Source: an optimization exercise on an open RTL-to-GDS flow (aim: small area). Production flows keep margins and buffers that such runs may drop.
The RTL was checked by simulation tests, not by an equivalence proof against the original design.
The series may have gaps, and a smaller design here may also do less where the tests do not look.

$ cat config.mk
export PLATFORM = sky130hd
export DESIGN_NAME = ddr_core
export DESIGN_NICKNAME = ddr_core
export VERILOG_FILES = /design/flow/design.v
export SDC_FILE = /design/flow/constraint.sdc
export NUM_CORES = 4
export LEC_CHECK = 0
export CAP_MARGIN = 20
export CORE_MARGIN = 2
export CORE_UTILIZATION = 45
export PLACE_DENSITY = 0.6
export SLEW_MARGIN = 20
$ cat constraint.sdc
create_clock -name core_clock -period 10.0 [get_ports {clk}]
set_input_delay 2.0000 -clock core_clock [delete_from_list [all_inputs] [get_ports {clk}]]
set_output_delay 2.0000 -clock core_clock [all_outputs]
set_load 0.01 [all_outputs]
$ cat design.v
module dancechoreography(
	input            clock,
	input            reset,        
	output     [3:0] enablecount
);
	reg  [7:0]  j;         
	reg         first;     
	reg         stepd;     
	reg  [14:0] upcounter;
	reg  [1:0]  a, bp;
	wire [1:0]  b = first ? bp : a;
	reg  [14:0] interval;
	always @(*) begin
		case (j)
			8'd0: a = 2'd1;
			8'd1: a = 2'd1;
			8'd2: a = 2'd1;
			8'd3: a = 2'd0;
			8'd4: a = 2'd0;
			8'd5: a = 2'd1;
			8'd6: a = 2'd1;
			8'd7: a = 2'd3;
			8'd8: a = 2'd0;
			8'd9: a = 2'd0;
			8'd10: a = 2'd0;
			8'd11: a = 2'd3;
			8'd12: a = 2'd1;
			8'd13: a = 2'd2;
			8'd14: a = 2'd0;
			8'd15: a = 2'd0;
			8'd16: a = 2'd1;
			8'd17: a = 2'd0;
			8'd18: a = 2'd1;
			8'd19: a = 2'd2;
			8'd20: a = 2'd1;
			8'd21: a = 2'd0;
			8'd22: a = 2'd0;
			8'd23: a = 2'd3;
			8'd24: a = 2'd0;
			8'd25: a = 2'd0;
			8'd26: a = 2'd0;
			8'd27: a = 2'd3;
			8'd28: a = 2'd2;
			8'd29: a = 2'd1;
			8'd30: a = 2'd0;
			8'd31: a = 2'd3;
			8'd32: a = 2'd2;
			8'd33: a = 2'd1;
			8'd34: a = 2'd0;
			8'd35: a = 2'd3;
			8'd36: a = 2'd3;
			8'd37: a = 2'd0;
			8'd38: a = 2'd3;
			8'd39: a = 2'd2;
			8'd40: a = 2'd1;
			8'd41: a = 2'd3;
			8'd42: a = 2'd3;
			8'd43: a = 2'd0;
			8'd44: a = 2'd3;
			8'd45: a = 2'd0;
			8'd46: a = 2'd1;
			8'd47: a = 2'd1;
			8'd48: a = 2'd2;
			8'd49: a = 2'd2;
			8'd50: a = 2'd3;
			8'd51: a = 2'd2;
			8'd52: a = 2'd2;
			8'd53: a = 2'd2;
			8'd54: a = 2'd2;
			8'd55: a = 2'd3;
			8'd56: a = 2'd1;
			8'd57: a = 2'd2;
			8'd58: a = 2'd3;
			8'd59: a = 2'd0;
			8'd60: a = 2'd0;
			8'd61: a = 2'd2;
			8'd62: a = 2'd2;
			8'd63: a = 2'd0;
			8'd64: a = 2'd3;
			8'd65: a = 2'd1;
			8'd66: a = 2'd1;
			8'd67: a = 2'd0;
			8'd68: a = 2'd1;
			8'd69: a = 2'd0;
			8'd70: a = 2'd2;
			8'd71: a = 2'd2;
			8'd72: a = 2'd1;
			8'd73: a = 2'd1;
			8'd74: a = 2'd0;
			8'd75: a = 2'd2;
			8'd76: a = 2'd3;
			8'd77: a = 2'd1;
			8'd78: a = 2'd0;
			8'd79: a = 2'd1;
			8'd80: a = 2'd2;
			8'd81: a = 2'd0;
			8'd82: a = 2'd0;
			8'd83: a = 2'd2;
			8'd84: a = 2'd3;
			8'd85: a = 2'd2;
			8'd86: a = 2'd1;
			8'd87: a = 2'd3;
			8'd88: a = 2'd3;
			8'd89: a = 2'd3;
			8'd90: a = 2'd1;
			8'd91: a = 2'd2;
			8'd92: a = 2'd1;
			8'd93: a = 2'd1;
			8'd94: a = 2'd0;
			8'd95: a = 2'd1;
			8'd96: a = 2'd1;
			8'd97: a = 2'd1;
			8'd98: a = 2'd0;
			8'd99: a = 2'd0;
			8'd100: a = 2'd1;
			8'd101: a = 2'd2;
			8'd102: a = 2'd2;
			8'd103: a = 2'd2;
			8'd104: a = 2'd2;
			8'd105: a = 2'd0;
			8'd106: a = 2'd0;
			8'd107: a = 2'd2;
			8'd108: a = 2'd3;
			8'd109: a = 2'd2;
			8'd110: a = 2'd0;
			8'd111: a = 2'd0;
			8'd112: a = 2'd1;
			8'd113: a = 2'd2;
			8'd114: a = 2'd3;
			8'd115: a = 2'd0;
			8'd116: a = 2'd0;
			8'd117: a = 2'd0;
			8'd118: a = 2'd2;
			8'd119: a = 2'd0;
			8'd120: a = 2'd3;
			8'd121: a = 2'd0;
			8'd122: a = 2'd2;
			8'd123: a = 2'd0;
			8'd124: a = 2'd1;
			8'd125: a = 2'd2;
			8'd126: a = 2'd0;
			8'd127: a = 2'd0;
			8'd128: a = 2'd1;
			8'd129: a = 2'd3;
			8'd130: a = 2'd0;
			8'd131: a = 2'd2;
			8'd132: a = 2'd1;
			8'd133: a = 2'd3;
			8'd134: a = 2'd0;
			8'd135: a = 2'd2;
			8'd136: a = 2'd1;
			8'd137: a = 2'd3;
			8'd138: a = 2'd2;
			8'd139: a = 2'd1;
			8'd140: a = 2'd3;
			8'd141: a = 2'd0;
			8'd142: a = 2'd3;
			8'd143: a = 2'd3;
			8'd144: a = 2'd2;
			8'd145: a = 2'd1;
			8'd146: a = 2'd2;
			8'd147: a = 2'd0;
			8'd148: a = 2'd2;
			8'd149: a = 2'd3;
			8'd150: a = 2'd1;
			8'd151: a = 2'd1;
			8'd152: a = 2'd3;
			8'd153: a = 2'd1;
			8'd154: a = 2'd1;
			8'd155: a = 2'd1;
			8'd156: a = 2'd1;
			8'd157: a = 2'd2;
			8'd158: a = 2'd3;
			8'd159: a = 2'd1;
			8'd160: a = 2'd2;
			8'd161: a = 2'd0;
			8'd162: a = 2'd1;
			8'd163: a = 2'd1;
			8'd164: a = 2'd0;
			8'd165: a = 2'd1;
			8'd166: a = 2'd2;
			8'd167: a = 2'd2;
			8'd168: a = 2'd2;
			8'd169: a = 2'd0;
			8'd170: a = 2'd2;
			8'd171: a = 2'd1;
			8'd172: a = 2'd1;
			8'd173: a = 2'd0;
			8'd174: a = 2'd2;
			8'd175: a = 2'd2;
			8'd176: a = 2'd1;
			8'd177: a = 2'd1;
			8'd178: a = 2'd2;
			8'd179: a = 2'd2;
			8'd180: a = 2'd0;
			8'd181: a = 2'd3;
			8'd182: a = 2'd0;
			8'd183: a = 2'd0;
			8'd184: a = 2'd1;
			8'd185: a = 2'd1;
			8'd186: a = 2'd3;
			8'd187: a = 2'd0;
			8'd188: a = 2'd3;
			8'd189: a = 2'd3;
			8'd190: a = 2'd3;
			8'd191: a = 2'd2;
			8'd192: a = 2'd3;
			8'd193: a = 2'd0;
			8'd194: a = 2'd2;
			8'd195: a = 2'd2;
			8'd196: a = 2'd0;
			8'd197: a = 2'd2;
			8'd198: a = 2'd2;
			8'd199: a = 2'd2;
			8'd200: a = 2'd0;
			8'd201: a = 2'd0;
			8'd202: a = 2'd3;
			default: a = 2'd0;
		endcase
	end
	always @(*) begin
		case (j)
			8'd0: bp = 2'd3;
			8'd1: bp = 2'd0;
			8'd2: bp = 2'd3;
			8'd3: bp = 2'd2;
			8'd4: bp = 2'd0;
			8'd5: bp = 2'd2;
			8'd6: bp = 2'd1;
			8'd7: bp = 2'd3;
			8'd8: bp = 2'd0;
			8'd9: bp = 2'd3;
			8'd10: bp = 2'd3;
			8'd11: bp = 2'd0;
			8'd12: bp = 2'd0;
			8'd13: bp = 2'd3;
			8'd14: bp = 2'd1;
			8'd15: bp = 2'd0;
			8'd16: bp = 2'd2;
			8'd17: bp = 2'd0;
			8'd18: bp = 2'd3;
			8'd19: bp = 2'd0;
			8'd20: bp = 2'd3;
			8'd21: bp = 2'd0;
			8'd22: bp = 2'd0;
			8'd23: bp = 2'd0;
			8'd24: bp = 2'd1;
			8'd25: bp = 2'd1;
			8'd26: bp = 2'd0;
			8'd27: bp = 2'd2;
			8'd28: bp = 2'd3;
			8'd29: bp = 2'd0;
			8'd30: bp = 2'd1;
			8'd31: bp = 2'd2;
			8'd32: bp = 2'd2;
			8'd33: bp = 2'd2;
			8'd34: bp = 2'd3;
			8'd35: bp = 2'd3;
			8'd36: bp = 2'd0;
			8'd37: bp = 2'd0;
			8'd38: bp = 2'd1;
			8'd39: bp = 2'd2;
			8'd40: bp = 2'd1;
			8'd41: bp = 2'd1;
			8'd42: bp = 2'd3;
			8'd43: bp = 2'd0;
			8'd44: bp = 2'd2;
			8'd45: bp = 2'd2;
			8'd46: bp = 2'd3;
			8'd47: bp = 2'd0;
			8'd48: bp = 2'd1;
			8'd49: bp = 2'd1;
			8'd50: bp = 2'd0;
			8'd51: bp = 2'd0;
			8'd52: bp = 2'd0;
			8'd53: bp = 2'd0;
			8'd54: bp = 2'd2;
			8'd55: bp = 2'd3;
			8'd56: bp = 2'd0;
			8'd57: bp = 2'd1;
			8'd58: bp = 2'd2;
			8'd59: bp = 2'd3;
			8'd60: bp = 2'd3;
			8'd61: bp = 2'd0;
			8'd62: bp = 2'd2;
			8'd63: bp = 2'd2;
			8'd64: bp = 2'd2;
			8'd65: bp = 2'd1;
			8'd66: bp = 2'd0;
			8'd67: bp = 2'd0;
			8'd68: bp = 2'd1;
			8'd69: bp = 2'd3;
			8'd70: bp = 2'd0;
			8'd71: bp = 2'd3;
			8'd72: bp = 2'd3;
			8'd73: bp = 2'd1;
			8'd74: bp = 2'd1;
			8'd75: bp = 2'd1;
			8'd76: bp = 2'd3;
			8'd77: bp = 2'd3;
			8'd78: bp = 2'd2;
			8'd79: bp = 2'd0;
			8'd80: bp = 2'd3;
			8'd81: bp = 2'd2;
			8'd82: bp = 2'd1;
			8'd83: bp = 2'd1;
			8'd84: bp = 2'd3;
			8'd85: bp = 2'd0;
			8'd86: bp = 2'd0;
			8'd87: bp = 2'd1;
			8'd88: bp = 2'd1;
			8'd89: bp = 2'd2;
			8'd90: bp = 2'd1;
			8'd91: bp = 2'd0;
			8'd92: bp = 2'd0;
			8'd93: bp = 2'd1;
			8'd94: bp = 2'd0;
			8'd95: bp = 2'd3;
			8'd96: bp = 2'd1;
			8'd97: bp = 2'd3;
			8'd98: bp = 2'd1;
			8'd99: bp = 2'd2;
			8'd202: bp = 2'd3;
			default: bp = 2'd0;
		endcase
	end
	always @(*) begin
		case (b)
			2'd0: interval = 15'd9999;
			2'd1: interval = 15'd5999;
			2'd2: interval = 15'd19999;
			default: interval = 15'd8999;
		endcase
	end
	wire pulse = (upcounter == interval);
	assign enablecount = 4'b0001 << a;
	always @(posedge clock) begin
		if (reset) begin
			j <= 8'd202;
			first <= 1'b1;
			stepd <= 1'b0;
			upcounter <= 15'd0;
		end else begin
			stepd <= pulse;
			if (pulse)
				upcounter <= 15'd0;
			else
				upcounter <= upcounter + 15'd1;
			if (stepd) begin
				j <= (j == 8'd202) ? 8'd0 : j + 8'd1;
				if (j == 8'd99)
					first <= 1'b0;
			end
		end
	end
endmodule
module FSM(
	input            clock,
	input            resetn,
	input      [3:0] enablecount,
	input      [7:0] score,
	output     [7:0] wir_x,
	output     [7:0] wir_y,
	output     [2:0] colour,
	output reg       plot,
	output     [3:0] pressEnable
);
	reg [5:0] state;
	reg [9:0] cnt;
	reg [9:0] term;
	always @(*) begin
		case (state)
			6'd0, 6'd3, 6'd6, 6'd9, 6'd13, 6'd16, 6'd19, 6'd22, 6'd26, 6'd30, 6'd33: term = 10'd5;
			6'd1, 6'd4, 6'd7, 6'd10, 6'd14, 6'd17, 6'd20, 6'd23: term = 10'd18;
			6'd27, 6'd31: term = 10'd101;
			6'd11: term = 10'd834;
			default: term = 10'd0;
		endcase
	end
	always @(posedge clock) begin
		if (~resetn) begin
			state <= 6'd0;
			cnt <= 10'd0;
		end else if (cnt == term) begin
			cnt <= 10'd0;
			state <= (state == 6'd33) ? 6'd0 : state + 6'd1;
		end else
			cnt <= cnt + 10'd1;
	end
	reg [2:0] dc;
	reg [6:0] y0, y1, y2, y3;
	reg [3:0] rundown;
	assign pressEnable = {y3 >= 7'd77, y2 >= 7'd77, y1 >= 7'd77, y0 >= 7'd77};
	always @(posedge clock) begin
		if (~resetn) begin
			plot <= 1'b0;
			dc <= 3'd0;
			y0 <= 7'd20; y1 <= 7'd20; y2 <= 7'd20; y3 <= 7'd20;
			rundown <= 4'd0;
		end else begin
			if (enablecount[0] && y0 == 7'd20) rundown[0] <= 1'b1;
			if (enablecount[1] && y1 == 7'd20) rundown[1] <= 1'b1;
			if (enablecount[2] && y2 == 7'd20) rundown[2] <= 1'b1;
			if (enablecount[3] && y3 == 7'd20) rundown[3] <= 1'b1;
			case (state)
				6'd0, 6'd13, 6'd33: begin plot <= 1'b0; dc <= 3'd4; end
				6'd3, 6'd16:        begin plot <= 1'b0; dc <= 3'd5; end
				6'd6, 6'd19:        begin plot <= 1'b0; dc <= 3'd6; end
				6'd9, 6'd22:        begin plot <= 1'b0; dc <= 3'd7; end
				6'd1, 6'd14: if (rundown[0]) plot <= 1'b1;
				6'd4, 6'd17: if (rundown[1]) plot <= 1'b1;
				6'd7, 6'd20: if (rundown[2]) plot <= 1'b1;
				6'd10, 6'd23: if (rundown[3]) plot <= 1'b1;
				6'd2, 6'd5, 6'd8, 6'd12, 6'd15, 6'd18, 6'd21, 6'd25, 6'd29: dc <= 3'd0;
				6'd24: begin
					dc <= 3'd0;
					plot <= 1'b0;
					if (rundown[0]) begin
						if (y0 < 7'd90) y0 <= y0 + 7'd1;
						else begin y0 <= 7'd20; rundown[0] <= 1'b0; end
					end
					if (rundown[1]) begin
						if (y1 < 7'd90) y1 <= y1 + 7'd1;
						else begin y1 <= 7'd20; rundown[1] <= 1'b0; end
					end
					if (rundown[2]) begin
						if (y2 < 7'd90) y2 <= y2 + 7'd1;
						else begin y2 <= 7'd20; rundown[2] <= 1'b0; end
					end
					if (rundown[3]) begin
						if (y3 < 7'd90) y3 <= y3 + 7'd1;
						else begin y3 <= 7'd20; rundown[3] <= 1'b0; end
					end
				end
				6'd26: begin plot <= 1'b0; dc <= 3'd2; end
				6'd30: begin plot <= 1'b0; dc <= 3'd3; end
				6'd27, 6'd31: plot <= 1'b1;
				6'd28, 6'd32: begin plot <= 1'b0; dc <= 3'd0; end
				default: ;
			endcase
		end
	end
	wire colmode = dc[2];
	wire glymode = ~dc[2] & dc[1];
	reg [2:0] countx, county;
	reg [1:0] counter;
	reg       go, done, black2;
	reg [3:0] digit;
	wire [3:0] scoresel = (dc == 3'd3) ? score[7:4] : score[3:0];
	wire [3:0] dsel = go ? scoresel : digit;
	reg [24:0] glyph;
	always @(*) begin
		case (dsel)
			4'd0: glyph = 25'b0111010001100011000101110;
			4'd1: glyph = 25'b0010000100001000010000100;
			4'd2: glyph = 25'b1111100001111111000011111;
			4'd3: glyph = 25'b1111100001111110000111111;
			4'd4: glyph = 25'b1000110001111110000100001;
			4'd5: glyph = 25'b1111110000111110000111111;
			4'd6: glyph = 25'b1111110000111111000111111;
			4'd7: glyph = 25'b1111100001000010000100001;
			4'd8: glyph = 25'b1111110001111111000111111;
			4'd9: glyph = 25'b1111110001111110000100001;
			4'hA: glyph = 25'b0111010001111111000110001;
			4'hB: glyph = 25'b1000010000111111000101110;
			4'hC: glyph = 25'b0111110000100001000001111;
			4'hD: glyph = 25'b0000100001111111000101110;
			4'hE: glyph = 25'b1111110000111111000011111;
			default: glyph = 25'b1111110000111111000010000;
		endcase
	end
	wire [4:0] idx = county * 3'd5 + countx;
	wire pix = ~done & glyph[5'd24 - idx];
	always @(posedge clock) begin
		if (~resetn || dc == 3'd0) begin
			countx <= 3'd0;
			county <= 3'd0;
			go <= 1'b1;
			counter <= 2'd0;
			done <= 1'b0;
			if (~resetn)
				black2 <= 1'b0;
		end else if (plot) begin
			if (colmode) begin
				if (countx == 3'd3) begin
					if (county != 3'd3) begin
						countx <= 3'd0;
						county <= county + 3'd1;
					end
				end else
					countx <= countx + 3'd1;
			end else if (glymode) begin
				go <= 1'b0;
				if (go)
					digit <= scoresel;
				if (counter != 2'd2) begin
					counter <= counter + 2'd1;
					black2 <= ~pix;
				end else begin
					counter <= 2'd0;
					if (countx == 3'd4) begin
						if (county == 3'd4)
							done <= 1'b1;
						else begin
							countx <= 3'd0;
							county <= county + 3'd1;
						end
					end else
						countx <= countx + 3'd1;
				end
			end
		end
	end
	reg [7:0] xb;
	reg [6:0] yb;
	reg       blk;
	always @(*) begin
		xb = 8'd20; yb = y0; blk = 1'b0;
		case (state)
			6'd1, 6'd2, 6'd3:           begin xb = 8'd20; yb = y0; end
			6'd4, 6'd5, 6'd6:           begin xb = 8'd40; yb = y1; end
			6'd7, 6'd8, 6'd9:           begin xb = 8'd60; yb = y2; end
			6'd10, 6'd11, 6'd12, 6'd13: begin xb = 8'd80; yb = y3; end
			6'd14, 6'd15, 6'd16:        begin xb = 8'd20; yb = y0; blk = 1'b1; end
			6'd17, 6'd18, 6'd19:        begin xb = 8'd40; yb = y1; blk = 1'b1; end
			6'd20, 6'd21, 6'd22:        begin xb = 8'd60; yb = y2; blk = 1'b1; end
			6'd23, 6'd24:               begin xb = 8'd80; yb = y3; blk = 1'b1; end
			6'd27, 6'd28:               begin xb = 8'd110; yb = 7'd30; end
			6'd31, 6'd32:               begin xb = 8'd103; yb = 7'd30; end
			default: ;
		endcase
	end
	assign wir_x = xb + {5'd0, countx};
	assign wir_y = {1'b0, yb} + {5'd0, county};
	assign colour = (colmode ? blk : black2) ? 3'b000 : 3'b111;
endmodule
module reactwin(
	input        clk,
	input        reset,
	input        enable,
	input        press,
	output       hit,
	output       digit
);
	reg        s;
	reg [15:0] c;
	assign hit = s & (c != 16'd0) & press;
	assign digit = (c >= 16'd5000) & (c <= 16'd49999);
	always @(posedge clk) begin
		if (reset) begin
			s <= 1'b0;
			c <= 16'd50000;
		end else if (s) begin
			if (c == 16'd0) begin
				c <= 16'd50000;
				s <= 1'b0;
			end else if (press) begin
				c <= 16'd0;
				s <= 1'b0;
			end else
				c <= c - 16'd1;
		end else
			s <= enable;
	end
endmodule
module reactiontime(
	input        clk,
	input        reset,
	input        resetscore,
	input  [3:0] enable,
	input  [3:0] press,
	output [3:0] digit,
	output reg [7:0] overallScore
);
	wire [3:0] hit;
	reactwin w0(clk, reset, enable[0], press[0], hit[0], digit[0]);
	reactwin w1(clk, reset, enable[1], press[1], hit[1], digit[1]);
	reactwin w2(clk, reset, enable[2], press[2], hit[2], digit[2]);
	reactwin w3(clk, reset, enable[3], press[3], hit[3], digit[3]);
	reg        enablescore;
	reg [12:0] cbi;
	wire       inc = enablescore & (cbi == 13'd5000);
	always @(posedge clk) begin
		if (reset) begin
			enablescore <= 1'b0;
			cbi <= 13'd0;
			overallScore <= 8'd0;
		end else begin
			if (enablescore)
				cbi <= inc ? 13'd0 : cbi + 13'd1;
			if (|hit)
				enablescore <= 1'b1;
			else if (inc)
				enablescore <= 1'b0;
			if (inc)
				overallScore <= overallScore + 8'd1;
			else if (resetscore)
				overallScore <= 8'd0;
		end
	end
endmodule
module hex_decoder(hex_digit, segments);
    input [3:0] hex_digit;
    output reg [6:0] segments;
    always @(*)
        case (hex_digit)
            4'h0: segments = 7'b100_0000;
            4'h1: segments = 7'b111_1001;
            4'h2: segments = 7'b010_0100;
            4'h3: segments = 7'b011_0000;
            4'h4: segments = 7'b001_1001;
            4'h5: segments = 7'b001_0010;
            4'h6: segments = 7'b000_0010;
            4'h7: segments = 7'b111_1000;
            4'h8: segments = 7'b000_0000;
            4'h9: segments = 7'b001_1000;
            4'hA: segments = 7'b000_1000;
            4'hB: segments = 7'b000_0011;
            4'hC: segments = 7'b100_0110;
            4'hD: segments = 7'b010_0001;
            4'hE: segments = 7'b000_0110;
            default: segments = 7'b000_1110;
        endcase
endmodule
module ddr_core (
	input        clk,
	input        resetn,       
	input        resetscore,   
	input  [3:0] key_n,        
	input  [3:0] pad_n,        
	output [7:0] x,
	output [7:0] y,
	output [2:0] colour,
	output       plot,
	output [6:0] hex0,
	output [6:0] hex1,
	output [6:0] hex2,
	output [6:0] hex3,
	output [6:0] hex4,
	output [6:0] hex5
);
	wire [3:0] enableCount;
	wire [3:0] pressEnable;
	wire [7:0] scoring;
	wire [3:0] digit;
	dancechoreography d0(clk, ~resetn, enableCount);
	FSM simulatechoreography(clk, resetn, enableCount, scoring, x, y, colour, plot, pressEnable);
	reactiontime test(clk, ~resetn, resetscore, pressEnable, ~key_n | ~pad_n, digit, scoring);
	hex_decoder hex0_dec(scoring[3:0], hex0);
	hex_decoder hex1_dec(scoring[7:4], hex1);
	assign hex2 = {1'b1, {3{digit[0]}}, 2'b00, digit[0]};
	assign hex3 = {1'b1, {3{digit[1]}}, 2'b00, digit[1]};
	assign hex4 = {1'b1, {3{digit[2]}}, 2'b00, digit[2]};
	assign hex5 = {1'b1, {3{digit[3]}}, 2'b00, digit[3]};
endmodule
$ cat run.sh
#!/bin/bash
# synth_recipe.tcl (not shown) runs the flow's synth.tcl, then flattens the netlist and writes it again
# the make line also repeats each setting of config.mk as NAME=value (left out here)
make -C /OpenROAD-flow-scripts/flow DESIGN_CONFIG=/design/flow/config.mk WORK_HOME=/design/flow/orfs CLKGATE_MAP_FILE= SYNTH_SCRIPT=/design/flow/synth_recipe.tcl finish
==> flow_summary.ini, run 1 <==
[outcome]
status = timing/DRC/antenna clean

[logic_synthesis]
synth.distinct_cells = 87
synth_top_area_frac = 0.283
yosysWarningCount = 5
ys_async_sr_fraction = 0
yosysSeqAreaShare = 0.294
yosysMostFrequentCell = nor2_1
ys.flop_type = dfxtp_1
synth_common_cells = 214 x nor2_1, 201 x dfxtp_1, 137 x nand2_1
yosys.area.top_type = dfxtp_1

[critical_path]
crit_path_start_kind = register
crit_required_ns = 8.00
crit_fanout = 28
end_kind = primary output
path_common_cell = or3_1

[placement]
gp_congestion = 0.913

[floorplanning]
die_w_um = 182
die_h_um = 182
dieArea_um2 = 33000
boundaryPins = 73
rows = 65

[grt]
grt_overflow = 0
grt_max_degree = 52
antenna_found_initial = 0
grt_use_total = 0.218
grt_pass1_wl_um = 61500

[sta]
hold_viol_final = 0
drv_slew = 0
relSlewSlack = 0.344
setup_viol = 0

[finish]
multiInputGateArea_um2 = 9080
syn_to_final_growth_pct = 10.8
final_nets = 1932
finish.instance_area_um2 = 15800

[detailed_routing]
drtAntennaViolNets = 0
first_pass_iters = 7
drc = 0

[clocking]
cts_tree = yes
hold_buffers = 0
path_clk_slew_ns = 0.06
cts-root-buf = clkbuf_16
cts_max_level = 1
cts_resized = 0
[run 1: routing by layer]
layer | GRT usage | routed length [µm] | part of all wire | vias to the layer above
li1 | - | - | - | 6712
met1 | 0.306 | 17300 | 0.47 | 6259
met2 | 0.346 | 16300 | 0.44 | 425
met3 | 0.0293 | 1940 | 0.053 | 89
met4 | 0.0683 | 1120 | 0.031 | 0
met5 | 0 | 0 | 0 | -
[run 1: flip-flops by register name (all words and copies together), names as in the netlist, 8 cells and up]
name	count
d0.j	8
test.w0.c	16
test.w1.c	16
test.w2.c	16
simulatechoreography.cnt	10
test.overallScore	8
test.w3.c	16
d0.upcounter	15
test.cbi	13
[run 1: final timing paths]
path	start	endpoint	slack, ns	cells past startpoint
hold / removal	d0.upcounter[0]	d0.upcounter[0]	0.45	1
hold reg to reg	d0.upcounter[0]	d0.upcounter[0]	0.45	1
setup reg to reg	d0.j[3]	d0.a[0]	6.02	11
setup / recovery	simulatechoreography.state[4]	y[7]	2.59	11
[run 1: metrics by stage]
| stage | setup WS, ns | instances |
|---|---|---|
| 5_1_grt | 2.32 | 2256 |
| 3_5_place_dp | 3.21 | 2209 |
| 6_report | 2.59 | 2256 |
| 4_1_cts | 2.62 | 2256 |
| 3_3_place_gp | 3.23 | 2209 |
| 2_1_floorplan | 4.40 | 1862 |
[run 1: area by class of cell]
| cell class | instances | share of cell area |
|---|---|---|
| timing repair buffer | 72 | 0.0435 |
| clock inverter | 16 | 0.0139 |
| tap | 402 | 0.0319 |
| sequential | 206 | 0.265 |
| inverter | 105 | 0.0250 |
| clock buffer | 31 | 0.0444 |
| multi-input combinational | 1424 | 0.576 |
[run 1: kinds of logic after synthesis]
kind of cell,count (synthesis),share of synthesized area
other,2,0.000528
multiplexers,33,0.0255
adder cells (fa/ha/maj),86,0.0778
flip-flops,206,0.294
buffers and inverters,232,0.0705
XOR/XNOR,73,0.0450
AO/OA/AOI/OAI,510,0.237
AND/OR/NAND/NOR,710,0.250
[run 1: layout by cell type, fill, tap and decap left out, types with 13 or more instances in the layout]
cell             instances
nor2_1                 214
inv_1                  103
and3_1                  15
o22ai_1                 26
clkdlybuf4s50_1         59
nand2_1                137
dfxtp_1                201
ha_1                    82
nand2b_1                20
nand4_1                 36
o211ai_1                31
and2_1                  15
a21o_1                  13
or3_1                   21
clkbuf_16               26
xor2_1                  37
o21ai_0                107
nor3b_1                 16
a211oi_1                16
nor4_1                  39
nand3_1                 77
a21oi_1                132
a31oi_1                 28
mux2i_1                 22
nor3_1                  50
xnor2_1                 36
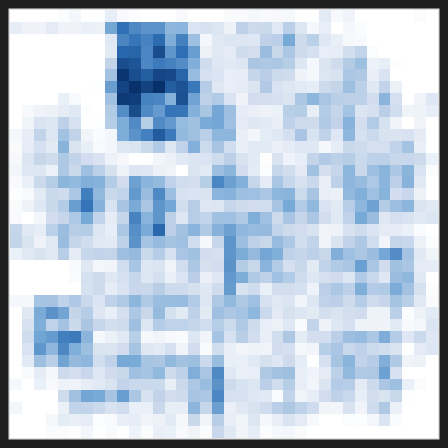
run_1/wire_density.png
The die is cut into 36 by 36 equal tiles; white is low, dark blue is high, scaled to the fullest tile. Values are wire area over tile area, all layers added.
nearly empty tiles: 15%
fullest tile: 0.80
mean over tiles: 0.18
tiles over half the peak: 8.1%

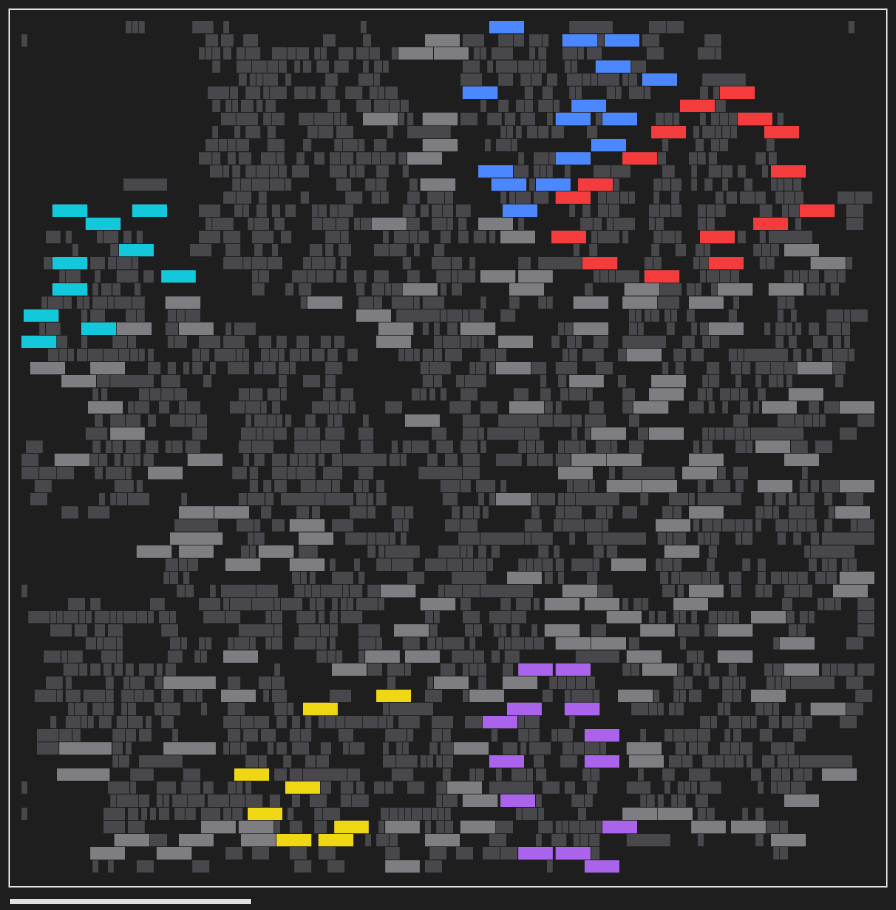
run_1/registers.png
Scale bar: 50 µm. Other sequential cells in the stronger gray, the rest of the logic in the fainter gray.
[test.w0.c] red | sequential cells: 16 | where: upper right
[d0.upcounter] blue | sequential cells: 15
[simulatechoreography.cnt] cyan | sequential cells: 10
[test.overallScore] yellow | sequential cells: 8
[test.cbi] purple | sequential cells: 13

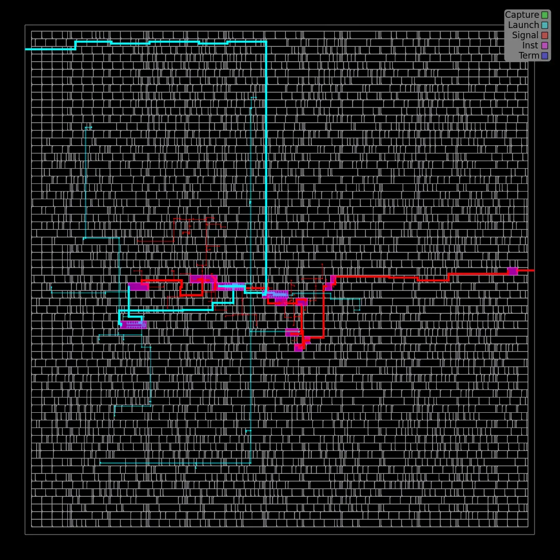
run_1/final_worst_path.png
final worst slack: 2.59 ns
Total Neg Setup Slack: 0 ns
fin crit period: 7.41 ns

run_1/met3.png
Scale bar: 50 µm.
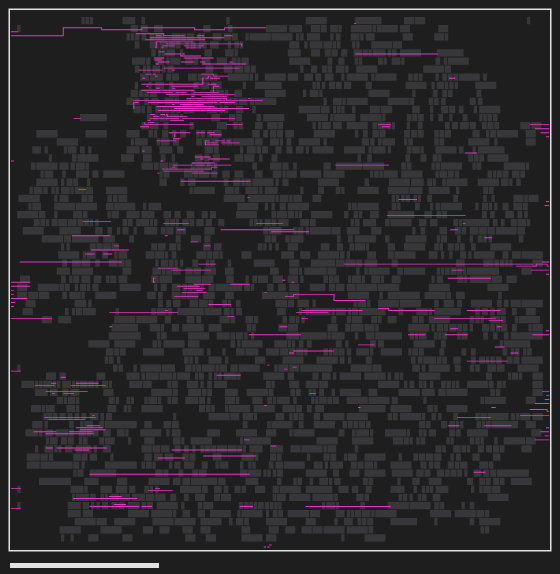

## Run 2: files that changed since run 1, shown whole
==> design.v <==
module dancechoreography(
	input        clock,
	input        reset,        
	output [3:0] enablecount
);
	reg  [7:0]  j;         
	reg         first;     
	reg         stepd;     
	reg  [14:0] up;        
	wire [511:0] tab_a = {
		64'b1100000000000000000000000000000000000000000000000000000000000000,
		64'b0000000000000000000000000000000000000000001100001010100010100011,
		64'b1011111100110101000011001010010110100001011000101010010001010010,
		64'b0111100101010111010111100010011011110011011011011000110110001101,
		64'b0000100100100011001000000011100100001011100000101010100100000101,
		64'b0100010110011111110110111000001001000111100001011010000100010111,
		64'b0010100000111001111010101011101001010011001111011011001111000110,
		64'b1100011011000000110000011001000100001001110000001101010000010101};
	wire [255:0] tab_b = {
		64'b0000000000000000000000000000000000000000000000000000000010011101,
		64'b1100010000011001010000110101101100101111010101111100110100000110,
		64'b1010001111100100111000000000010100111010001101011001000011111010,
		64'b1001001110000101000000110011001000011100001111001101100010110011};
	wire [1:0] a = tab_a[{j, 1'b0} +: 2];
	wire [1:0] bp = tab_b[{j[6:0], 1'b0} +: 2];
	wire [1:0] b = first ? bp : a;
	reg [14:0] target;     
	always @(*) begin
		case (b)
			2'd0: target = 15'h0a71;
			2'd1: target = 15'h0650;
			2'd2: target = 15'h4ec9;
			default: target = 15'h4bd8;
		endcase
	end
	wire pulse = (up == target);
	assign enablecount = 4'b0001 << a;
	always @(posedge clock) begin
		up <= (reset | pulse) ? 15'd0 : {up[13:0], ~(up[14] ^ up[12] ^ up[6] ^ up[2])};
		if (reset) begin
			j <= 8'd255;
			first <= 1'b0;
			stepd <= 1'b0;
		end else begin
			stepd <= pulse;
			if (stepd) begin
				j <= (j == 8'd202) ? 8'd0 : j + 8'd1;
				first <= (j == 8'd255) | (first & (j != 8'd99));
			end
		end
	end
endmodule
module FSM(
	input            clock,
	input            resetn,
	input      [3:0] enablecount,
	input      [7:0] score,
	output     [7:0] wir_x,
	output     [7:0] wir_y,
	output     [2:0] colour,
	output reg       plot,
	output     [3:0] pressEnable
);
	reg [5:0] state;
	reg [6:0] cnt;
	wire       colst = ~state[5];
	wire       waitst = state[5] & ~state[4];
	wire       glyst = state[5] & state[4];
	wire [1:0] ss = state[1:0];
	wire       lastwait = waitst & (state[3:0] == 4'd8);
	reg [6:0] term;
	always @(*) begin
		if (colst)
			term = (ss == 2'd0) ? 7'd5 : (ss == 2'd1) ? 7'd18 : 7'd0;
		else if (waitst)
			term = lastwait ? 7'd18 : 7'd101;
		else
			term = (ss == 2'd0 || (state[2] && ss == 2'd3)) ? 7'd5 :
			       (ss == 2'd1) ? 7'd101 : 7'd0;
	end
	reg [5:0] nstate;
	always @(*) begin
		if (colst) begin
			if (state[4:0] == 5'b01101)           
				nstate = 6'b100000;
			else if (state[4:0] == 5'b11111)      
				nstate = 6'b110000;
			else if (ss == 2'd2 && state[4:0] != 5'b11110)
				nstate = {1'b0, state[4:2] + 3'd1, 2'd0};
			else
				nstate = state + 6'd1;
		end else if (waitst)
			nstate = lastwait ? 6'b001110 : state + 6'd1;
		else
			nstate = (state[2] && ss == 2'd3) ? 6'd0 : state + 6'd1;
	end
	always @(posedge clock) begin
		if (~resetn) begin
			state <= 6'd0;
			cnt <= 7'd0;
		end else if (cnt == term) begin
			cnt <= 7'd0;
			state <= nstate;
		end else
			cnt <= cnt + 7'd1;
	end
	reg [2:0] dc;
	reg [6:0] yc [0:3];
	wire [3:0] idle, falling;
	genvar g;
	generate for (g = 0; g < 4; g = g + 1) begin : col
		assign idle[g] = (yc[g] == 7'd19);
		assign falling[g] = ~idle[g];
		assign pressEnable[g] = (yc[g] >= 7'd77);
		always @(posedge clock) begin
			if (~resetn)
				yc[g] <= 7'd19;
			else if (idle[g]) begin
				if (enablecount[g])
					yc[g] <= 7'd20;
			end else if (colst && state[4:0] == 5'b11110)
				yc[g] <= (yc[g] == 7'd90) ? 7'd19 : yc[g] + 7'd1;
		end
	end endgenerate
	wire [1:0] cc = state[3:2];
	always @(posedge clock) begin
		if (~resetn) begin
			plot <= 1'b0;
			dc <= 3'd0;
		end else if (colst) begin
			case (ss)
				2'd0: begin plot <= 1'b0; dc <= {1'b1, cc}; end
				2'd1: if (falling[cc]) plot <= 1'b1;
				default: begin
					dc <= 3'd0;
					if (state[4:0] == 5'b11110) plot <= 1'b0;
				end
			endcase
		end else if (glyst) begin
			case (ss)
				2'd0: begin plot <= 1'b0; dc <= {2'b01, state[2]}; end
				2'd1: plot <= 1'b1;
				2'd2: begin plot <= 1'b0; dc <= 3'd0; end
				default: if (state[2]) begin plot <= 1'b0; dc <= 3'd4; end
			endcase
		end
	end
	wire colmode = dc[2];
	wire glymode = ~dc[2] & dc[1];
	reg [2:0] countx, county;
	reg [1:0] counter;
	reg       go, done, black2;
	reg [3:0] digit;
	wire [3:0] scoresel = dc[0] ? score[7:4] : score[3:0];
	wire [3:0] dsel = go ? scoresel : digit;
	wire [1023:0] font = {
		64'b0000000000000000000000000000000100000001000111110000000100011111,
		64'b0000000000000000000000000001111100000001000111110000000100011111,
		64'b0000000000000000000000000000111000010001000111110001000000010000,
		64'b0000000000000000000000000001111000000001000000010000000100011110,
		64'b0000000000000000000000000000111000010001000111110000000100000001,
		64'b0000000000000000000000000001000100010001000111110001000100001110,
		64'b0000000000000000000000000001000000010000000111110001000100011111,
		64'b0000000000000000000000000001111100010001000111110001000100011111,
		64'b0000000000000000000000000001000000010000000100000001000000011111,
		64'b0000000000000000000000000001111100010001000111110000000100011111,
		64'b0000000000000000000000000001111100010000000111110000000100011111,
		64'b0000000000000000000000000001000000010000000111110001000100010001,
		64'b0000000000000000000000000001111100010000000111110001000000011111,
		64'b0000000000000000000000000001111100000001000111110001000000011111,
		64'b0000000000000000000000000000010000000100000001000000010000000100,
		64'b0000000000000000000000000000111000010001000100010001000100001110};
	wire pix = ~done & font[{dsel, county, countx}];
	always @(posedge clock) begin
		if (~resetn || dc == 3'd0) begin
			countx <= 3'd0;
			county <= 3'd0;
			go <= 1'b1;
			counter <= 2'd0;
			done <= 1'b0;
			if (~resetn)
				black2 <= 1'b0;
		end else if (plot) begin
			if (colmode) begin
				if (countx == 3'd3) begin
					if (county != 3'd3) begin
						countx <= 3'd0;
						county <= county + 3'd1;
					end
				end else
					countx <= countx + 3'd1;
			end else if (glymode) begin
				go <= 1'b0;
				if (go)
					digit <= scoresel;
				if (counter != 2'd2) begin
					counter <= counter + 2'd1;
					black2 <= ~pix;
				end else begin
					counter <= 2'd0;
					if (countx == 3'd4) begin
						if (county == 3'd4)
							done <= 1'b1;
						else begin
							countx <= 3'd0;
							county <= county + 3'd1;
						end
					end else
						countx <= countx + 3'd1;
				end
			end
		end
	end
	wire [1:0] pc = cc - {1'b0, colst && ss == 2'd0};
	wire [1:0] xc = waitst ? 2'd3 : pc;
	reg  [7:0] xb;
	reg  [6:0] yb;
	always @(*) begin
		if (glyst) begin
			xb = state[2] ? 8'd103 : 8'd110;
			yb = 7'd30;
		end else begin
			xb = (xc == 2'd0) ? 8'd20 : (xc == 2'd1) ? 8'd40 : (xc == 2'd2) ? 8'd60 : 8'd80;
			yb = yc[xc];
		end
	end
	wire blk = colst & state[4] & ~(ss == 2'd0 && cc == 2'd0);
	assign wir_x = xb + {5'd0, countx};
	assign wir_y = {1'b0, yb} + {5'd0, county};
	assign colour = (colmode ? blk : black2) ? 3'b000 : 3'b111;
endmodule
module reactwin(
	input        clk,
	input        reset,
	input        enable,
	input        press,
	output       hit,
	output reg   digit
);
	localparam [15:0] C50000 = 16'h813e;
	localparam [15:0] C5000  = 16'h5b4d;
	localparam [15:0] C0     = 16'h813f;
	reg        s;
	reg [15:0] c;
	wire       top = (c[15:1] == C0[15:1]);
	wire       zero = top & c[0];
	wire       full = top & ~c[0];
	wire       load = reset | ~s | zero | press;
	wire       selz = ~reset & (s ^ zero);
	assign hit = s & ~zero & press;
	always @(posedge clk) begin
		c <= load ? {C0[15:1], selz} : {c[14:0], c[15] ^ c[14] ^ c[12] ^ c[3]};
		if (reset) begin
			s <= 1'b0;
			digit <= 1'b0;
		end else if (s) begin
			if (zero | press)
				s <= 1'b0;
			if (~zero) begin
				if (press)
					digit <= 1'b0;
				else if (full)
					digit <= 1'b1;
				else if (c == C5000)
					digit <= 1'b0;
			end
		end else
			s <= enable;
	end
endmodule
module reactiontime(
	input        clk,
	input        reset,
	input        resetscore,
	input  [3:0] enable,
	input  [3:0] press,
	output [3:0] digit,
	output reg [7:0] overallScore
);
	wire [3:0] hit;
	reactwin w0(clk, reset, enable[0], press[0], hit[0], digit[0]);
	reactwin w1(clk, reset, enable[1], press[1], hit[1], digit[1]);
	reactwin w2(clk, reset, enable[2], press[2], hit[2], digit[2]);
	reactwin w3(clk, reset, enable[3], press[3], hit[3], digit[3]);
	reg        enablescore;
	reg [12:0] cbi;
	wire       inc = enablescore & (cbi == 13'h026e);
	always @(posedge clk) begin
		cbi <= (reset | ~enablescore | inc) ? 13'd0 : {cbi[11:0], ~(cbi[12] ^ cbi[0])};
		if (reset) begin
			enablescore <= 1'b0;
			overallScore <= 8'd0;
		end else begin
			if (|hit)
				enablescore <= 1'b1;
			else if (inc)
				enablescore <= 1'b0;
			if (inc)
				overallScore <= overallScore + 8'd1;
			else if (resetscore)
				overallScore <= 8'd0;
		end
	end
endmodule
module hex_decoder(
	input  [3:0] hex_digit,
	output [6:0] segments
);
	wire [15:0] seg6 = 16'b0001000010000011;
	wire [15:0] seg5 = 16'b0010000010001110;
	wire [15:0] seg4 = 16'b0000001010111010;
	wire [15:0] seg3 = 16'b1000011010010010;
	wire [15:0] seg2 = 16'b1101000000000100;
	wire [15:0] seg1 = 16'b1101100001100000;
	wire [15:0] seg0 = 16'b0010100000010010;
	assign segments = {seg6[hex_digit], seg5[hex_digit], seg4[hex_digit], seg3[hex_digit],
	                   seg2[hex_digit], seg1[hex_digit], seg0[hex_digit]};
endmodule
module ddr_core (
	input        clk,
	input        resetn,       
	input        resetscore,   
	input  [3:0] key_n,        
	input  [3:0] pad_n,        
	output [7:0] x,
	output [7:0] y,
	output [2:0] colour,
	output       plot,
	output [6:0] hex0,
	output [6:0] hex1,
	output [6:0] hex2,
	output [6:0] hex3,
	output [6:0] hex4,
	output [6:0] hex5
);
	wire [3:0] enableCount;
	wire [3:0] pressEnable;
	wire [7:0] scoring;
	wire [3:0] digit;
	dancechoreography d0(clk, ~resetn, enableCount);
	FSM simulatechoreography(clk, resetn, enableCount, scoring, x, y, colour, plot, pressEnable);
	reactiontime test(clk, ~resetn, resetscore, pressEnable, ~key_n | ~pad_n, digit, scoring);
	hex_decoder hex0_dec(scoring[3:0], hex0);
	hex_decoder hex1_dec(scoring[7:4], hex1);
	assign hex2 = {1'b1, {3{digit[0]}}, 2'b00, digit[0]};
	assign hex3 = {1'b1, {3{digit[1]}}, 2'b00, digit[1]};
	assign hex4 = {1'b1, {3{digit[2]}}, 2'b00, digit[2]};
	assign hex5 = {1'b1, {3{digit[3]}}, 2'b00, digit[3]};
endmodule
==> config.mk <==
export PLATFORM = sky130hd
export DESIGN_NAME = ddr_core
export DESIGN_NICKNAME = ddr_core
export VERILOG_FILES = /design/flow/design.v
export SDC_FILE = /design/flow/constraint.sdc
export NUM_CORES = 4
export LEC_CHECK = 0
export CAP_MARGIN = 20
export CORE_MARGIN = 2
export CORE_UTILIZATION = 45
export CTS_BUF_LIST = sky130_fd_sc_hd__clkbuf_8
export PLACE_DENSITY = 0.6
export SLEW_MARGIN = 20
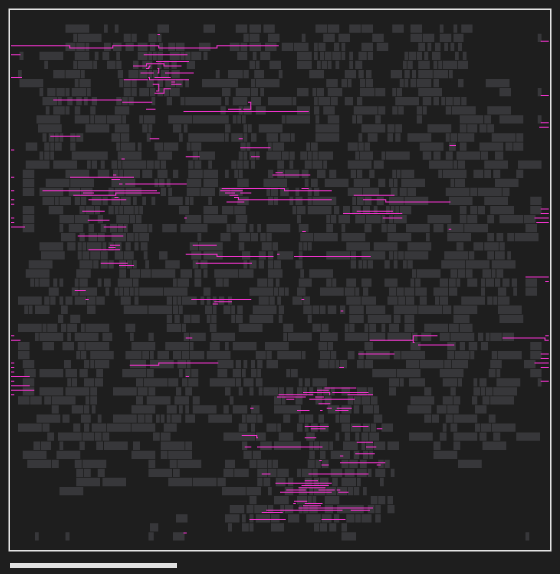
run_2/met3.png
Scale bar: 50 µm.
share of all routed wire: 4.6%
wire length on this layer: 1240 µm
main direction: horizontal

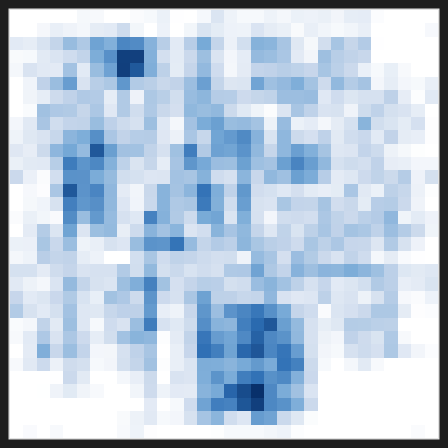
run_2/wire_density.png
The die is cut into 32 by 32 equal tiles; white is low, dark blue is high, scaled to the fullest tile. Values are wire area over tile area, all layers added.
densest ninth of the die: bottom center
nearly empty tiles: 16%
tiles over half the peak: 11%
fullest tile: 0.69

==> run 2 against run 1 <==
  * Clock skew is 0.0012 ns higher
  * Cell count down 24%
  * Non-clock buffer count down 5
  * Wire length shrank 26%
  * Global-route usage decreased by 1.1 points
  * Utilization is 0.19 points lower
==> flow_summary.ini, run 2 <==
[outcome]
status = timing/DRC/antenna clean

[hold_path]
min_delay_worst_endpoint = test.w0.c[8]
whs_path_depth = 1
worstHoldStart = test.w0.c[7]

[logic_synthesis]
synth_top_area_frac = 0.310
yosys.area.top_type = dfxtp_1
ys_async_sr_fraction = 0
synth.distinct_cells = 88
synth_common_cells = 174 x dfxtp_1, 119 x nor2_1, 110 x nand2_1
yosysWarningCount = 5

[grt]
grt_max_degree = 60
grt_use_total = 0.207

[critical_path]
reg2reg_depth = 17
r2r_end = d0.up[0]
reg2reg_slack_ns = 4.57
crit_fanout = 10
end_kind = primary output
crit-reg2reg-launch = d0.j[1]
crit_path_start_kind = register
crit_required_ns = 8.00

[floorplanning]
die_h_um = 162
boundaryPins = 73
rows = 57

[finish]
top_register = simulatechoreography.yc
mostFrequentLayoutCell = dfxtp_1

[sta]
setup_viol = 0
relSlewSlack = 0.377
drv_slew = 0
hold_viol_final = 0

[detailed_routing]
drc = 0

[placement]
dp_slack_ns = 3.82
gp_congestion = 0.898

[clocking]
cts_tree = yes
path_clk_slew_ns = 0.10
hold_buffers = 0
cts-root-buf = clkbuf_8
cts_max_level = 4

[power]
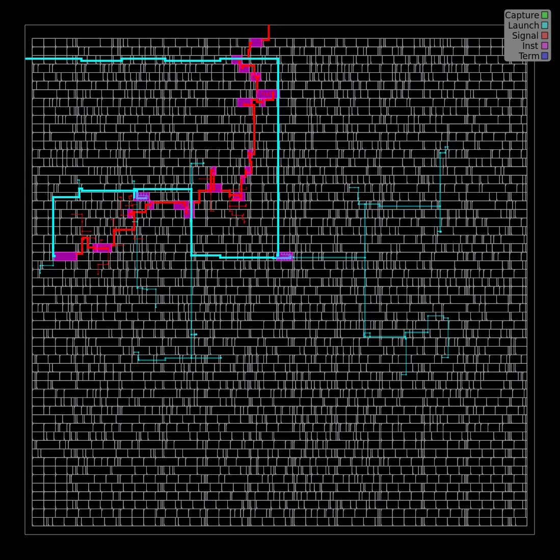
run_2/final_worst_path.png
final worst slack: 3.29 ns
Finished Core Util: 0.501
fin crit period: 6.71 ns
Layout Cells excl Fill: 1713

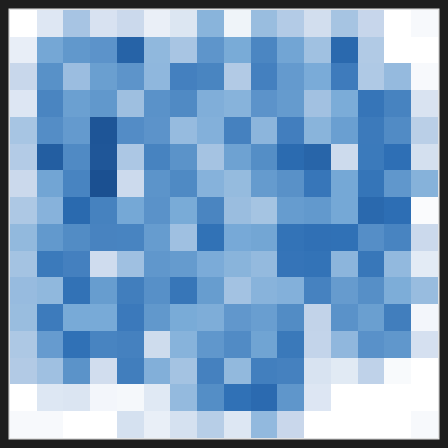
run_2/density.png
The die is cut into 16 by 16 equal tiles; white is low, dark blue is high, 0 to 100% covered.
tiles over 75% full: 4.7%
nearly empty tiles: 6.2%
emptiest ninth of the die: lower right
fullest tile: 87%
mean over tiles: 45%

run 2: cell types whose count changed after synthesis, sizes merged, moves of 27 or more:
cell / change
a21oi: -70
nor2: -95
nor4: -36
dfxtp: -27
and2: +46
o21ai: -30
clkbuf: -45
nand2: -27
nand3: -31
run 2: logic make-up (layout without fill, tap and decap cells):
| logic type | after synthesis | in the layout | share of synthesized area |
|---|---|---|---|
| buffers and inverters | 172 | 181 | 0.0713 |
| AOI/OAI and AO/OA | 315 | 315 | 0.193 |
| adders and majority gates | 84 | 84 | 0.0949 |
| DFF | 179 | 179 | 0.323 |
| other | 2 | 13 | 0.000668 |
| and+or+nand+nor | 550 | 550 | 0.255 |
| xor gates and xnor gates | 39 | 39 | 0.0304 |
| muxes | 28 | 28 | 0.0312 |
run 2: how the worst max path moves through the flow:
stage                                             start    to  slack (ns)  cells past startpoint
after floorplan           simulatechoreography.state[0]  y[6]        4.64                     21
after global placement    simulatechoreography.state[0]  y[6]        3.94                     21
after detailed placement  simulatechoreography.state[0]  y[6]        3.82                     21
after CTS                 simulatechoreography.state[0]  y[6]        3.28                     21
after global routing      simulatechoreography.state[0]  y[6]        2.92                     21
final                     simulatechoreography.state[0]  y[6]        3.29                     21
run 2: layer usage:
layer	vias up	track usage	wire, µm
met5	-	0	0
met4	0	0.0704	590
met3	46	0.0327	1240
met2	303	0.318	11900
met1	4597	0.294	13200
li1	4892	-	-
run 2: layout make-up:
| class | count | area share |
|---|---|---|
| Clock buffer | 17 | 0.0191 |
| Tap cell | 324 | 0.0332 |
| Clock inverter | 15 | 0.0126 |
| Sequential cell | 179 | 0.297 |
| Timing Repair Buffer | 67 | 0.0528 |
| Inverter | 82 | 0.0254 |
| Multi-Input combinational cell | 1029 | 0.560 |
run 2: through the flow:
stage | util | area, µm² | cells
after floorplan | - | 11300 | 1380
after global routing | 0.501 | 12200 | 1713
after detailed placement | 0.485 | 11800 | 1681
after CTS | 0.501 | 12200 | 1713
after global placement | 0.485 | 11800 | 1681
final | 0.501 | 12200 | 1713
run_2/registers.png
Scale bar: 50 µm. Other sequential cells in the stronger gray, the rest of the logic in the fainter gray.
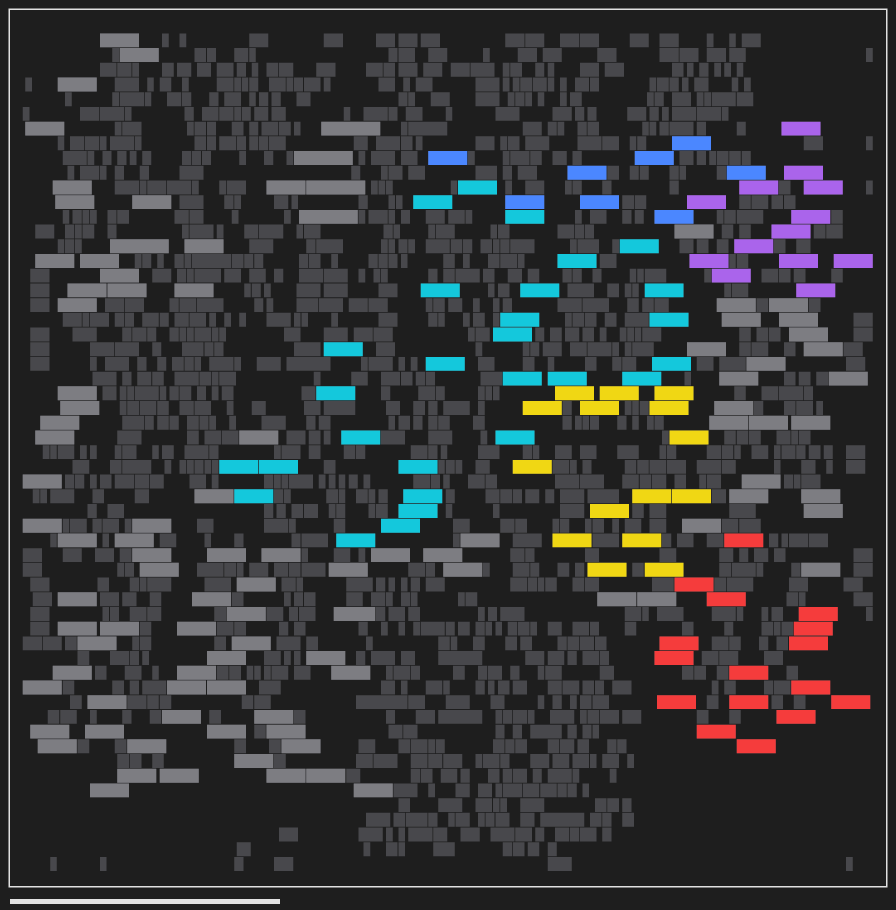

==> run 3: changes to the inputs <==
--- a/config.mk
+++ b/config.mk
@@ -8,6 +8,5 @@
 export CAP_MARGIN = 20
 export CORE_MARGIN = 2
 export CORE_UTILIZATION = 45
-export CTS_BUF_LIST = sky130_fd_sc_hd__clkbuf_8
 export PLACE_DENSITY = 0.6
 export SLEW_MARGIN = 20
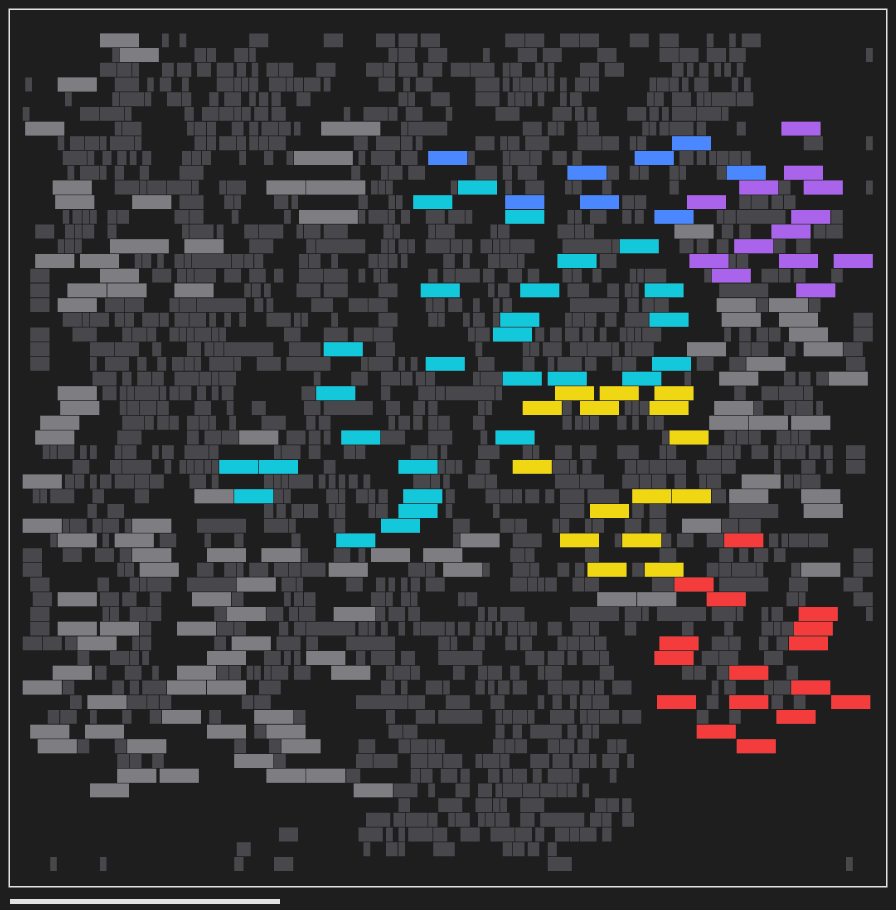
run_3/registers.png
Scale bar: 50 µm. Other sequential cells in the stronger gray, the rest of the logic in the fainter gray.
[simulatechoreography.yc] cyan | sequential cells: 28
[test.w0.c] red | sequential cells: 16 | where: lower right
[test.overallScore] blue | sequential cells: 8
[d0.up] yellow | sequential cells: 15
[test.cbi] purple | sequential cells: 13 | where: upper right
not colored: 99

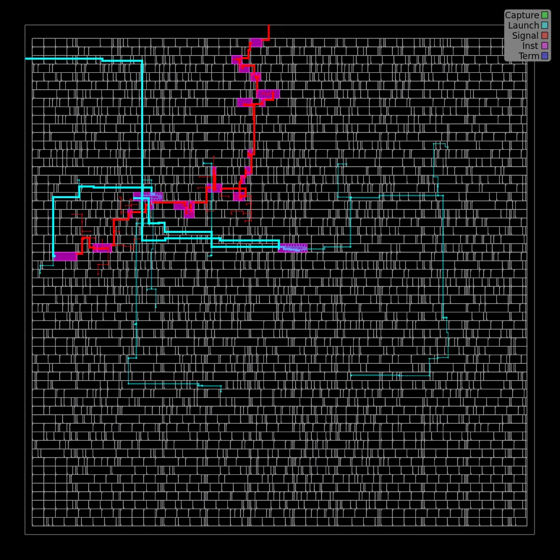
run_3/final_worst_path.png
final worst slack: 3.32 ns
fin crit period: 6.68 ns
Finished Core Util: 0.509

==> run 3 against run 2 <==
  * Utilization rose by 0.78 points
  * Wire length barely moved
  * Design area rose by 1.6%
  * Die area did not move
  * Largest cell class unchanged
  * Hold slack got worse by 0.0054 ns
  * Synthesized cell count did not move
==> flow_summary.ini, run 3 <==
[hold_path]
min_delay_worst_endpoint = test.w0.c[8]

[outcome]
status = timing/DRC/antenna clean

[critical_path]
reg2reg_slack_ns = 4.60
crit_required_ns = 8.00
cp.depth = 21
r2r_end = d0.up[0]
end_kind = primary output
path_common_cell = inv_1

[sta]
drv_slew = 0
relSlewSlack = 0.385

[logic_synthesis]
yosysSeqAreaShare = 0.323
ys.flop_type = dfxtp_1
synth_top_area_frac = 0.310
yosysMostFrequentCell = dfxtp_1
synth_common_cells = 174 x dfxtp_1, 119 x nor2_1, 110 x nand2_1

[finish]
top_register = simulatechoreography.yc
mostFrequentLayoutCell = dfxtp_1
largest_register_ffs = 28

[grt]
antenna_found_initial = 0
grt_pass1_wl_um = 44800

[clocking]
path_clk_slew_ns = 0.07
cts-root-buf = clkbuf_16

[floorplanning]
die_h_um = 162
rows = 57
dieArea_um2 = 26200
boundaryPins = 73

[placement]
place_area_um2 = 11800

[power]
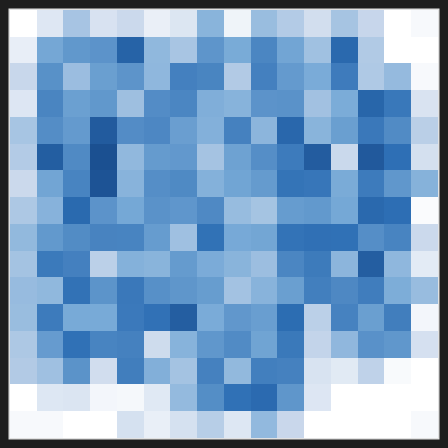
run_3/density.png
The die is cut into 16 by 16 equal tiles; white is low, dark blue is high, 0 to 100% covered.
Core ar.: 24400 µm²
Initial Util: 0.461

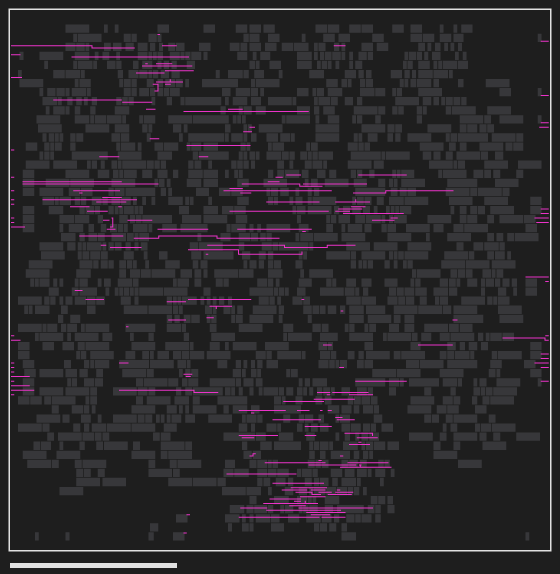
run_3/met3.png
Scale bar: 50 µm.
nets with wire on the layer: 132
wire length on this layer: 1440 µm
share of all routed wire: 5.3%

## run 3: cell counts after synthesis
Identical to the previous run, type by type.
## run 3: worst max-delay path by stage
| stage | slack (ns) | startpoint | end |
|---|---|---|---|
| after floorplan | 4.64 | simulatechoreography.state[0] | y[6] |
| after global placement | 3.94 | simulatechoreography.state[0] | y[6] |
| after detailed placement | 3.82 | simulatechoreography.state[0] | y[6] |
| after CTS | 3.33 | simulatechoreography.state[0] | y[6] |
| after global routing | 2.98 | simulatechoreography.state[0] | y[6] |
| final | 3.32 | simulatechoreography.state[0] | y[6] |
## run 3: per-stage QoR
stage / utilization / worst slack, ns
floorplan: - / 4.64
global placement: 0.485 / 3.94
detailed placement: 0.485 / 3.82
CTS: 0.509 / 3.33
global route: 0.509 / 2.98
finish: 0.509 / 3.32
## run 3: kinds of logic (layout without fill, tap and decap cells)
kind of cell / after synthesis / count (layout) / share of synthesized area
AOI/OAI and AO/OA: 315 / 315 / 0.193
xor gates and xnor gates: 39 / 39 / 0.0304
adders and majority gates: 84 / 84 / 0.0949
other: 2 / 13 / 0.000668
DFF: 179 / 179 / 0.323
and+or+nand+nor: 550 / 550 / 0.255
buffers and inverters: 172 / 181 / 0.0713
muxes: 28 / 28 / 0.0312
## run 3: layout make-up
cell class / count / area, µm² / share of cell area
inverter: 82 / 310 / 0.0250
multi-input combinational: 1029 / 6840 / 0.551
clock buffer: 18 / 429 / 0.0346
timing repair buffer: 67 / 646 / 0.0520
clock inverter: 14 / 150 / 0.0121
tap: 324 / 405 / 0.0326
sequential: 179 / 3630 / 0.293
## run 3: routing by layer
layer | vias up | wire [µm] | share of wire | global-route usage
met5 | - | 0 | 0 | 0
li1 | 4894 | - | - | -
met2 | 300 | 12000 | 0.45 | 0.318
met1 | 4627 | 12900 | 0.48 | 0.295
met3 | 46 | 1440 | 0.053 | 0.0309
met4 | 0 | 605 | 0.022 | 0.0772
run_3/wire_density.png
The die is cut into 32 by 32 equal tiles; white is low, dark blue is high, scaled to the fullest tile. Values are wire area over tile area, all layers added.
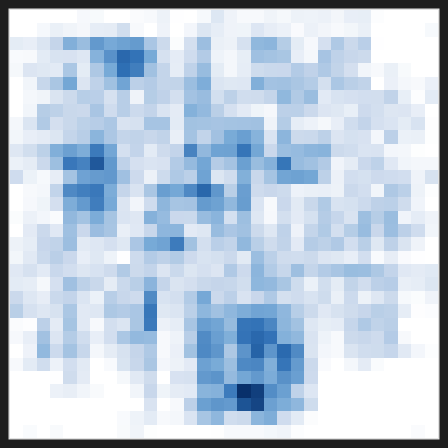

## Run 4: files that changed since run 3, shown whole
removed: run.sh
==> design.v <==
module dancechoreography(
	input        clock,
	input        reset,        
	output [3:0] enablecount
);
	reg  [7:0]  j;         
	reg         first;     
	reg         stepd;     
	reg  [14:0] up;        
	wire [511:0] tab_a = {
		64'b1100000000000000000000000000000000000000000000000000000000000000,
		64'b0000000000000000000000000000000000000000001100001010100010100011,
		64'b1011111100110101000011001010010110100001011000101010010001010010,
		64'b0111100101010111010111100010011011110011011011011000110110001101,
		64'b0000100100100011001000000011100100001011100000101010100100000101,
		64'b0100010110011111110110111000001001000111100001011010000100010111,
		64'b0010100000111001111010101011101001010011001111011011001111000110,
		64'b1100011011000000110000011001000100001001110000001101010000010101};
	wire [255:0] tab_b = {
		64'b0000000000000000000000000000000000000000000000000000000010011101,
		64'b1100010000011001010000110101101100101111010101111100110100000110,
		64'b1010001111100100111000000000010100111010001101011001000011111010,
		64'b1001001110000101000000110011001000011100001111001101100010110011};
	wire [1:0] a = tab_a[{j, 1'b0} +: 2];
	wire [1:0] bp = tab_b[{j[6:0], 1'b0} +: 2];
	wire [1:0] b = first ? bp : a;
	reg [14:0] target;     
	always @(*) begin
		case (b)
			2'd0: target = 15'h0a71;
			2'd1: target = 15'h0650;
			2'd2: target = 15'h4ec9;
			default: target = 15'h4bd8;
		endcase
	end
	wire pulse = (up == target);
	assign enablecount = 4'b0001 << a;
	always @(posedge clock) begin
		up <= (reset | pulse) ? 15'd0 : {up[13:0], ~(up[14] ^ up[12] ^ up[6] ^ up[2])};
		if (reset) begin
			j <= 8'd255;
			first <= 1'b0;
			stepd <= 1'b0;
		end else begin
			stepd <= pulse;
			if (stepd) begin
				j <= (j == 8'd202) ? 8'd0 : j + 8'd1;
				first <= (j == 8'd255) | (first & (j != 8'd99));
			end
		end
	end
endmodule
module FSM(
	input            clock,
	input            resetn,
	input      [3:0] enablecount,
	input      [7:0] score,
	output     [7:0] wir_x,
	output     [7:0] wir_y,
	output     [2:0] colour,
	output reg       plot,
	output     [3:0] pressEnable
);
	reg [5:0] state;
	reg [6:0] cnt;         
	wire       colst = ~state[5];
	wire       waitst = state[5] & ~state[4];
	wire       glyst = state[5] & state[4];
	wire [1:0] ss = state[1:0];
	wire       lastwait = waitst & (state[3:0] == 4'd8);
	localparam [6:0] T6 = 7'h1f, T19 = 7'h4f, T102 = 7'h2d;
	reg [6:0] term;
	always @(*) begin
		if (colst)
			term = (ss == 2'd0) ? T6 : (ss == 2'd1) ? T19 : 7'd0;
		else if (waitst)
			term = lastwait ? T19 : T102;
		else
			term = (ss == 2'd0 || (state[2] && ss == 2'd3)) ? T6 :
			       (ss == 2'd1) ? T102 : 7'd0;
	end
	reg [5:0] nstate;
	always @(*) begin
		if (colst) begin
			if (state[4:0] == 5'b01101)           
				nstate = 6'b100000;
			else if (state[4:0] == 5'b11111)      
				nstate = 6'b110000;
			else if (ss == 2'd2 && state[4:0] != 5'b11110)
				nstate = {1'b0, state[4:2] + 3'd1, 2'd0};
			else
				nstate = state + 6'd1;
		end else if (waitst)
			nstate = lastwait ? 6'b001110 : state + 6'd1;
		else
			nstate = (state[2] && ss == 2'd3) ? 6'd0 : state + 6'd1;
	end
	always @(posedge clock) begin
		if (~resetn) begin
			state <= 6'd0;
			cnt <= 7'd0;
		end else if (cnt == term) begin
			cnt <= 7'd0;
			state <= nstate;
		end else
			cnt <= {cnt[5:0], ~(cnt[6] ^ cnt[5])};
	end
	reg [2:0] dc;
	reg [27:0] ycs;        
	wire [6:0] yc [0:3];
	wire [3:0] idle, falling;
	genvar g;
	generate for (g = 0; g < 4; g = g + 1) begin : col
		assign yc[g] = ycs[7*g +: 7];
		assign idle[g] = (yc[g] == 7'd19);
		assign falling[g] = ~idle[g];
		assign pressEnable[g] = (yc[g] >= 7'd77);
		always @(posedge clock) begin
			if (~resetn)
				ycs[7*g +: 7] <= 7'd19;
			else if (idle[g] ? enablecount[g] : (colst && state[4:0] == 5'b11110))
				ycs[7*g +: 7] <= (yc[g] == 7'd90) ? 7'd19 : yc[g] + 7'd1;
		end
	end endgenerate
	wire [1:0] cc = state[3:2];
	always @(posedge clock) begin
		if (~resetn) begin
			plot <= 1'b0;
			dc <= 3'd0;
		end else if (colst) begin
			case (ss)
				2'd0: begin plot <= 1'b0; dc <= {1'b1, cc}; end
				2'd1: if (falling[cc]) plot <= 1'b1;
				default: begin
					dc <= 3'd0;
					if (state[4:0] == 5'b11110) plot <= 1'b0;
				end
			endcase
		end else if (glyst) begin
			case (ss)
				2'd0: begin plot <= 1'b0; dc <= {2'b01, state[2]}; end
				2'd1: plot <= 1'b1;
				2'd2: begin plot <= 1'b0; dc <= 3'd0; end
				default: if (state[2]) begin plot <= 1'b0; dc <= 3'd4; end
			endcase
		end
	end
	wire colmode = dc[2];
	wire glymode = ~dc[2] & dc[1];
	reg [2:0] countx, county;
	reg [1:0] counter;
	reg       done, black2;
	wire      go = (counter == 2'd0) & (countx == 3'd0) & (county == 3'd0);
	reg [3:0] digit;
	wire [3:0] scoresel = dc[0] ? score[7:4] : score[3:0];
	wire [3:0] dsel = go ? scoresel : digit;
	wire [383:0] rowcode = {
		64'b1001001001001001101001101101101101101001101001100100100100101011,
		64'b1000000001101101101110010010001101001001001010111010010010110110,
		64'b1101101110101010000000000000000110101110110110110110101110101110,
		64'b0000000000000000000001101101101101101011101001101101101101100001,
		64'b1010011000000000000000011010110111011011011000011000011011011011,
		64'b0110100110000110001001001001001001001001010010010010101101101010};
	wire [2:0]  prow = rowcode[{dsel, county}*3 +: 3];
	wire [63:0] pattern = 64'b1111000011111111111100010000000111111110000011100000010011110000;
	wire pix = ~done & pattern[{prow, countx}];
	always @(posedge clock) begin
		if (~resetn || dc == 3'd0) begin
			countx <= 3'd0;
			county <= 3'd0;
			counter <= 2'd0;
			done <= 1'b0;
			if (~resetn)
				black2 <= 1'b0;
		end else if (plot) begin
			if (colmode) begin
				if (countx == 3'd3) begin
					if (county != 3'd3) begin
						countx <= 3'd0;
						county <= county + 3'd1;
					end
				end else
					countx <= countx + 3'd1;
			end else if (glymode) begin
				if (go)
					digit <= scoresel;
				if (counter != 2'd2) begin
					counter <= counter + 2'd1;
					black2 <= ~pix;
				end else begin
					counter <= 2'd0;
					if (countx == 3'd4) begin
						if (county == 3'd4)
							done <= 1'b1;
						else begin
							countx <= 3'd0;
							county <= county + 3'd1;
						end
					end else
						countx <= countx + 3'd1;
				end
			end
		end
	end
	wire [1:0] pc = cc - {1'b0, colst && ss == 2'd0};
	wire [1:0] xc = waitst ? 2'd3 : pc;
	reg  [7:0] xb;
	reg  [6:0] yb;
	always @(*) begin
		if (glyst) begin
			xb = state[2] ? 8'd103 : 8'd110;
			yb = 7'd30;
		end else begin
			xb = (xc == 2'd0) ? 8'd20 : (xc == 2'd1) ? 8'd40 : (xc == 2'd2) ? 8'd60 : 8'd80;
			yb = yc[xc];
		end
	end
	wire blk = colst & state[4] & ~(ss == 2'd0 && cc == 2'd0);
	assign wir_x = xb + {5'd0, countx};
	assign wir_y = {1'b0, yb} + {5'd0, county};
	assign colour = (colmode ? blk : black2) ? 3'b000 : 3'b111;
endmodule
module reactwin(
	input        clk,
	input        reset,
	input        enable,
	input        press,
	output       hit,
	output reg   digit
);
	localparam [15:0] C50000 = 16'h1cbd;
	localparam [15:0] C5000  = 16'hd4bd;
	localparam [15:0] C0     = 16'h1c9d;
	reg        s;
	reg [15:0] c;
	wire       zero = (c == C0);
	wire       full = (c == C50000);
	wire       load = reset | ~s | zero | press;
	wire       selz = ~reset & (s ^ zero);
	assign hit = s & ~zero & press;
	always @(posedge clk) begin
		c <= load ? {C0[15:6], ~selz, C0[4:0]} : {c[14:0], c[15] ^ c[10] ^ c[8] ^ c[6]};
		if (reset) begin
			s <= 1'b0;
			digit <= 1'b0;
		end else if (s) begin
			if (zero | press)
				s <= 1'b0;
			if (~zero) begin
				if (press)
					digit <= 1'b0;
				else if (full)
					digit <= 1'b1;
				else if (c == C5000)
					digit <= 1'b0;
			end
		end else
			s <= enable;
	end
endmodule
module reactiontime(
	input        clk,
	input        reset,
	input        resetscore,
	input  [3:0] enable,
	input  [3:0] press,
	output [3:0] digit,
	output reg [7:0] overallScore
);
	wire [3:0] hit;
	reactwin w0(clk, reset, enable[0], press[0], hit[0], digit[0]);
	reactwin w1(clk, reset, enable[1], press[1], hit[1], digit[1]);
	reactwin w2(clk, reset, enable[2], press[2], hit[2], digit[2]);
	reactwin w3(clk, reset, enable[3], press[3], hit[3], digit[3]);
	reg        enablescore;
	reg [12:0] cbi;
	wire       inc = enablescore & (cbi == 13'h026e);
	always @(posedge clk) begin
		cbi <= (reset | ~enablescore | inc) ? 13'd0 : {cbi[11:0], ~(cbi[12] ^ cbi[0])};
		if (reset) begin
			enablescore <= 1'b0;
			overallScore <= 8'd0;
		end else begin
			if (|hit)
				enablescore <= 1'b1;
			else if (inc)
				enablescore <= 1'b0;
			if (inc)
				overallScore <= overallScore + 8'd1;
			else if (resetscore)
				overallScore <= 8'd0;
		end
	end
endmodule
module hex_decoder(
	input  [3:0] hex_digit,
	output [6:0] segments
);
	wire [15:0] seg6 = 16'b0001000010000011;
	wire [15:0] seg5 = 16'b0010000010001110;
	wire [15:0] seg4 = 16'b0000001010111010;
	wire [15:0] seg3 = 16'b1000011010010010;
	wire [15:0] seg2 = 16'b1101000000000100;
	wire [15:0] seg1 = 16'b1101100001100000;
	wire [15:0] seg0 = 16'b0010100000010010;
	assign segments = {seg6[hex_digit], seg5[hex_digit], seg4[hex_digit], seg3[hex_digit],
	                   seg2[hex_digit], seg1[hex_digit], seg0[hex_digit]};
endmodule
module ddr_core (
	input        clk,
	input        resetn,       
	input        resetscore,   
	input  [3:0] key_n,        
	input  [3:0] pad_n,        
	output [7:0] x,
	output [7:0] y,
	output [2:0] colour,
	output       plot,
	output [6:0] hex0,
	output [6:0] hex1,
	output [6:0] hex2,
	output [6:0] hex3,
	output [6:0] hex4,
	output [6:0] hex5
);
	wire [3:0] enableCount;
	wire [3:0] pressEnable;
	wire [7:0] scoring;
	wire [3:0] digit;
	dancechoreography d0(clk, ~resetn, enableCount);
	FSM simulatechoreography(clk, resetn, enableCount, scoring, x, y, colour, plot, pressEnable);
	reactiontime test(clk, ~resetn, resetscore, pressEnable, ~key_n | ~pad_n, digit, scoring);
	hex_decoder hex0_dec(scoring[3:0], hex0);
	hex_decoder hex1_dec(scoring[7:4], hex1);
	assign hex2 = {1'b1, {3{digit[0]}}, 2'b00, digit[0]};
	assign hex3 = {1'b1, {3{digit[1]}}, 2'b00, digit[1]};
	assign hex4 = {1'b1, {3{digit[2]}}, 2'b00, digit[2]};
	assign hex5 = {1'b1, {3{digit[3]}}, 2'b00, digit[3]};
endmodule
==> flow/run.sh <==
#!/bin/bash
# Own layout flow: the standard flow (standard.sh) with two changes.
#  1. After the standard synthesis, the combinational logic of its netlist is
#     optimised again (flow/reopt.sh: ABC &deepsyn, then area mapping to the
#     sky130hd cells). The flip-flops, their cell types and names are kept.
#  2. The port buffers that global placement inserts use the smallest buffer
#     cell.
# Each tool's output goes to its own log in this folder (ORFS's per-step logs
# are under orfs/logs/).
set -euo pipefail
R=orfs/results/${FLOW_PLATFORM:-sky130hd}/ddr_core/base
export BUFFER_PORTS_ARGS="-buffer_cell sky130_fd_sc_hd__buf_1"
bash standard.sh synth > synth.log 2>&1
cp $R/1_2_yosys.v 1_2_yosys.standard.v
bash flow/reopt.sh 1_2_yosys.standard.v $R/1_2_yosys.v reopt.log reopt_tmp
rm -f $R/1_synth.odb $R/1_synth.sdc
bash standard.sh > standard.log 2>&1
==> flow/cellmodels.py <==
#!/usr/bin/env python3
"""cellmodels.py LIB NETLIST > models.v
Writes a Verilog model (assign from the Liberty function) for every
combinational sky130 cell type used in NETLIST, under the cell's own name.
Sequential cells (those with an ff/latch group) get no model."""
import re, sys
lib = open(sys.argv[1]).read()
net = open(sys.argv[2]).read()
used = sorted(set(re.findall(r'^\s*(sky130_fd_sc_hd__\w+)\s', net, re.M)))
def block(text, start):
    j = text.index('{', start); depth = 0; k = j
    while True:
        if text[k] == '{': depth += 1
        elif text[k] == '}':
            depth -= 1
            if depth == 0: return text[j:k]
        k += 1
def conv(f):
    f = f.strip().replace('!', '~').replace('+', '|').replace('*', '&')
    f = re.sub(r'(\w|\))\s+(?=[\w~(])', r'\1 & ', f)
    return f if f not in ('0', '1') else "1'b" + f
out = []
for c in used:
    body = block(lib, lib.index('cell ("%s")' % c))
    if re.search(r'\b(ff|latch|statetable)\s*\(', body):
        continue
    ins, outs = [], []
    for m in re.finditer(r'\bpin\s*\(\s*"?(\w+)"?\s*\)\s*\{', body):
        blk = block(body, m.end() - 1)
        d = re.search(r'direction\s*:\s*"?(\w+)"?', blk).group(1)
        f = re.search(r'\bfunction\s*:\s*"([^"]*)"', blk)
        (ins if d == 'input' else outs).append((m.group(1), f.group(1) if f else None))
    ports = ', '.join(['input ' + p for p, _ in ins] + ['output ' + p for p, _ in outs])
    out.append('module %s(%s);' % (c, ports))
    for p, f in outs:
        out.append('\tassign %s = %s;' % (p, conv(f)))
    out.append('endmodule')
print('\n'.join(out))
==> flow/reopt.abc <==
strash
&get -n
&deepsyn -T 60
&put
dch -f
amap
topo
==> flow/reopt.sh <==
#!/bin/bash
# reopt.sh IN.v OUT.v LOG TMPDIR : re-optimises the combinational logic of the
# standard synthesis netlist IN.v (flip-flops and their names untouched) and
# maps it again to the sky130hd cells, avoiding the platform's don't-use cells.
set -euo pipefail
IN=$1; OUT=$2; LOG=$3; TMP=$4
HERE=$(dirname "$(readlink -f "$0")")
PLAT=${FLOW_HOME:-/OpenROAD-flow-scripts/flow}/platforms/sky130hd
LIB=$PLAT/lib/sky130_fd_sc_hd__tt_025C_1v80.lib
YOSYS=$(command -v yosys || echo ${FLOW_HOME:-/OpenROAD-flow-scripts/flow}/../tools/install/yosys/bin/yosys)
mkdir -p "$TMP"
python3 "$HERE/cellmodels.py" "$LIB" "$IN" > "$TMP/models.v"
DONT=$(sed -n '/^export DONT_USE_CELLS/,/^$/p' "$PLAT/config.mk" | grep -oE 'sky130_fd_sc_hd__\w+' | sed 's/^/-dont_use /' | tr '\n' ' ')
cp "$HERE/reopt.abc" "$TMP/reopt.abc"
cat > "$TMP/reopt.ys" <<EOY
read_liberty -lib $LIB
read_verilog -overwrite $TMP/models.v
read_verilog $IN
hierarchy -top ddr_core
flatten
techmap
opt -fast -purge
opt_clean -purge
abc -script $TMP/reopt.abc -liberty $LIB $DONT
opt_clean -purge
hilomap -singleton -hicell sky130_fd_sc_hd__conb_1 HI -locell sky130_fd_sc_hd__conb_1 LO
insbuf -buf sky130_fd_sc_hd__buf_4 A X
splitnets
opt_clean -purge
rename -enumerate -pattern rn%
tee -o $TMP/stat.txt stat -liberty $LIB
write_verilog -noattr -nohex -nodec $OUT
EOY
"$YOSYS" -s "$TMP/reopt.ys" > "$LOG" 2>&1
==> standard.sh <==
#!/bin/bash
# synth_recipe.tcl (not shown) runs the flow's synth.tcl, then flattens the netlist and writes it again
# the make line also repeats each setting of config.mk as NAME=value (left out here)
make -C /OpenROAD-flow-scripts/flow DESIGN_CONFIG=/design/flow/config.mk WORK_HOME=/design/flow/orfs CLKGATE_MAP_FILE= SYNTH_SCRIPT=/design/flow/synth_recipe.tcl "${@:-finish}"
==> config.mk <==
export PLATFORM = sky130hd
export DESIGN_NAME = ddr_core
export DESIGN_NICKNAME = ddr_core
export VERILOG_FILES = /design/flow/design.v
export SDC_FILE = /design/flow/constraint.sdc
export NUM_CORES = 4
export LEC_CHECK = 0
export ABC_AREA = 1
export CAP_MARGIN = 20
export CORE_MARGIN = 2
export CORE_UTILIZATION = 45
export CTS_BUF_LIST = sky130_fd_sc_hd__clkbuf_8
export PLACE_DENSITY = 0.6
export SLEW_MARGIN = 20
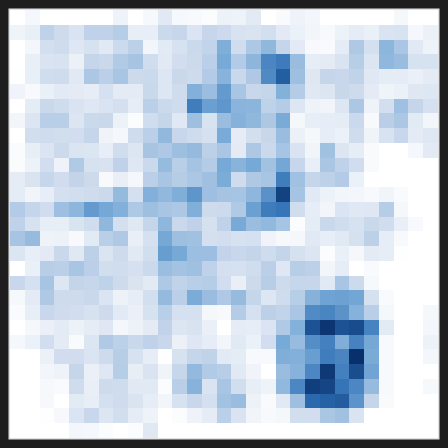
run_4/wire_density.png
The die is cut into 29 by 29 equal tiles; white is low, dark blue is high, scaled to the fullest tile. Values are wire area over tile area, all layers added.
gr usage total: 0.215
DR vias: 8094
Routed WL per cell: 14.4 µm
Routed WL: 21200 µm

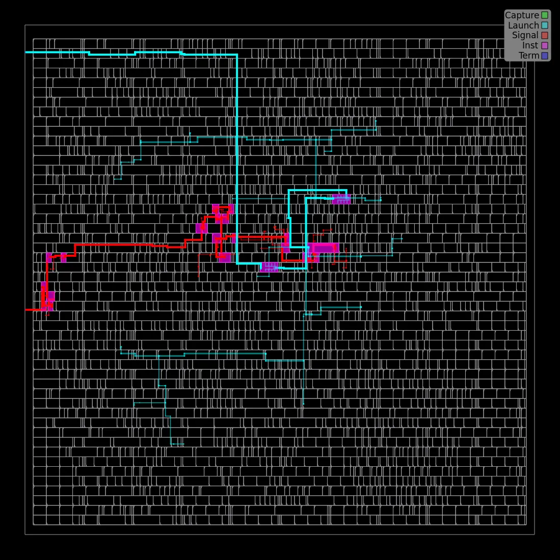
run_4/final_worst_path.png
final worst slack: 3.64 ns
fin crit period: 6.36 ns
Layout Cells excl Fill: 1476
Finished Core Util: 0.499

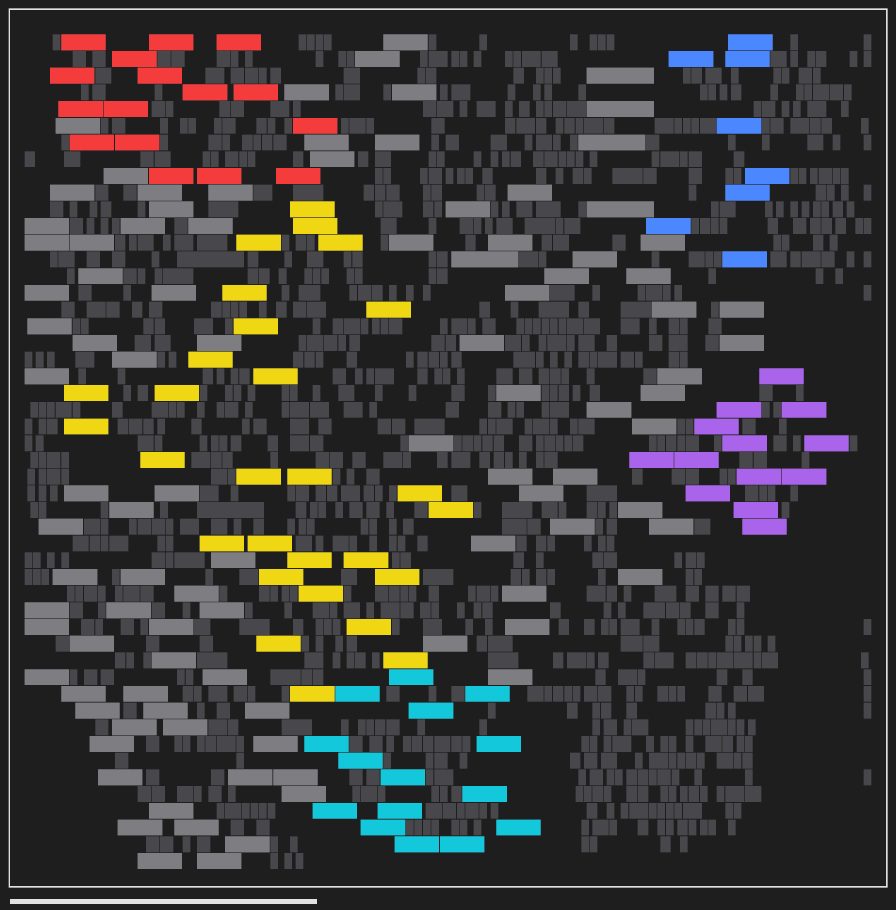
run_4/registers.png
Scale bar: 50 µm. Other sequential cells in the stronger gray, the rest of the logic in the fainter gray.
fraction of area in registers: 0.386
Register Area: 3610 µm²

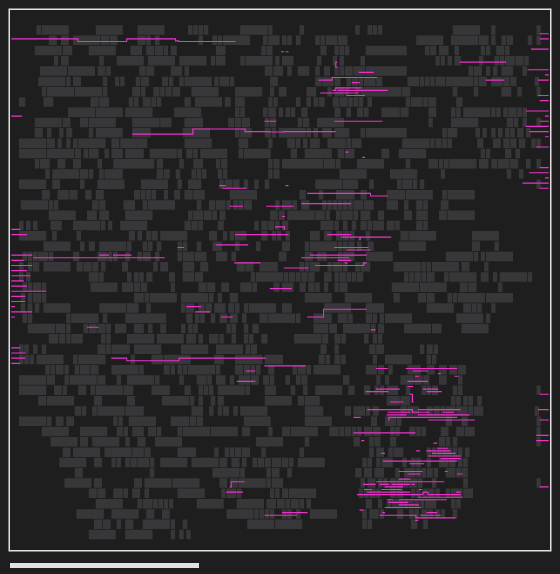
run_4/met3.png
Scale bar: 50 µm.
met3 Resource Use GR: 0.0443

==> run 4 against run 3 <==
  * Still clean
  * Critical path type unchanged
  * Clock skew grew 0.0024 ns
  * Non-clock buffer count fell by 4
  * Setup slack improved by 0.31 ns
  * Sequential share of layout area grew 9.3 points
  * Hold slack worse by 0.015 ns
  * Register-to-register slack better by 0.24 ns
==> flow_summary.ini, run 4 <==
[finish]
syn_to_final_growth_pct = 8.34
top_register = simulatechoreography.ycs
largest_register_ffs = 28
final_nets = 1240
mostFrequentLayoutCell = nor2_1
mostFrequentLayoutCells = 248 x nor2_1, 173 x dfxtp_1, 158 x clkinv_1, 100 x nand2_1, 63 x o21ai_0
finish.instance_area_um2 = 9370

[critical_path]
end_kind = primary output
reg2reg_depth = 14
crit_end = y[6]
critPathLaunch = simulatechoreography.state[1]
crit_fanout = 6
r2r_end = d0.up[6]
crit-reg2reg-launch = d0.j[0]
crit_required_ns = 8.00

[outcome]
status = timing/DRC/antenna clean

[sta]
drv_slew = 0
setup_viol = 0
hold_viol_final = 0
setup_tns_ns = 0

[floorplanning]
die_h_um = 143
die_w_um = 143
initial_core_util = 0.461
core_area_um2 = 18800
dieArea_um2 = 20300
rows = 50
boundaryPins = 73

[clocking]
cts_resized = 0
path_clk_slew_ns = 0.10
hold_buffers = 0
cts-root-buf = clkbuf_8
cts_tree = yes
cts_max_level = 4

[detailed_routing]
drtAntennaViolNets = 0
first_pass_iters = 5
drc = 0

[grt]
antenna_found_initial = 0
grt_overflow = 0
grt_max_degree = 48

[placement]
place_area_um2 = 8950
dp.cells = 1444
gp_congestion = 0.929

[logic_synthesis]
yosysWarningCount = 4
run 4: changes by cell type in the layout (fill, tap and decap cells not counted), sizes merged, moves of 58 or more:
cell           change
clkinv           +153
nor2             +129
ha                -82
inv               -79
and2              -62
clkdlybuf4s50     -58
run 4: how the worst min path moves through the flow:
stage / from / cells after the start / endpoint
after floorplan: test.w0.c[12] / 2 / test.w0.c[13]
after global placement: test.w1.c[12] / 2 / test.w1.c[13]
after detailed placement: test.w1.c[12] / 2 / test.w1.c[13]
after CTS: test.w2.c[2] / 2 / test.w2.c[3]
after global routing: test.w2.c[2] / 2 / test.w2.c[3]
final: test.w1.c[12] / 2 / test.w1.c[13]
run 4: area by class of cell:
type	count	area (µm²)	area share
Clock buffer	18	248	0.0264
Clock inverter	14	164	0.0175
Inverter	158	593	0.0633
Multi-Input combinational cell	811	4200	0.449
Sequential cell	178	3610	0.386
Tap cell	234	293	0.0313
Timing Repair Buffer	63	253	0.0270
run 4: per-stage QoR:
| step | worst slack (ns) | hold WS, ns |
|---|---|---|
| 5_1_grt | 2.93 | 0.422 |
| 3_5_place_dp | 4.16 | 0.412 |
| 3_3_place_gp | 4.30 | 0.410 |
| 4_1_cts | 3.62 | 0.417 |
| 2_1_floorplan | 4.88 | 0.398 |
| 6_report | 3.64 | 0.422 |
run 4: worst max-delay path, cell delays in order, from the launching register on:
cell,delay (ns)
dfxtp_1,0.36
nor2_1,0.30
clkinv_1,0.14
o22ai_1,0.25
or2_0,0.21
nor2_1,0.13
clkinv_1,0.13
o22ai_1,0.08
a2111oi_0,0.67
nor2_1,0.09
a21oi_1,0.18
nand2_1,0.09
o21ai_0,0.12
nand2_1,0.10
o21ai_0,0.18
nand2_1,0.15
nor2_1,0.21
and2_0,0.19
nor2_1,0.06
nor2_1,0.12
buf_1,0.16
run 4: metal layers:
layer | vias to the layer above | routed length, µm | GRT usage
met3 | 41 | 1060 | 0.0443
met2 | 270 | 9430 | 0.331
met1 | 3608 | 10200 | 0.297
met5 | - | 0 | 0
li1 | 4175 | - | -
met4 | 0 | 517 | 0.0834
run_4/density.png
The die is cut into 14 by 14 equal tiles; white is low, dark blue is high, 0 to 100% covered.
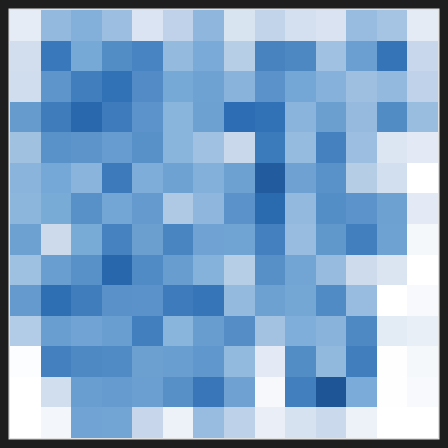

==> run 5: changes to the inputs <==
==> flow/reopt.abc (replaced) <==
strash
&get -n
&deepsyn -T 60 -S @SEED@
&put
dch -f
amap
topo
strash
dch -f
amap
topo
==> flow/reopt.sh (replaced) <==
#!/bin/bash
# reopt.sh IN.v OUT.v LOG TMPDIR : re-optimises the combinational logic of the
# standard synthesis netlist IN.v (flip-flops, their cell types and names
# untouched) and maps it again to the sky130hd cells, avoiding the platform's
# don't-use cells. Four ABC runs with different &deepsyn seeds go in parallel;
# the netlist with the smallest cell area is kept.
set -euo pipefail
IN=$1; OUT=$2; LOG=$3; TMP=$4
HERE=$(dirname "$(readlink -f "$0")")
PLAT=${FLOW_HOME:-/OpenROAD-flow-scripts/flow}/platforms/sky130hd
LIB=$PLAT/lib/sky130_fd_sc_hd__tt_025C_1v80.lib
YOSYS=$(command -v yosys || echo ${FLOW_HOME:-/OpenROAD-flow-scripts/flow}/../tools/install/yosys/bin/yosys)
mkdir -p "$TMP"
python3 "$HERE/cellmodels.py" "$LIB" "$IN" > "$TMP/models.v"
DONT=$(sed -n '/^export DONT_USE_CELLS/,/^$/p' "$PLAT/config.mk" | grep -oE 'sky130_fd_sc_hd__\w+' | sed 's/^/-dont_use /' | tr '\n' ' ')
for S in 1 2 3 4; do
  sed "s/@SEED@/$S/" "$HERE/reopt.abc" > "$TMP/reopt$S.abc"
  cat > "$TMP/reopt$S.ys" <<EOY
read_liberty -lib $LIB
read_verilog -overwrite $TMP/models.v
read_verilog $IN
hierarchy -top ddr_core
flatten
techmap
opt -fast -purge
abc -script $TMP/reopt$S.abc -liberty $LIB $DONT
opt_clean -purge
hilomap -singleton -hicell sky130_fd_sc_hd__conb_1 HI -locell sky130_fd_sc_hd__conb_1 LO
insbuf -buf sky130_fd_sc_hd__buf_4 A X
splitnets
opt_clean -purge
rename -enumerate -pattern rn%
tee -o $TMP/stat$S.txt stat -liberty $LIB
write_verilog -noattr -nohex -nodec $TMP/out$S.v
EOY
  "$YOSYS" -s "$TMP/reopt$S.ys" > "$TMP/reopt$S.log" 2>&1 &
done
wait
best=$(for S in 1 2 3 4; do echo "$(grep 'Chip area' "$TMP/stat$S.txt" | awk '{print $NF}') $S"; done | sort -g | head -1 | awk '{print $2}')
{ for S in 1 2 3 4; do echo "seed $S: $(grep 'Chip area' "$TMP/stat$S.txt")"; done; echo "kept seed $best"; cat "$TMP/reopt$best.log"; } > "$LOG"
cp "$TMP/out$best.v" "$OUT"
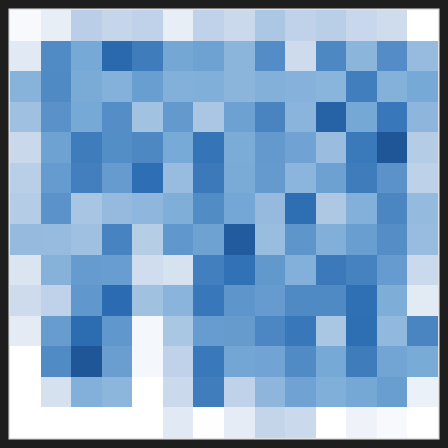
run_5/density.png
The die is cut into 14 by 14 equal tiles; white is low, dark blue is high, 0 to 100% covered.
tiles over 75% full: 4.1%
nearly empty tiles: 6.1%
fullest tile: 85%
emptiest ninth of the die: lower left

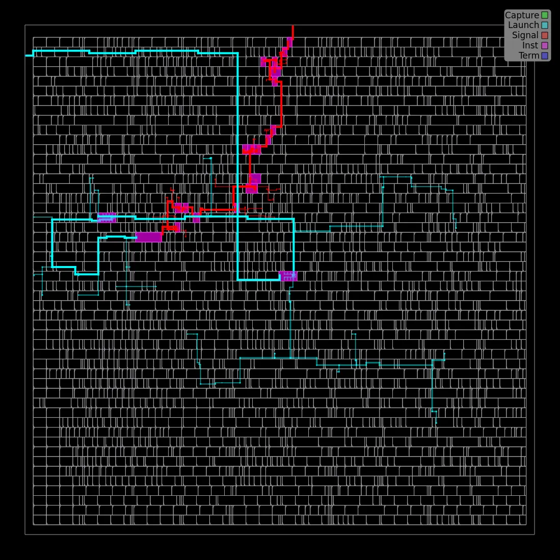
run_5/final_worst_path.png
final worst slack: 4.06 ns
Layout Cells excl Fill: 1483
Finished Core Util: 0.498
fin crit period: 5.94 ns

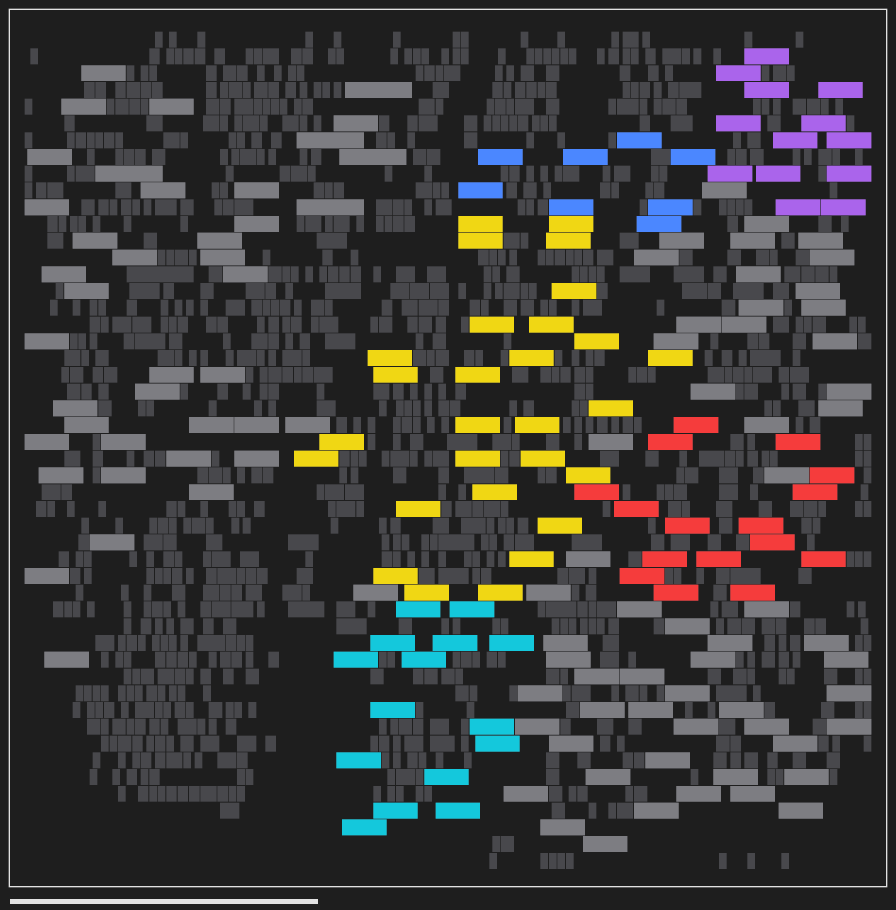
run_5/registers.png
Scale bar: 50 µm. Other sequential cells in the stronger gray, the rest of the logic in the fainter gray.
[test.w0.c] red | sequential cells: 16 | where: middle right
[simulatechoreography.ycs] yellow | sequential cells: 28 | where: center
[test.cbi] purple | sequential cells: 13 | where: upper right
[test.overallScore] blue | sequential cells: 8
[d0.up] cyan | sequential cells: 15 | where: bottom center
not colored: 98

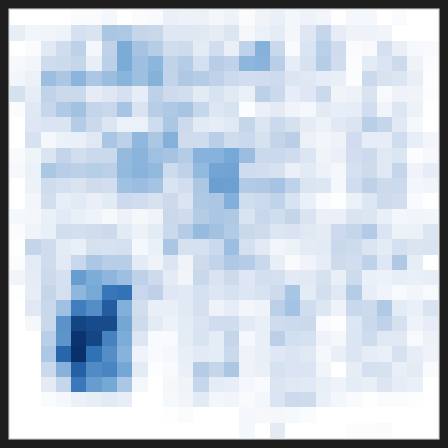
run_5/wire_density.png
The die is cut into 28 by 28 equal tiles; white is low, dark blue is high, scaled to the fullest tile. Values are wire area over tile area, all layers added.
Routed WL per cell: 14.5 µm
gr usage total: 0.223
Routed WL: 21500 µm
DR vias: 8152

==> run 5 against run 4 <==
  * Hold slack got worse by 0.0059 ns
  * Die area shrank 0.62%
  * Sequential share of layout area increased by 0.21 points
  * Critical path type unchanged
==> flow_summary.ini, run 5 <==
[outcome]
status = timing/DRC/antenna clean

[critical_path]
crit_fanout = 7
reg2reg_depth = 22
crit_required_ns = 8.00
cp_top_family = compound AO/OA/AOI/OAI gates
cpMaxStageDelayCell = dfxtp_1

[hold_path]
whs_path_depth = 2

[floorplanning]
core_area_um2 = 18700
dieArea_um2 = 20200
die_w_um = 142
initial_core_util = 0.459
boundaryPins = 73

[sta]
setup_tns_ns = 0
relSlewSlack = 0.233
drv_slew = 0
setup_viol = 0

[clocking]
cts_resized = 0
cts-root-buf = clkbuf_8
path_clk_slew_ns = 0.10

[finish]
mostFrequentLayoutCells = 242 x nor2_1, 173 x dfxtp_1, 165 x clkinv_1, 103 x nand2_1, 94 x o21ai_0

[detailed_routing]
drtAntennaViolNets = 0

[placement]
gp_congestion = 0.983

[grt]
grt_pass1_wl_um = 36200
antenna_found_initial = 0
-- run 5: path summary, 6_finish.rpt --
kind	start	to	slack (ns)
max	simulatechoreography.state[1]	y[6]	4.06
min	test.w0.c[12]	test.w0.c[13]	0.42
max reg2reg	simulatechoreography.county[2]	simulatechoreography.black2	5.01
min reg2reg	test.w0.c[12]	test.w0.c[13]	0.42
-- run 5: area by class of cell --
| type | instances | area [µm²] |
|---|---|---|
| clock buffers | 17 | 234 |
| clock inverters | 15 | 170 |
| fillers | 1884 | 9390 |
| inverters | 165 | 619 |
| multi-input cells | 811 | 4130 |
| flip-flops and latches | 178 | 3610 |
| well taps | 234 | 293 |
| repair buffers | 63 | 258 |
-- run 5: worst reg2reg max path: cells and delay by family (launching register included) --
kind            cells  cell delay (ns)
simple gates        8             2.00
compound gates     11             1.88
buf+inv             3             0.47
flops               1             0.41
-- run 5: routing by layer --
layer	wire, µm	vias to the layer above	track usage	share of wire
met1	10100	3658	0.301	0.47
li1	-	4186	-	-
met5	0	-	0	0
met4	474	0	0.0679	0.022
met2	9740	266	0.357	0.45
met3	1220	42	0.0488	0.056
-- run 5: stage by stage --
| stage | instance area, µm² | hold WS [ns] |
|---|---|---|
| final | 9320 | 0.416 |
| after floorplan | 8630 | 0.398 |
| after global routing | 9320 | 0.433 |
| after CTS | 9300 | 0.417 |
| after detailed placement | 8900 | 0.412 |
| after global placement | 8900 | 0.408 |
run_5/met3.png
Scale bar: 50 µm.
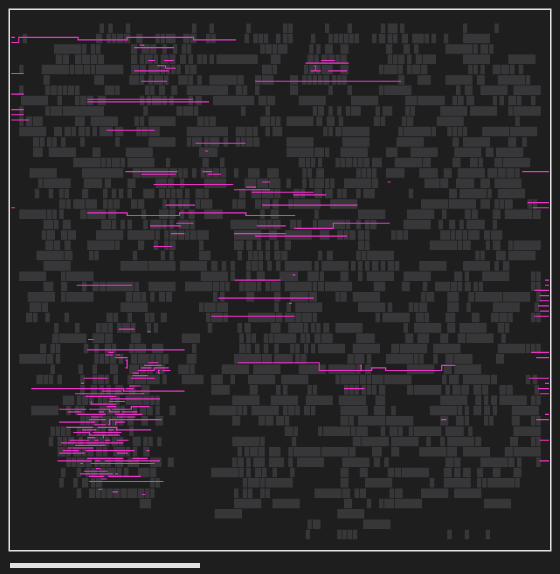

==> run 6: changes to the inputs <==
--- a/flow/run.sh
+++ b/flow/run.sh
@@ -5,11 +5,14 @@
 #     sky130hd cells). The flip-flops, their cell types and names are kept.
 #  2. The port buffers that global placement inserts use the smallest buffer
 #     cell.
+#  3. Clock tree synthesis (same options as the standard flow with the
+#     CTS_BUF_LIST of config.mk) inserts no dummy loads to balance the tree.
 # Each tool's output goes to its own log in this folder (ORFS's per-step logs
 # are under orfs/logs/).
 set -euo pipefail
 R=orfs/results/${FLOW_PLATFORM:-sky130hd}/ddr_core/base
 export BUFFER_PORTS_ARGS="-buffer_cell sky130_fd_sc_hd__buf_1"
+export CTS_ARGS="-sink_clustering_enable -repair_clock_nets -buf_list sky130_fd_sc_hd__clkbuf_8 -dont_use_dummy_load"
 bash standard.sh synth > synth.log 2>&1
 cp $R/1_2_yosys.v 1_2_yosys.standard.v
 bash flow/reopt.sh 1_2_yosys.standard.v $R/1_2_yosys.v reopt.log reopt_tmp
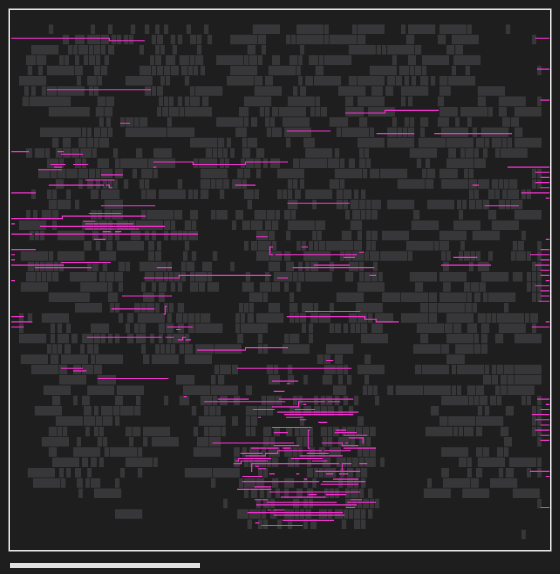
run_6/met3.png
Scale bar: 50 µm.
wire length on this layer: 1500 µm
nets with wire on the layer: 156
longest straight run: 42.8 µm
share of all routed wire: 7.0%
main direction: horizontal

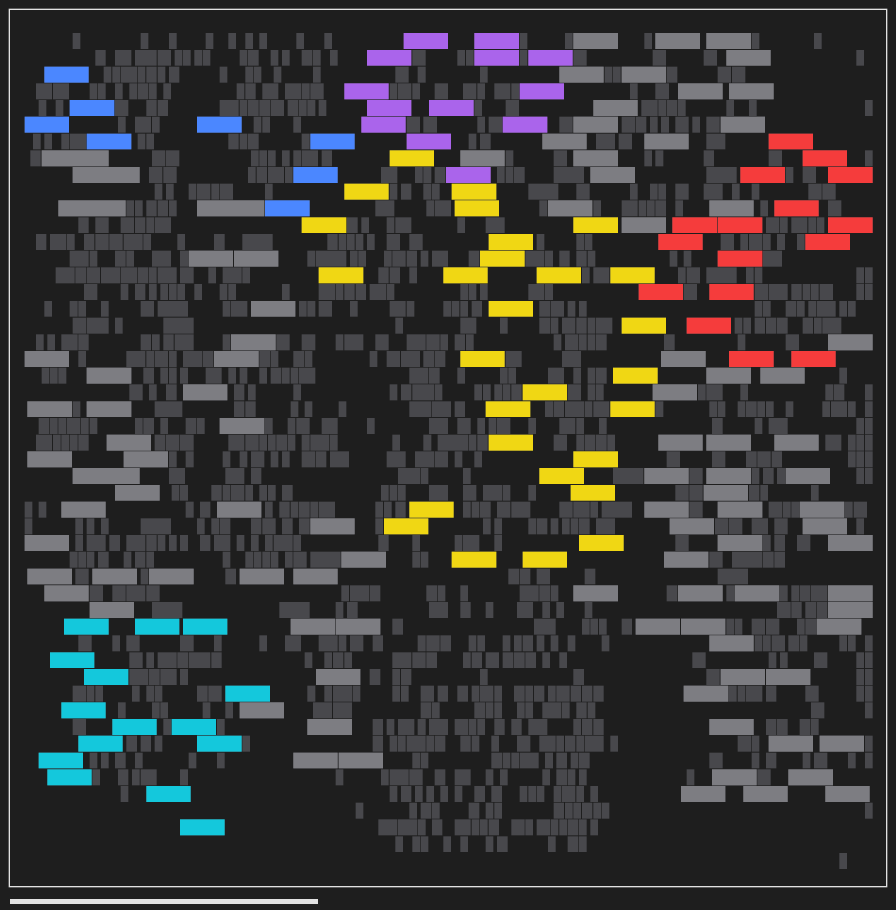
run_6/registers.png
Scale bar: 50 µm. Other sequential cells in the stronger gray, the rest of the logic in the fainter gray.
[d0.up] cyan | sequential cells: 15 | where: lower left
[test.w0.c] red | sequential cells: 16 | where: upper right
[simulatechoreography.ycs] yellow | sequential cells: 28
[test.overallScore] blue | sequential cells: 8 | where: upper left
[test.cbi] purple | sequential cells: 13 | where: top center

==> run 6 against run 5 <==
  * Die area rose by 0.35%
  * First-iteration DRC count decreased by 5.9%
  * Synthesized cell count down 0.85%
  * Design area fell by 1.4%
  * Register-to-register slack improved by 0.26 ns
  * Non-clock buffer count shrank 1
  * Global-route usage decreased by 0.80 points
  * Utilization fell by 0.86 points
  * Hold slack worse by 0.026 ns
  * Highest routed layer unchanged
==> flow_summary.ini, run 6 <==
[outcome]
status = timing/DRC/antenna clean

[critical_path]
reg2reg_slack_ns = 5.27
end_kind = primary output
crit_path_start_kind = register
path_common_cell = nand2_1
crit_required_ns = 8.00
cpMaxStageDelayCell = o21ai_0
crit_fanout = 13
slowest_delay_ns = 0.76
path_buf_inv = 2
cp_cell_sequence = nand2_1, o21ai_0, nor2_1, clkinv_1, o22ai_1, a2111oi_0, nor2_1, a21oi_1, nand2_1, o21ai_0, nand2_1, nand2_1, nand2_1, nor2_1, nand2_1, o21a_1, nor2_1, buf_1
reg2reg_depth = 15
cp_top_family = compound AO/OA/AOI/OAI gates

[sta]
hold_viol_final = 0
drv_slew = 0
setup_tns_ns = 0
relSlewSlack = 0.325
max_freq_mhz = 153

[finish]
stdcell_count = 1459
top_register = simulatechoreography.ycs
mostFrequentLayoutCell = nor2_1
final_nets = 1238

[clocking]
hold_buffers = 0
cts_max_level = 4
cts-root-buf = clkbuf_8
cts_tree = yes
cts_resized = 0
path_clk_slew_ns = 0.09

[hold_path]
worstHoldStart = test.cbi[7]
min_delay_worst_endpoint = test.cbi[8]
whs_path_depth = 2

[floorplanning]
rows = 50
die_w_um = 142
core_area_um2 = 18800
die_h_um = 142
boundaryPins = 73
dieArea_um2 = 20300

[grt]
grt_max_degree = 45
grt_overflow = 0
antenna_found_initial = 0
grt_use_total = 0.215
grt_pass1_vias = 7123
grt_pass1_wl_um = 34900

[detailed_routing]
wirelength_um = 21400
drtAntennaViolNets = 0
wl_met1_um = 10800
dr_wl_met3_um = 1500
drc = 0
via_count = 8176
routed.top_layer = met4
first_pass_iters = 5
drt_iter0_drc = 692
wl_met2_um = 8710
wire_per_inst_um = 14.7

[placement]
dp.cells = 1442
gp_congestion = 0.991

[logic_synthesis]
yosysWarningCount = 4
syn_inst = 1169

[power]
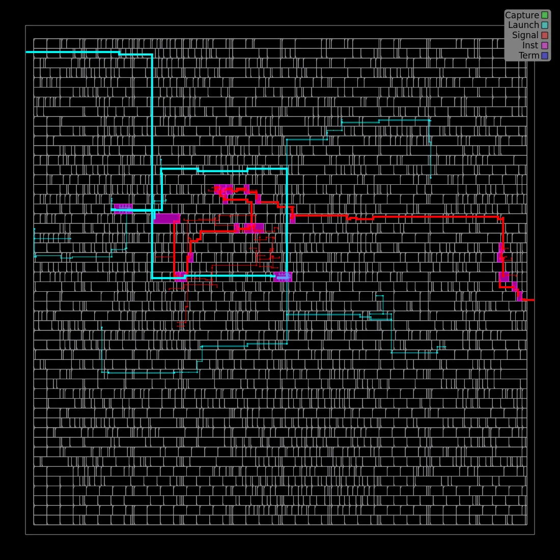
run_6/final_worst_path.png
Finished Core Util: 0.489
fin crit period: 6.55 ns

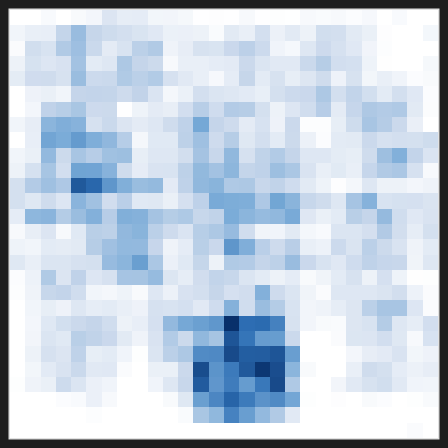
run_6/wire_density.png
The die is cut into 28 by 28 equal tiles; white is low, dark blue is high, scaled to the fullest tile. Values are wire area over tile area, all layers added.
fullest tile: 0.86
densest ninth of the die: bottom center
tiles over half the peak: 6.4%

## run 6: worst max path at each step
stage / start / endpoint / depth (start not counted)
global placement: simulatechoreography.state[3] / y[6] / 18
global route: simulatechoreography.state[3] / y[6] / 18
detailed placement: simulatechoreography.state[3] / y[6] / 18
finish: simulatechoreography.state[3] / y[6] / 18
CTS: simulatechoreography.state[3] / y[6] / 18
floorplan: simulatechoreography.state[3] / y[6] / 17
## run 6: cell type report
type / instances / area, µm² / area share
multi-input cells: 797 / 4160 / 0.453
flip-flops and latches: 178 / 3610 / 0.393
inverters: 171 / 642 / 0.0699
well taps: 234 / 293 / 0.0319
repair buffers: 62 / 245 / 0.0267
clock buffers: 17 / 234 / 0.0255
## run 6: routing by layer
layer	global-route usage	up-vias
li1	-	4168
met1	0.319	3649
met2	0.305	317
met3	0.0491	42
met4	0.0714	0
met5	0	-
## run 6: tightest hold or removal path, delay by kind of cell (launching register included)
family	cells	cell delay, ns
flip-flops	1	0.30
buffers and inverters	1	0.05
AND/OR/NAND/NOR	1	0.04
## run 6: stage by stage
| step | instance area [µm²] | setup WS (ns) | hold slack, ns |
|---|---|---|---|
| 2_1_floorplan | 8660 | 4.79 | 0.398 |
| 3_3_place_gp | 8950 | 4.12 | 0.407 |
| 3_5_place_dp | 8950 | 3.93 | 0.406 |
| 4_1_cts | 9190 | 3.43 | 0.402 |
| 5_1_grt | 9190 | 2.83 | 0.407 |
| 6_report | 9190 | 3.45 | 0.390 |

what the ideal ports hide:
No port has a modelled driver above. Below, the same layouts with a new extraction and two added sets of constraints. Step 1 (the two cells are an assumption about what drives the block):
set clk [get_ports {clk}]
set_driving_cell -lib_cell sky130_fd_sc_hd__clkbuf_16 $clk
set_driving_cell -lib_cell sky130_fd_sc_hd__buf_2 [delete_from_list [all_inputs] $clk]
Step 2 times the ports against the registers' clock, not the clock port: input delays grow and output delays shrink by t, the midpoint of the rising clock arrivals with the driver on. Slacks: ideal ports / drivers / drivers and shift; pairs: ideal ports / drivers.
run	t (ns)	slack for setup (ns)	worst setup path at the end
run 1	0.582	2.594 / 2.541 / 3.123	register to output
run 2	0.506	3.295 / 3.253 / 3.759	register to output
run 3	0.481	3.322 / 3.275 / 3.756	register to output
run 4	0.485	3.637 / 3.597 / 4.082	register to output
run 5	0.496	4.062 / 4.019 / 4.516	register to output
run 6	0.485	3.445 / 3.404 / 3.888	register to output
After both steps setup and hold are still met in every run listed.
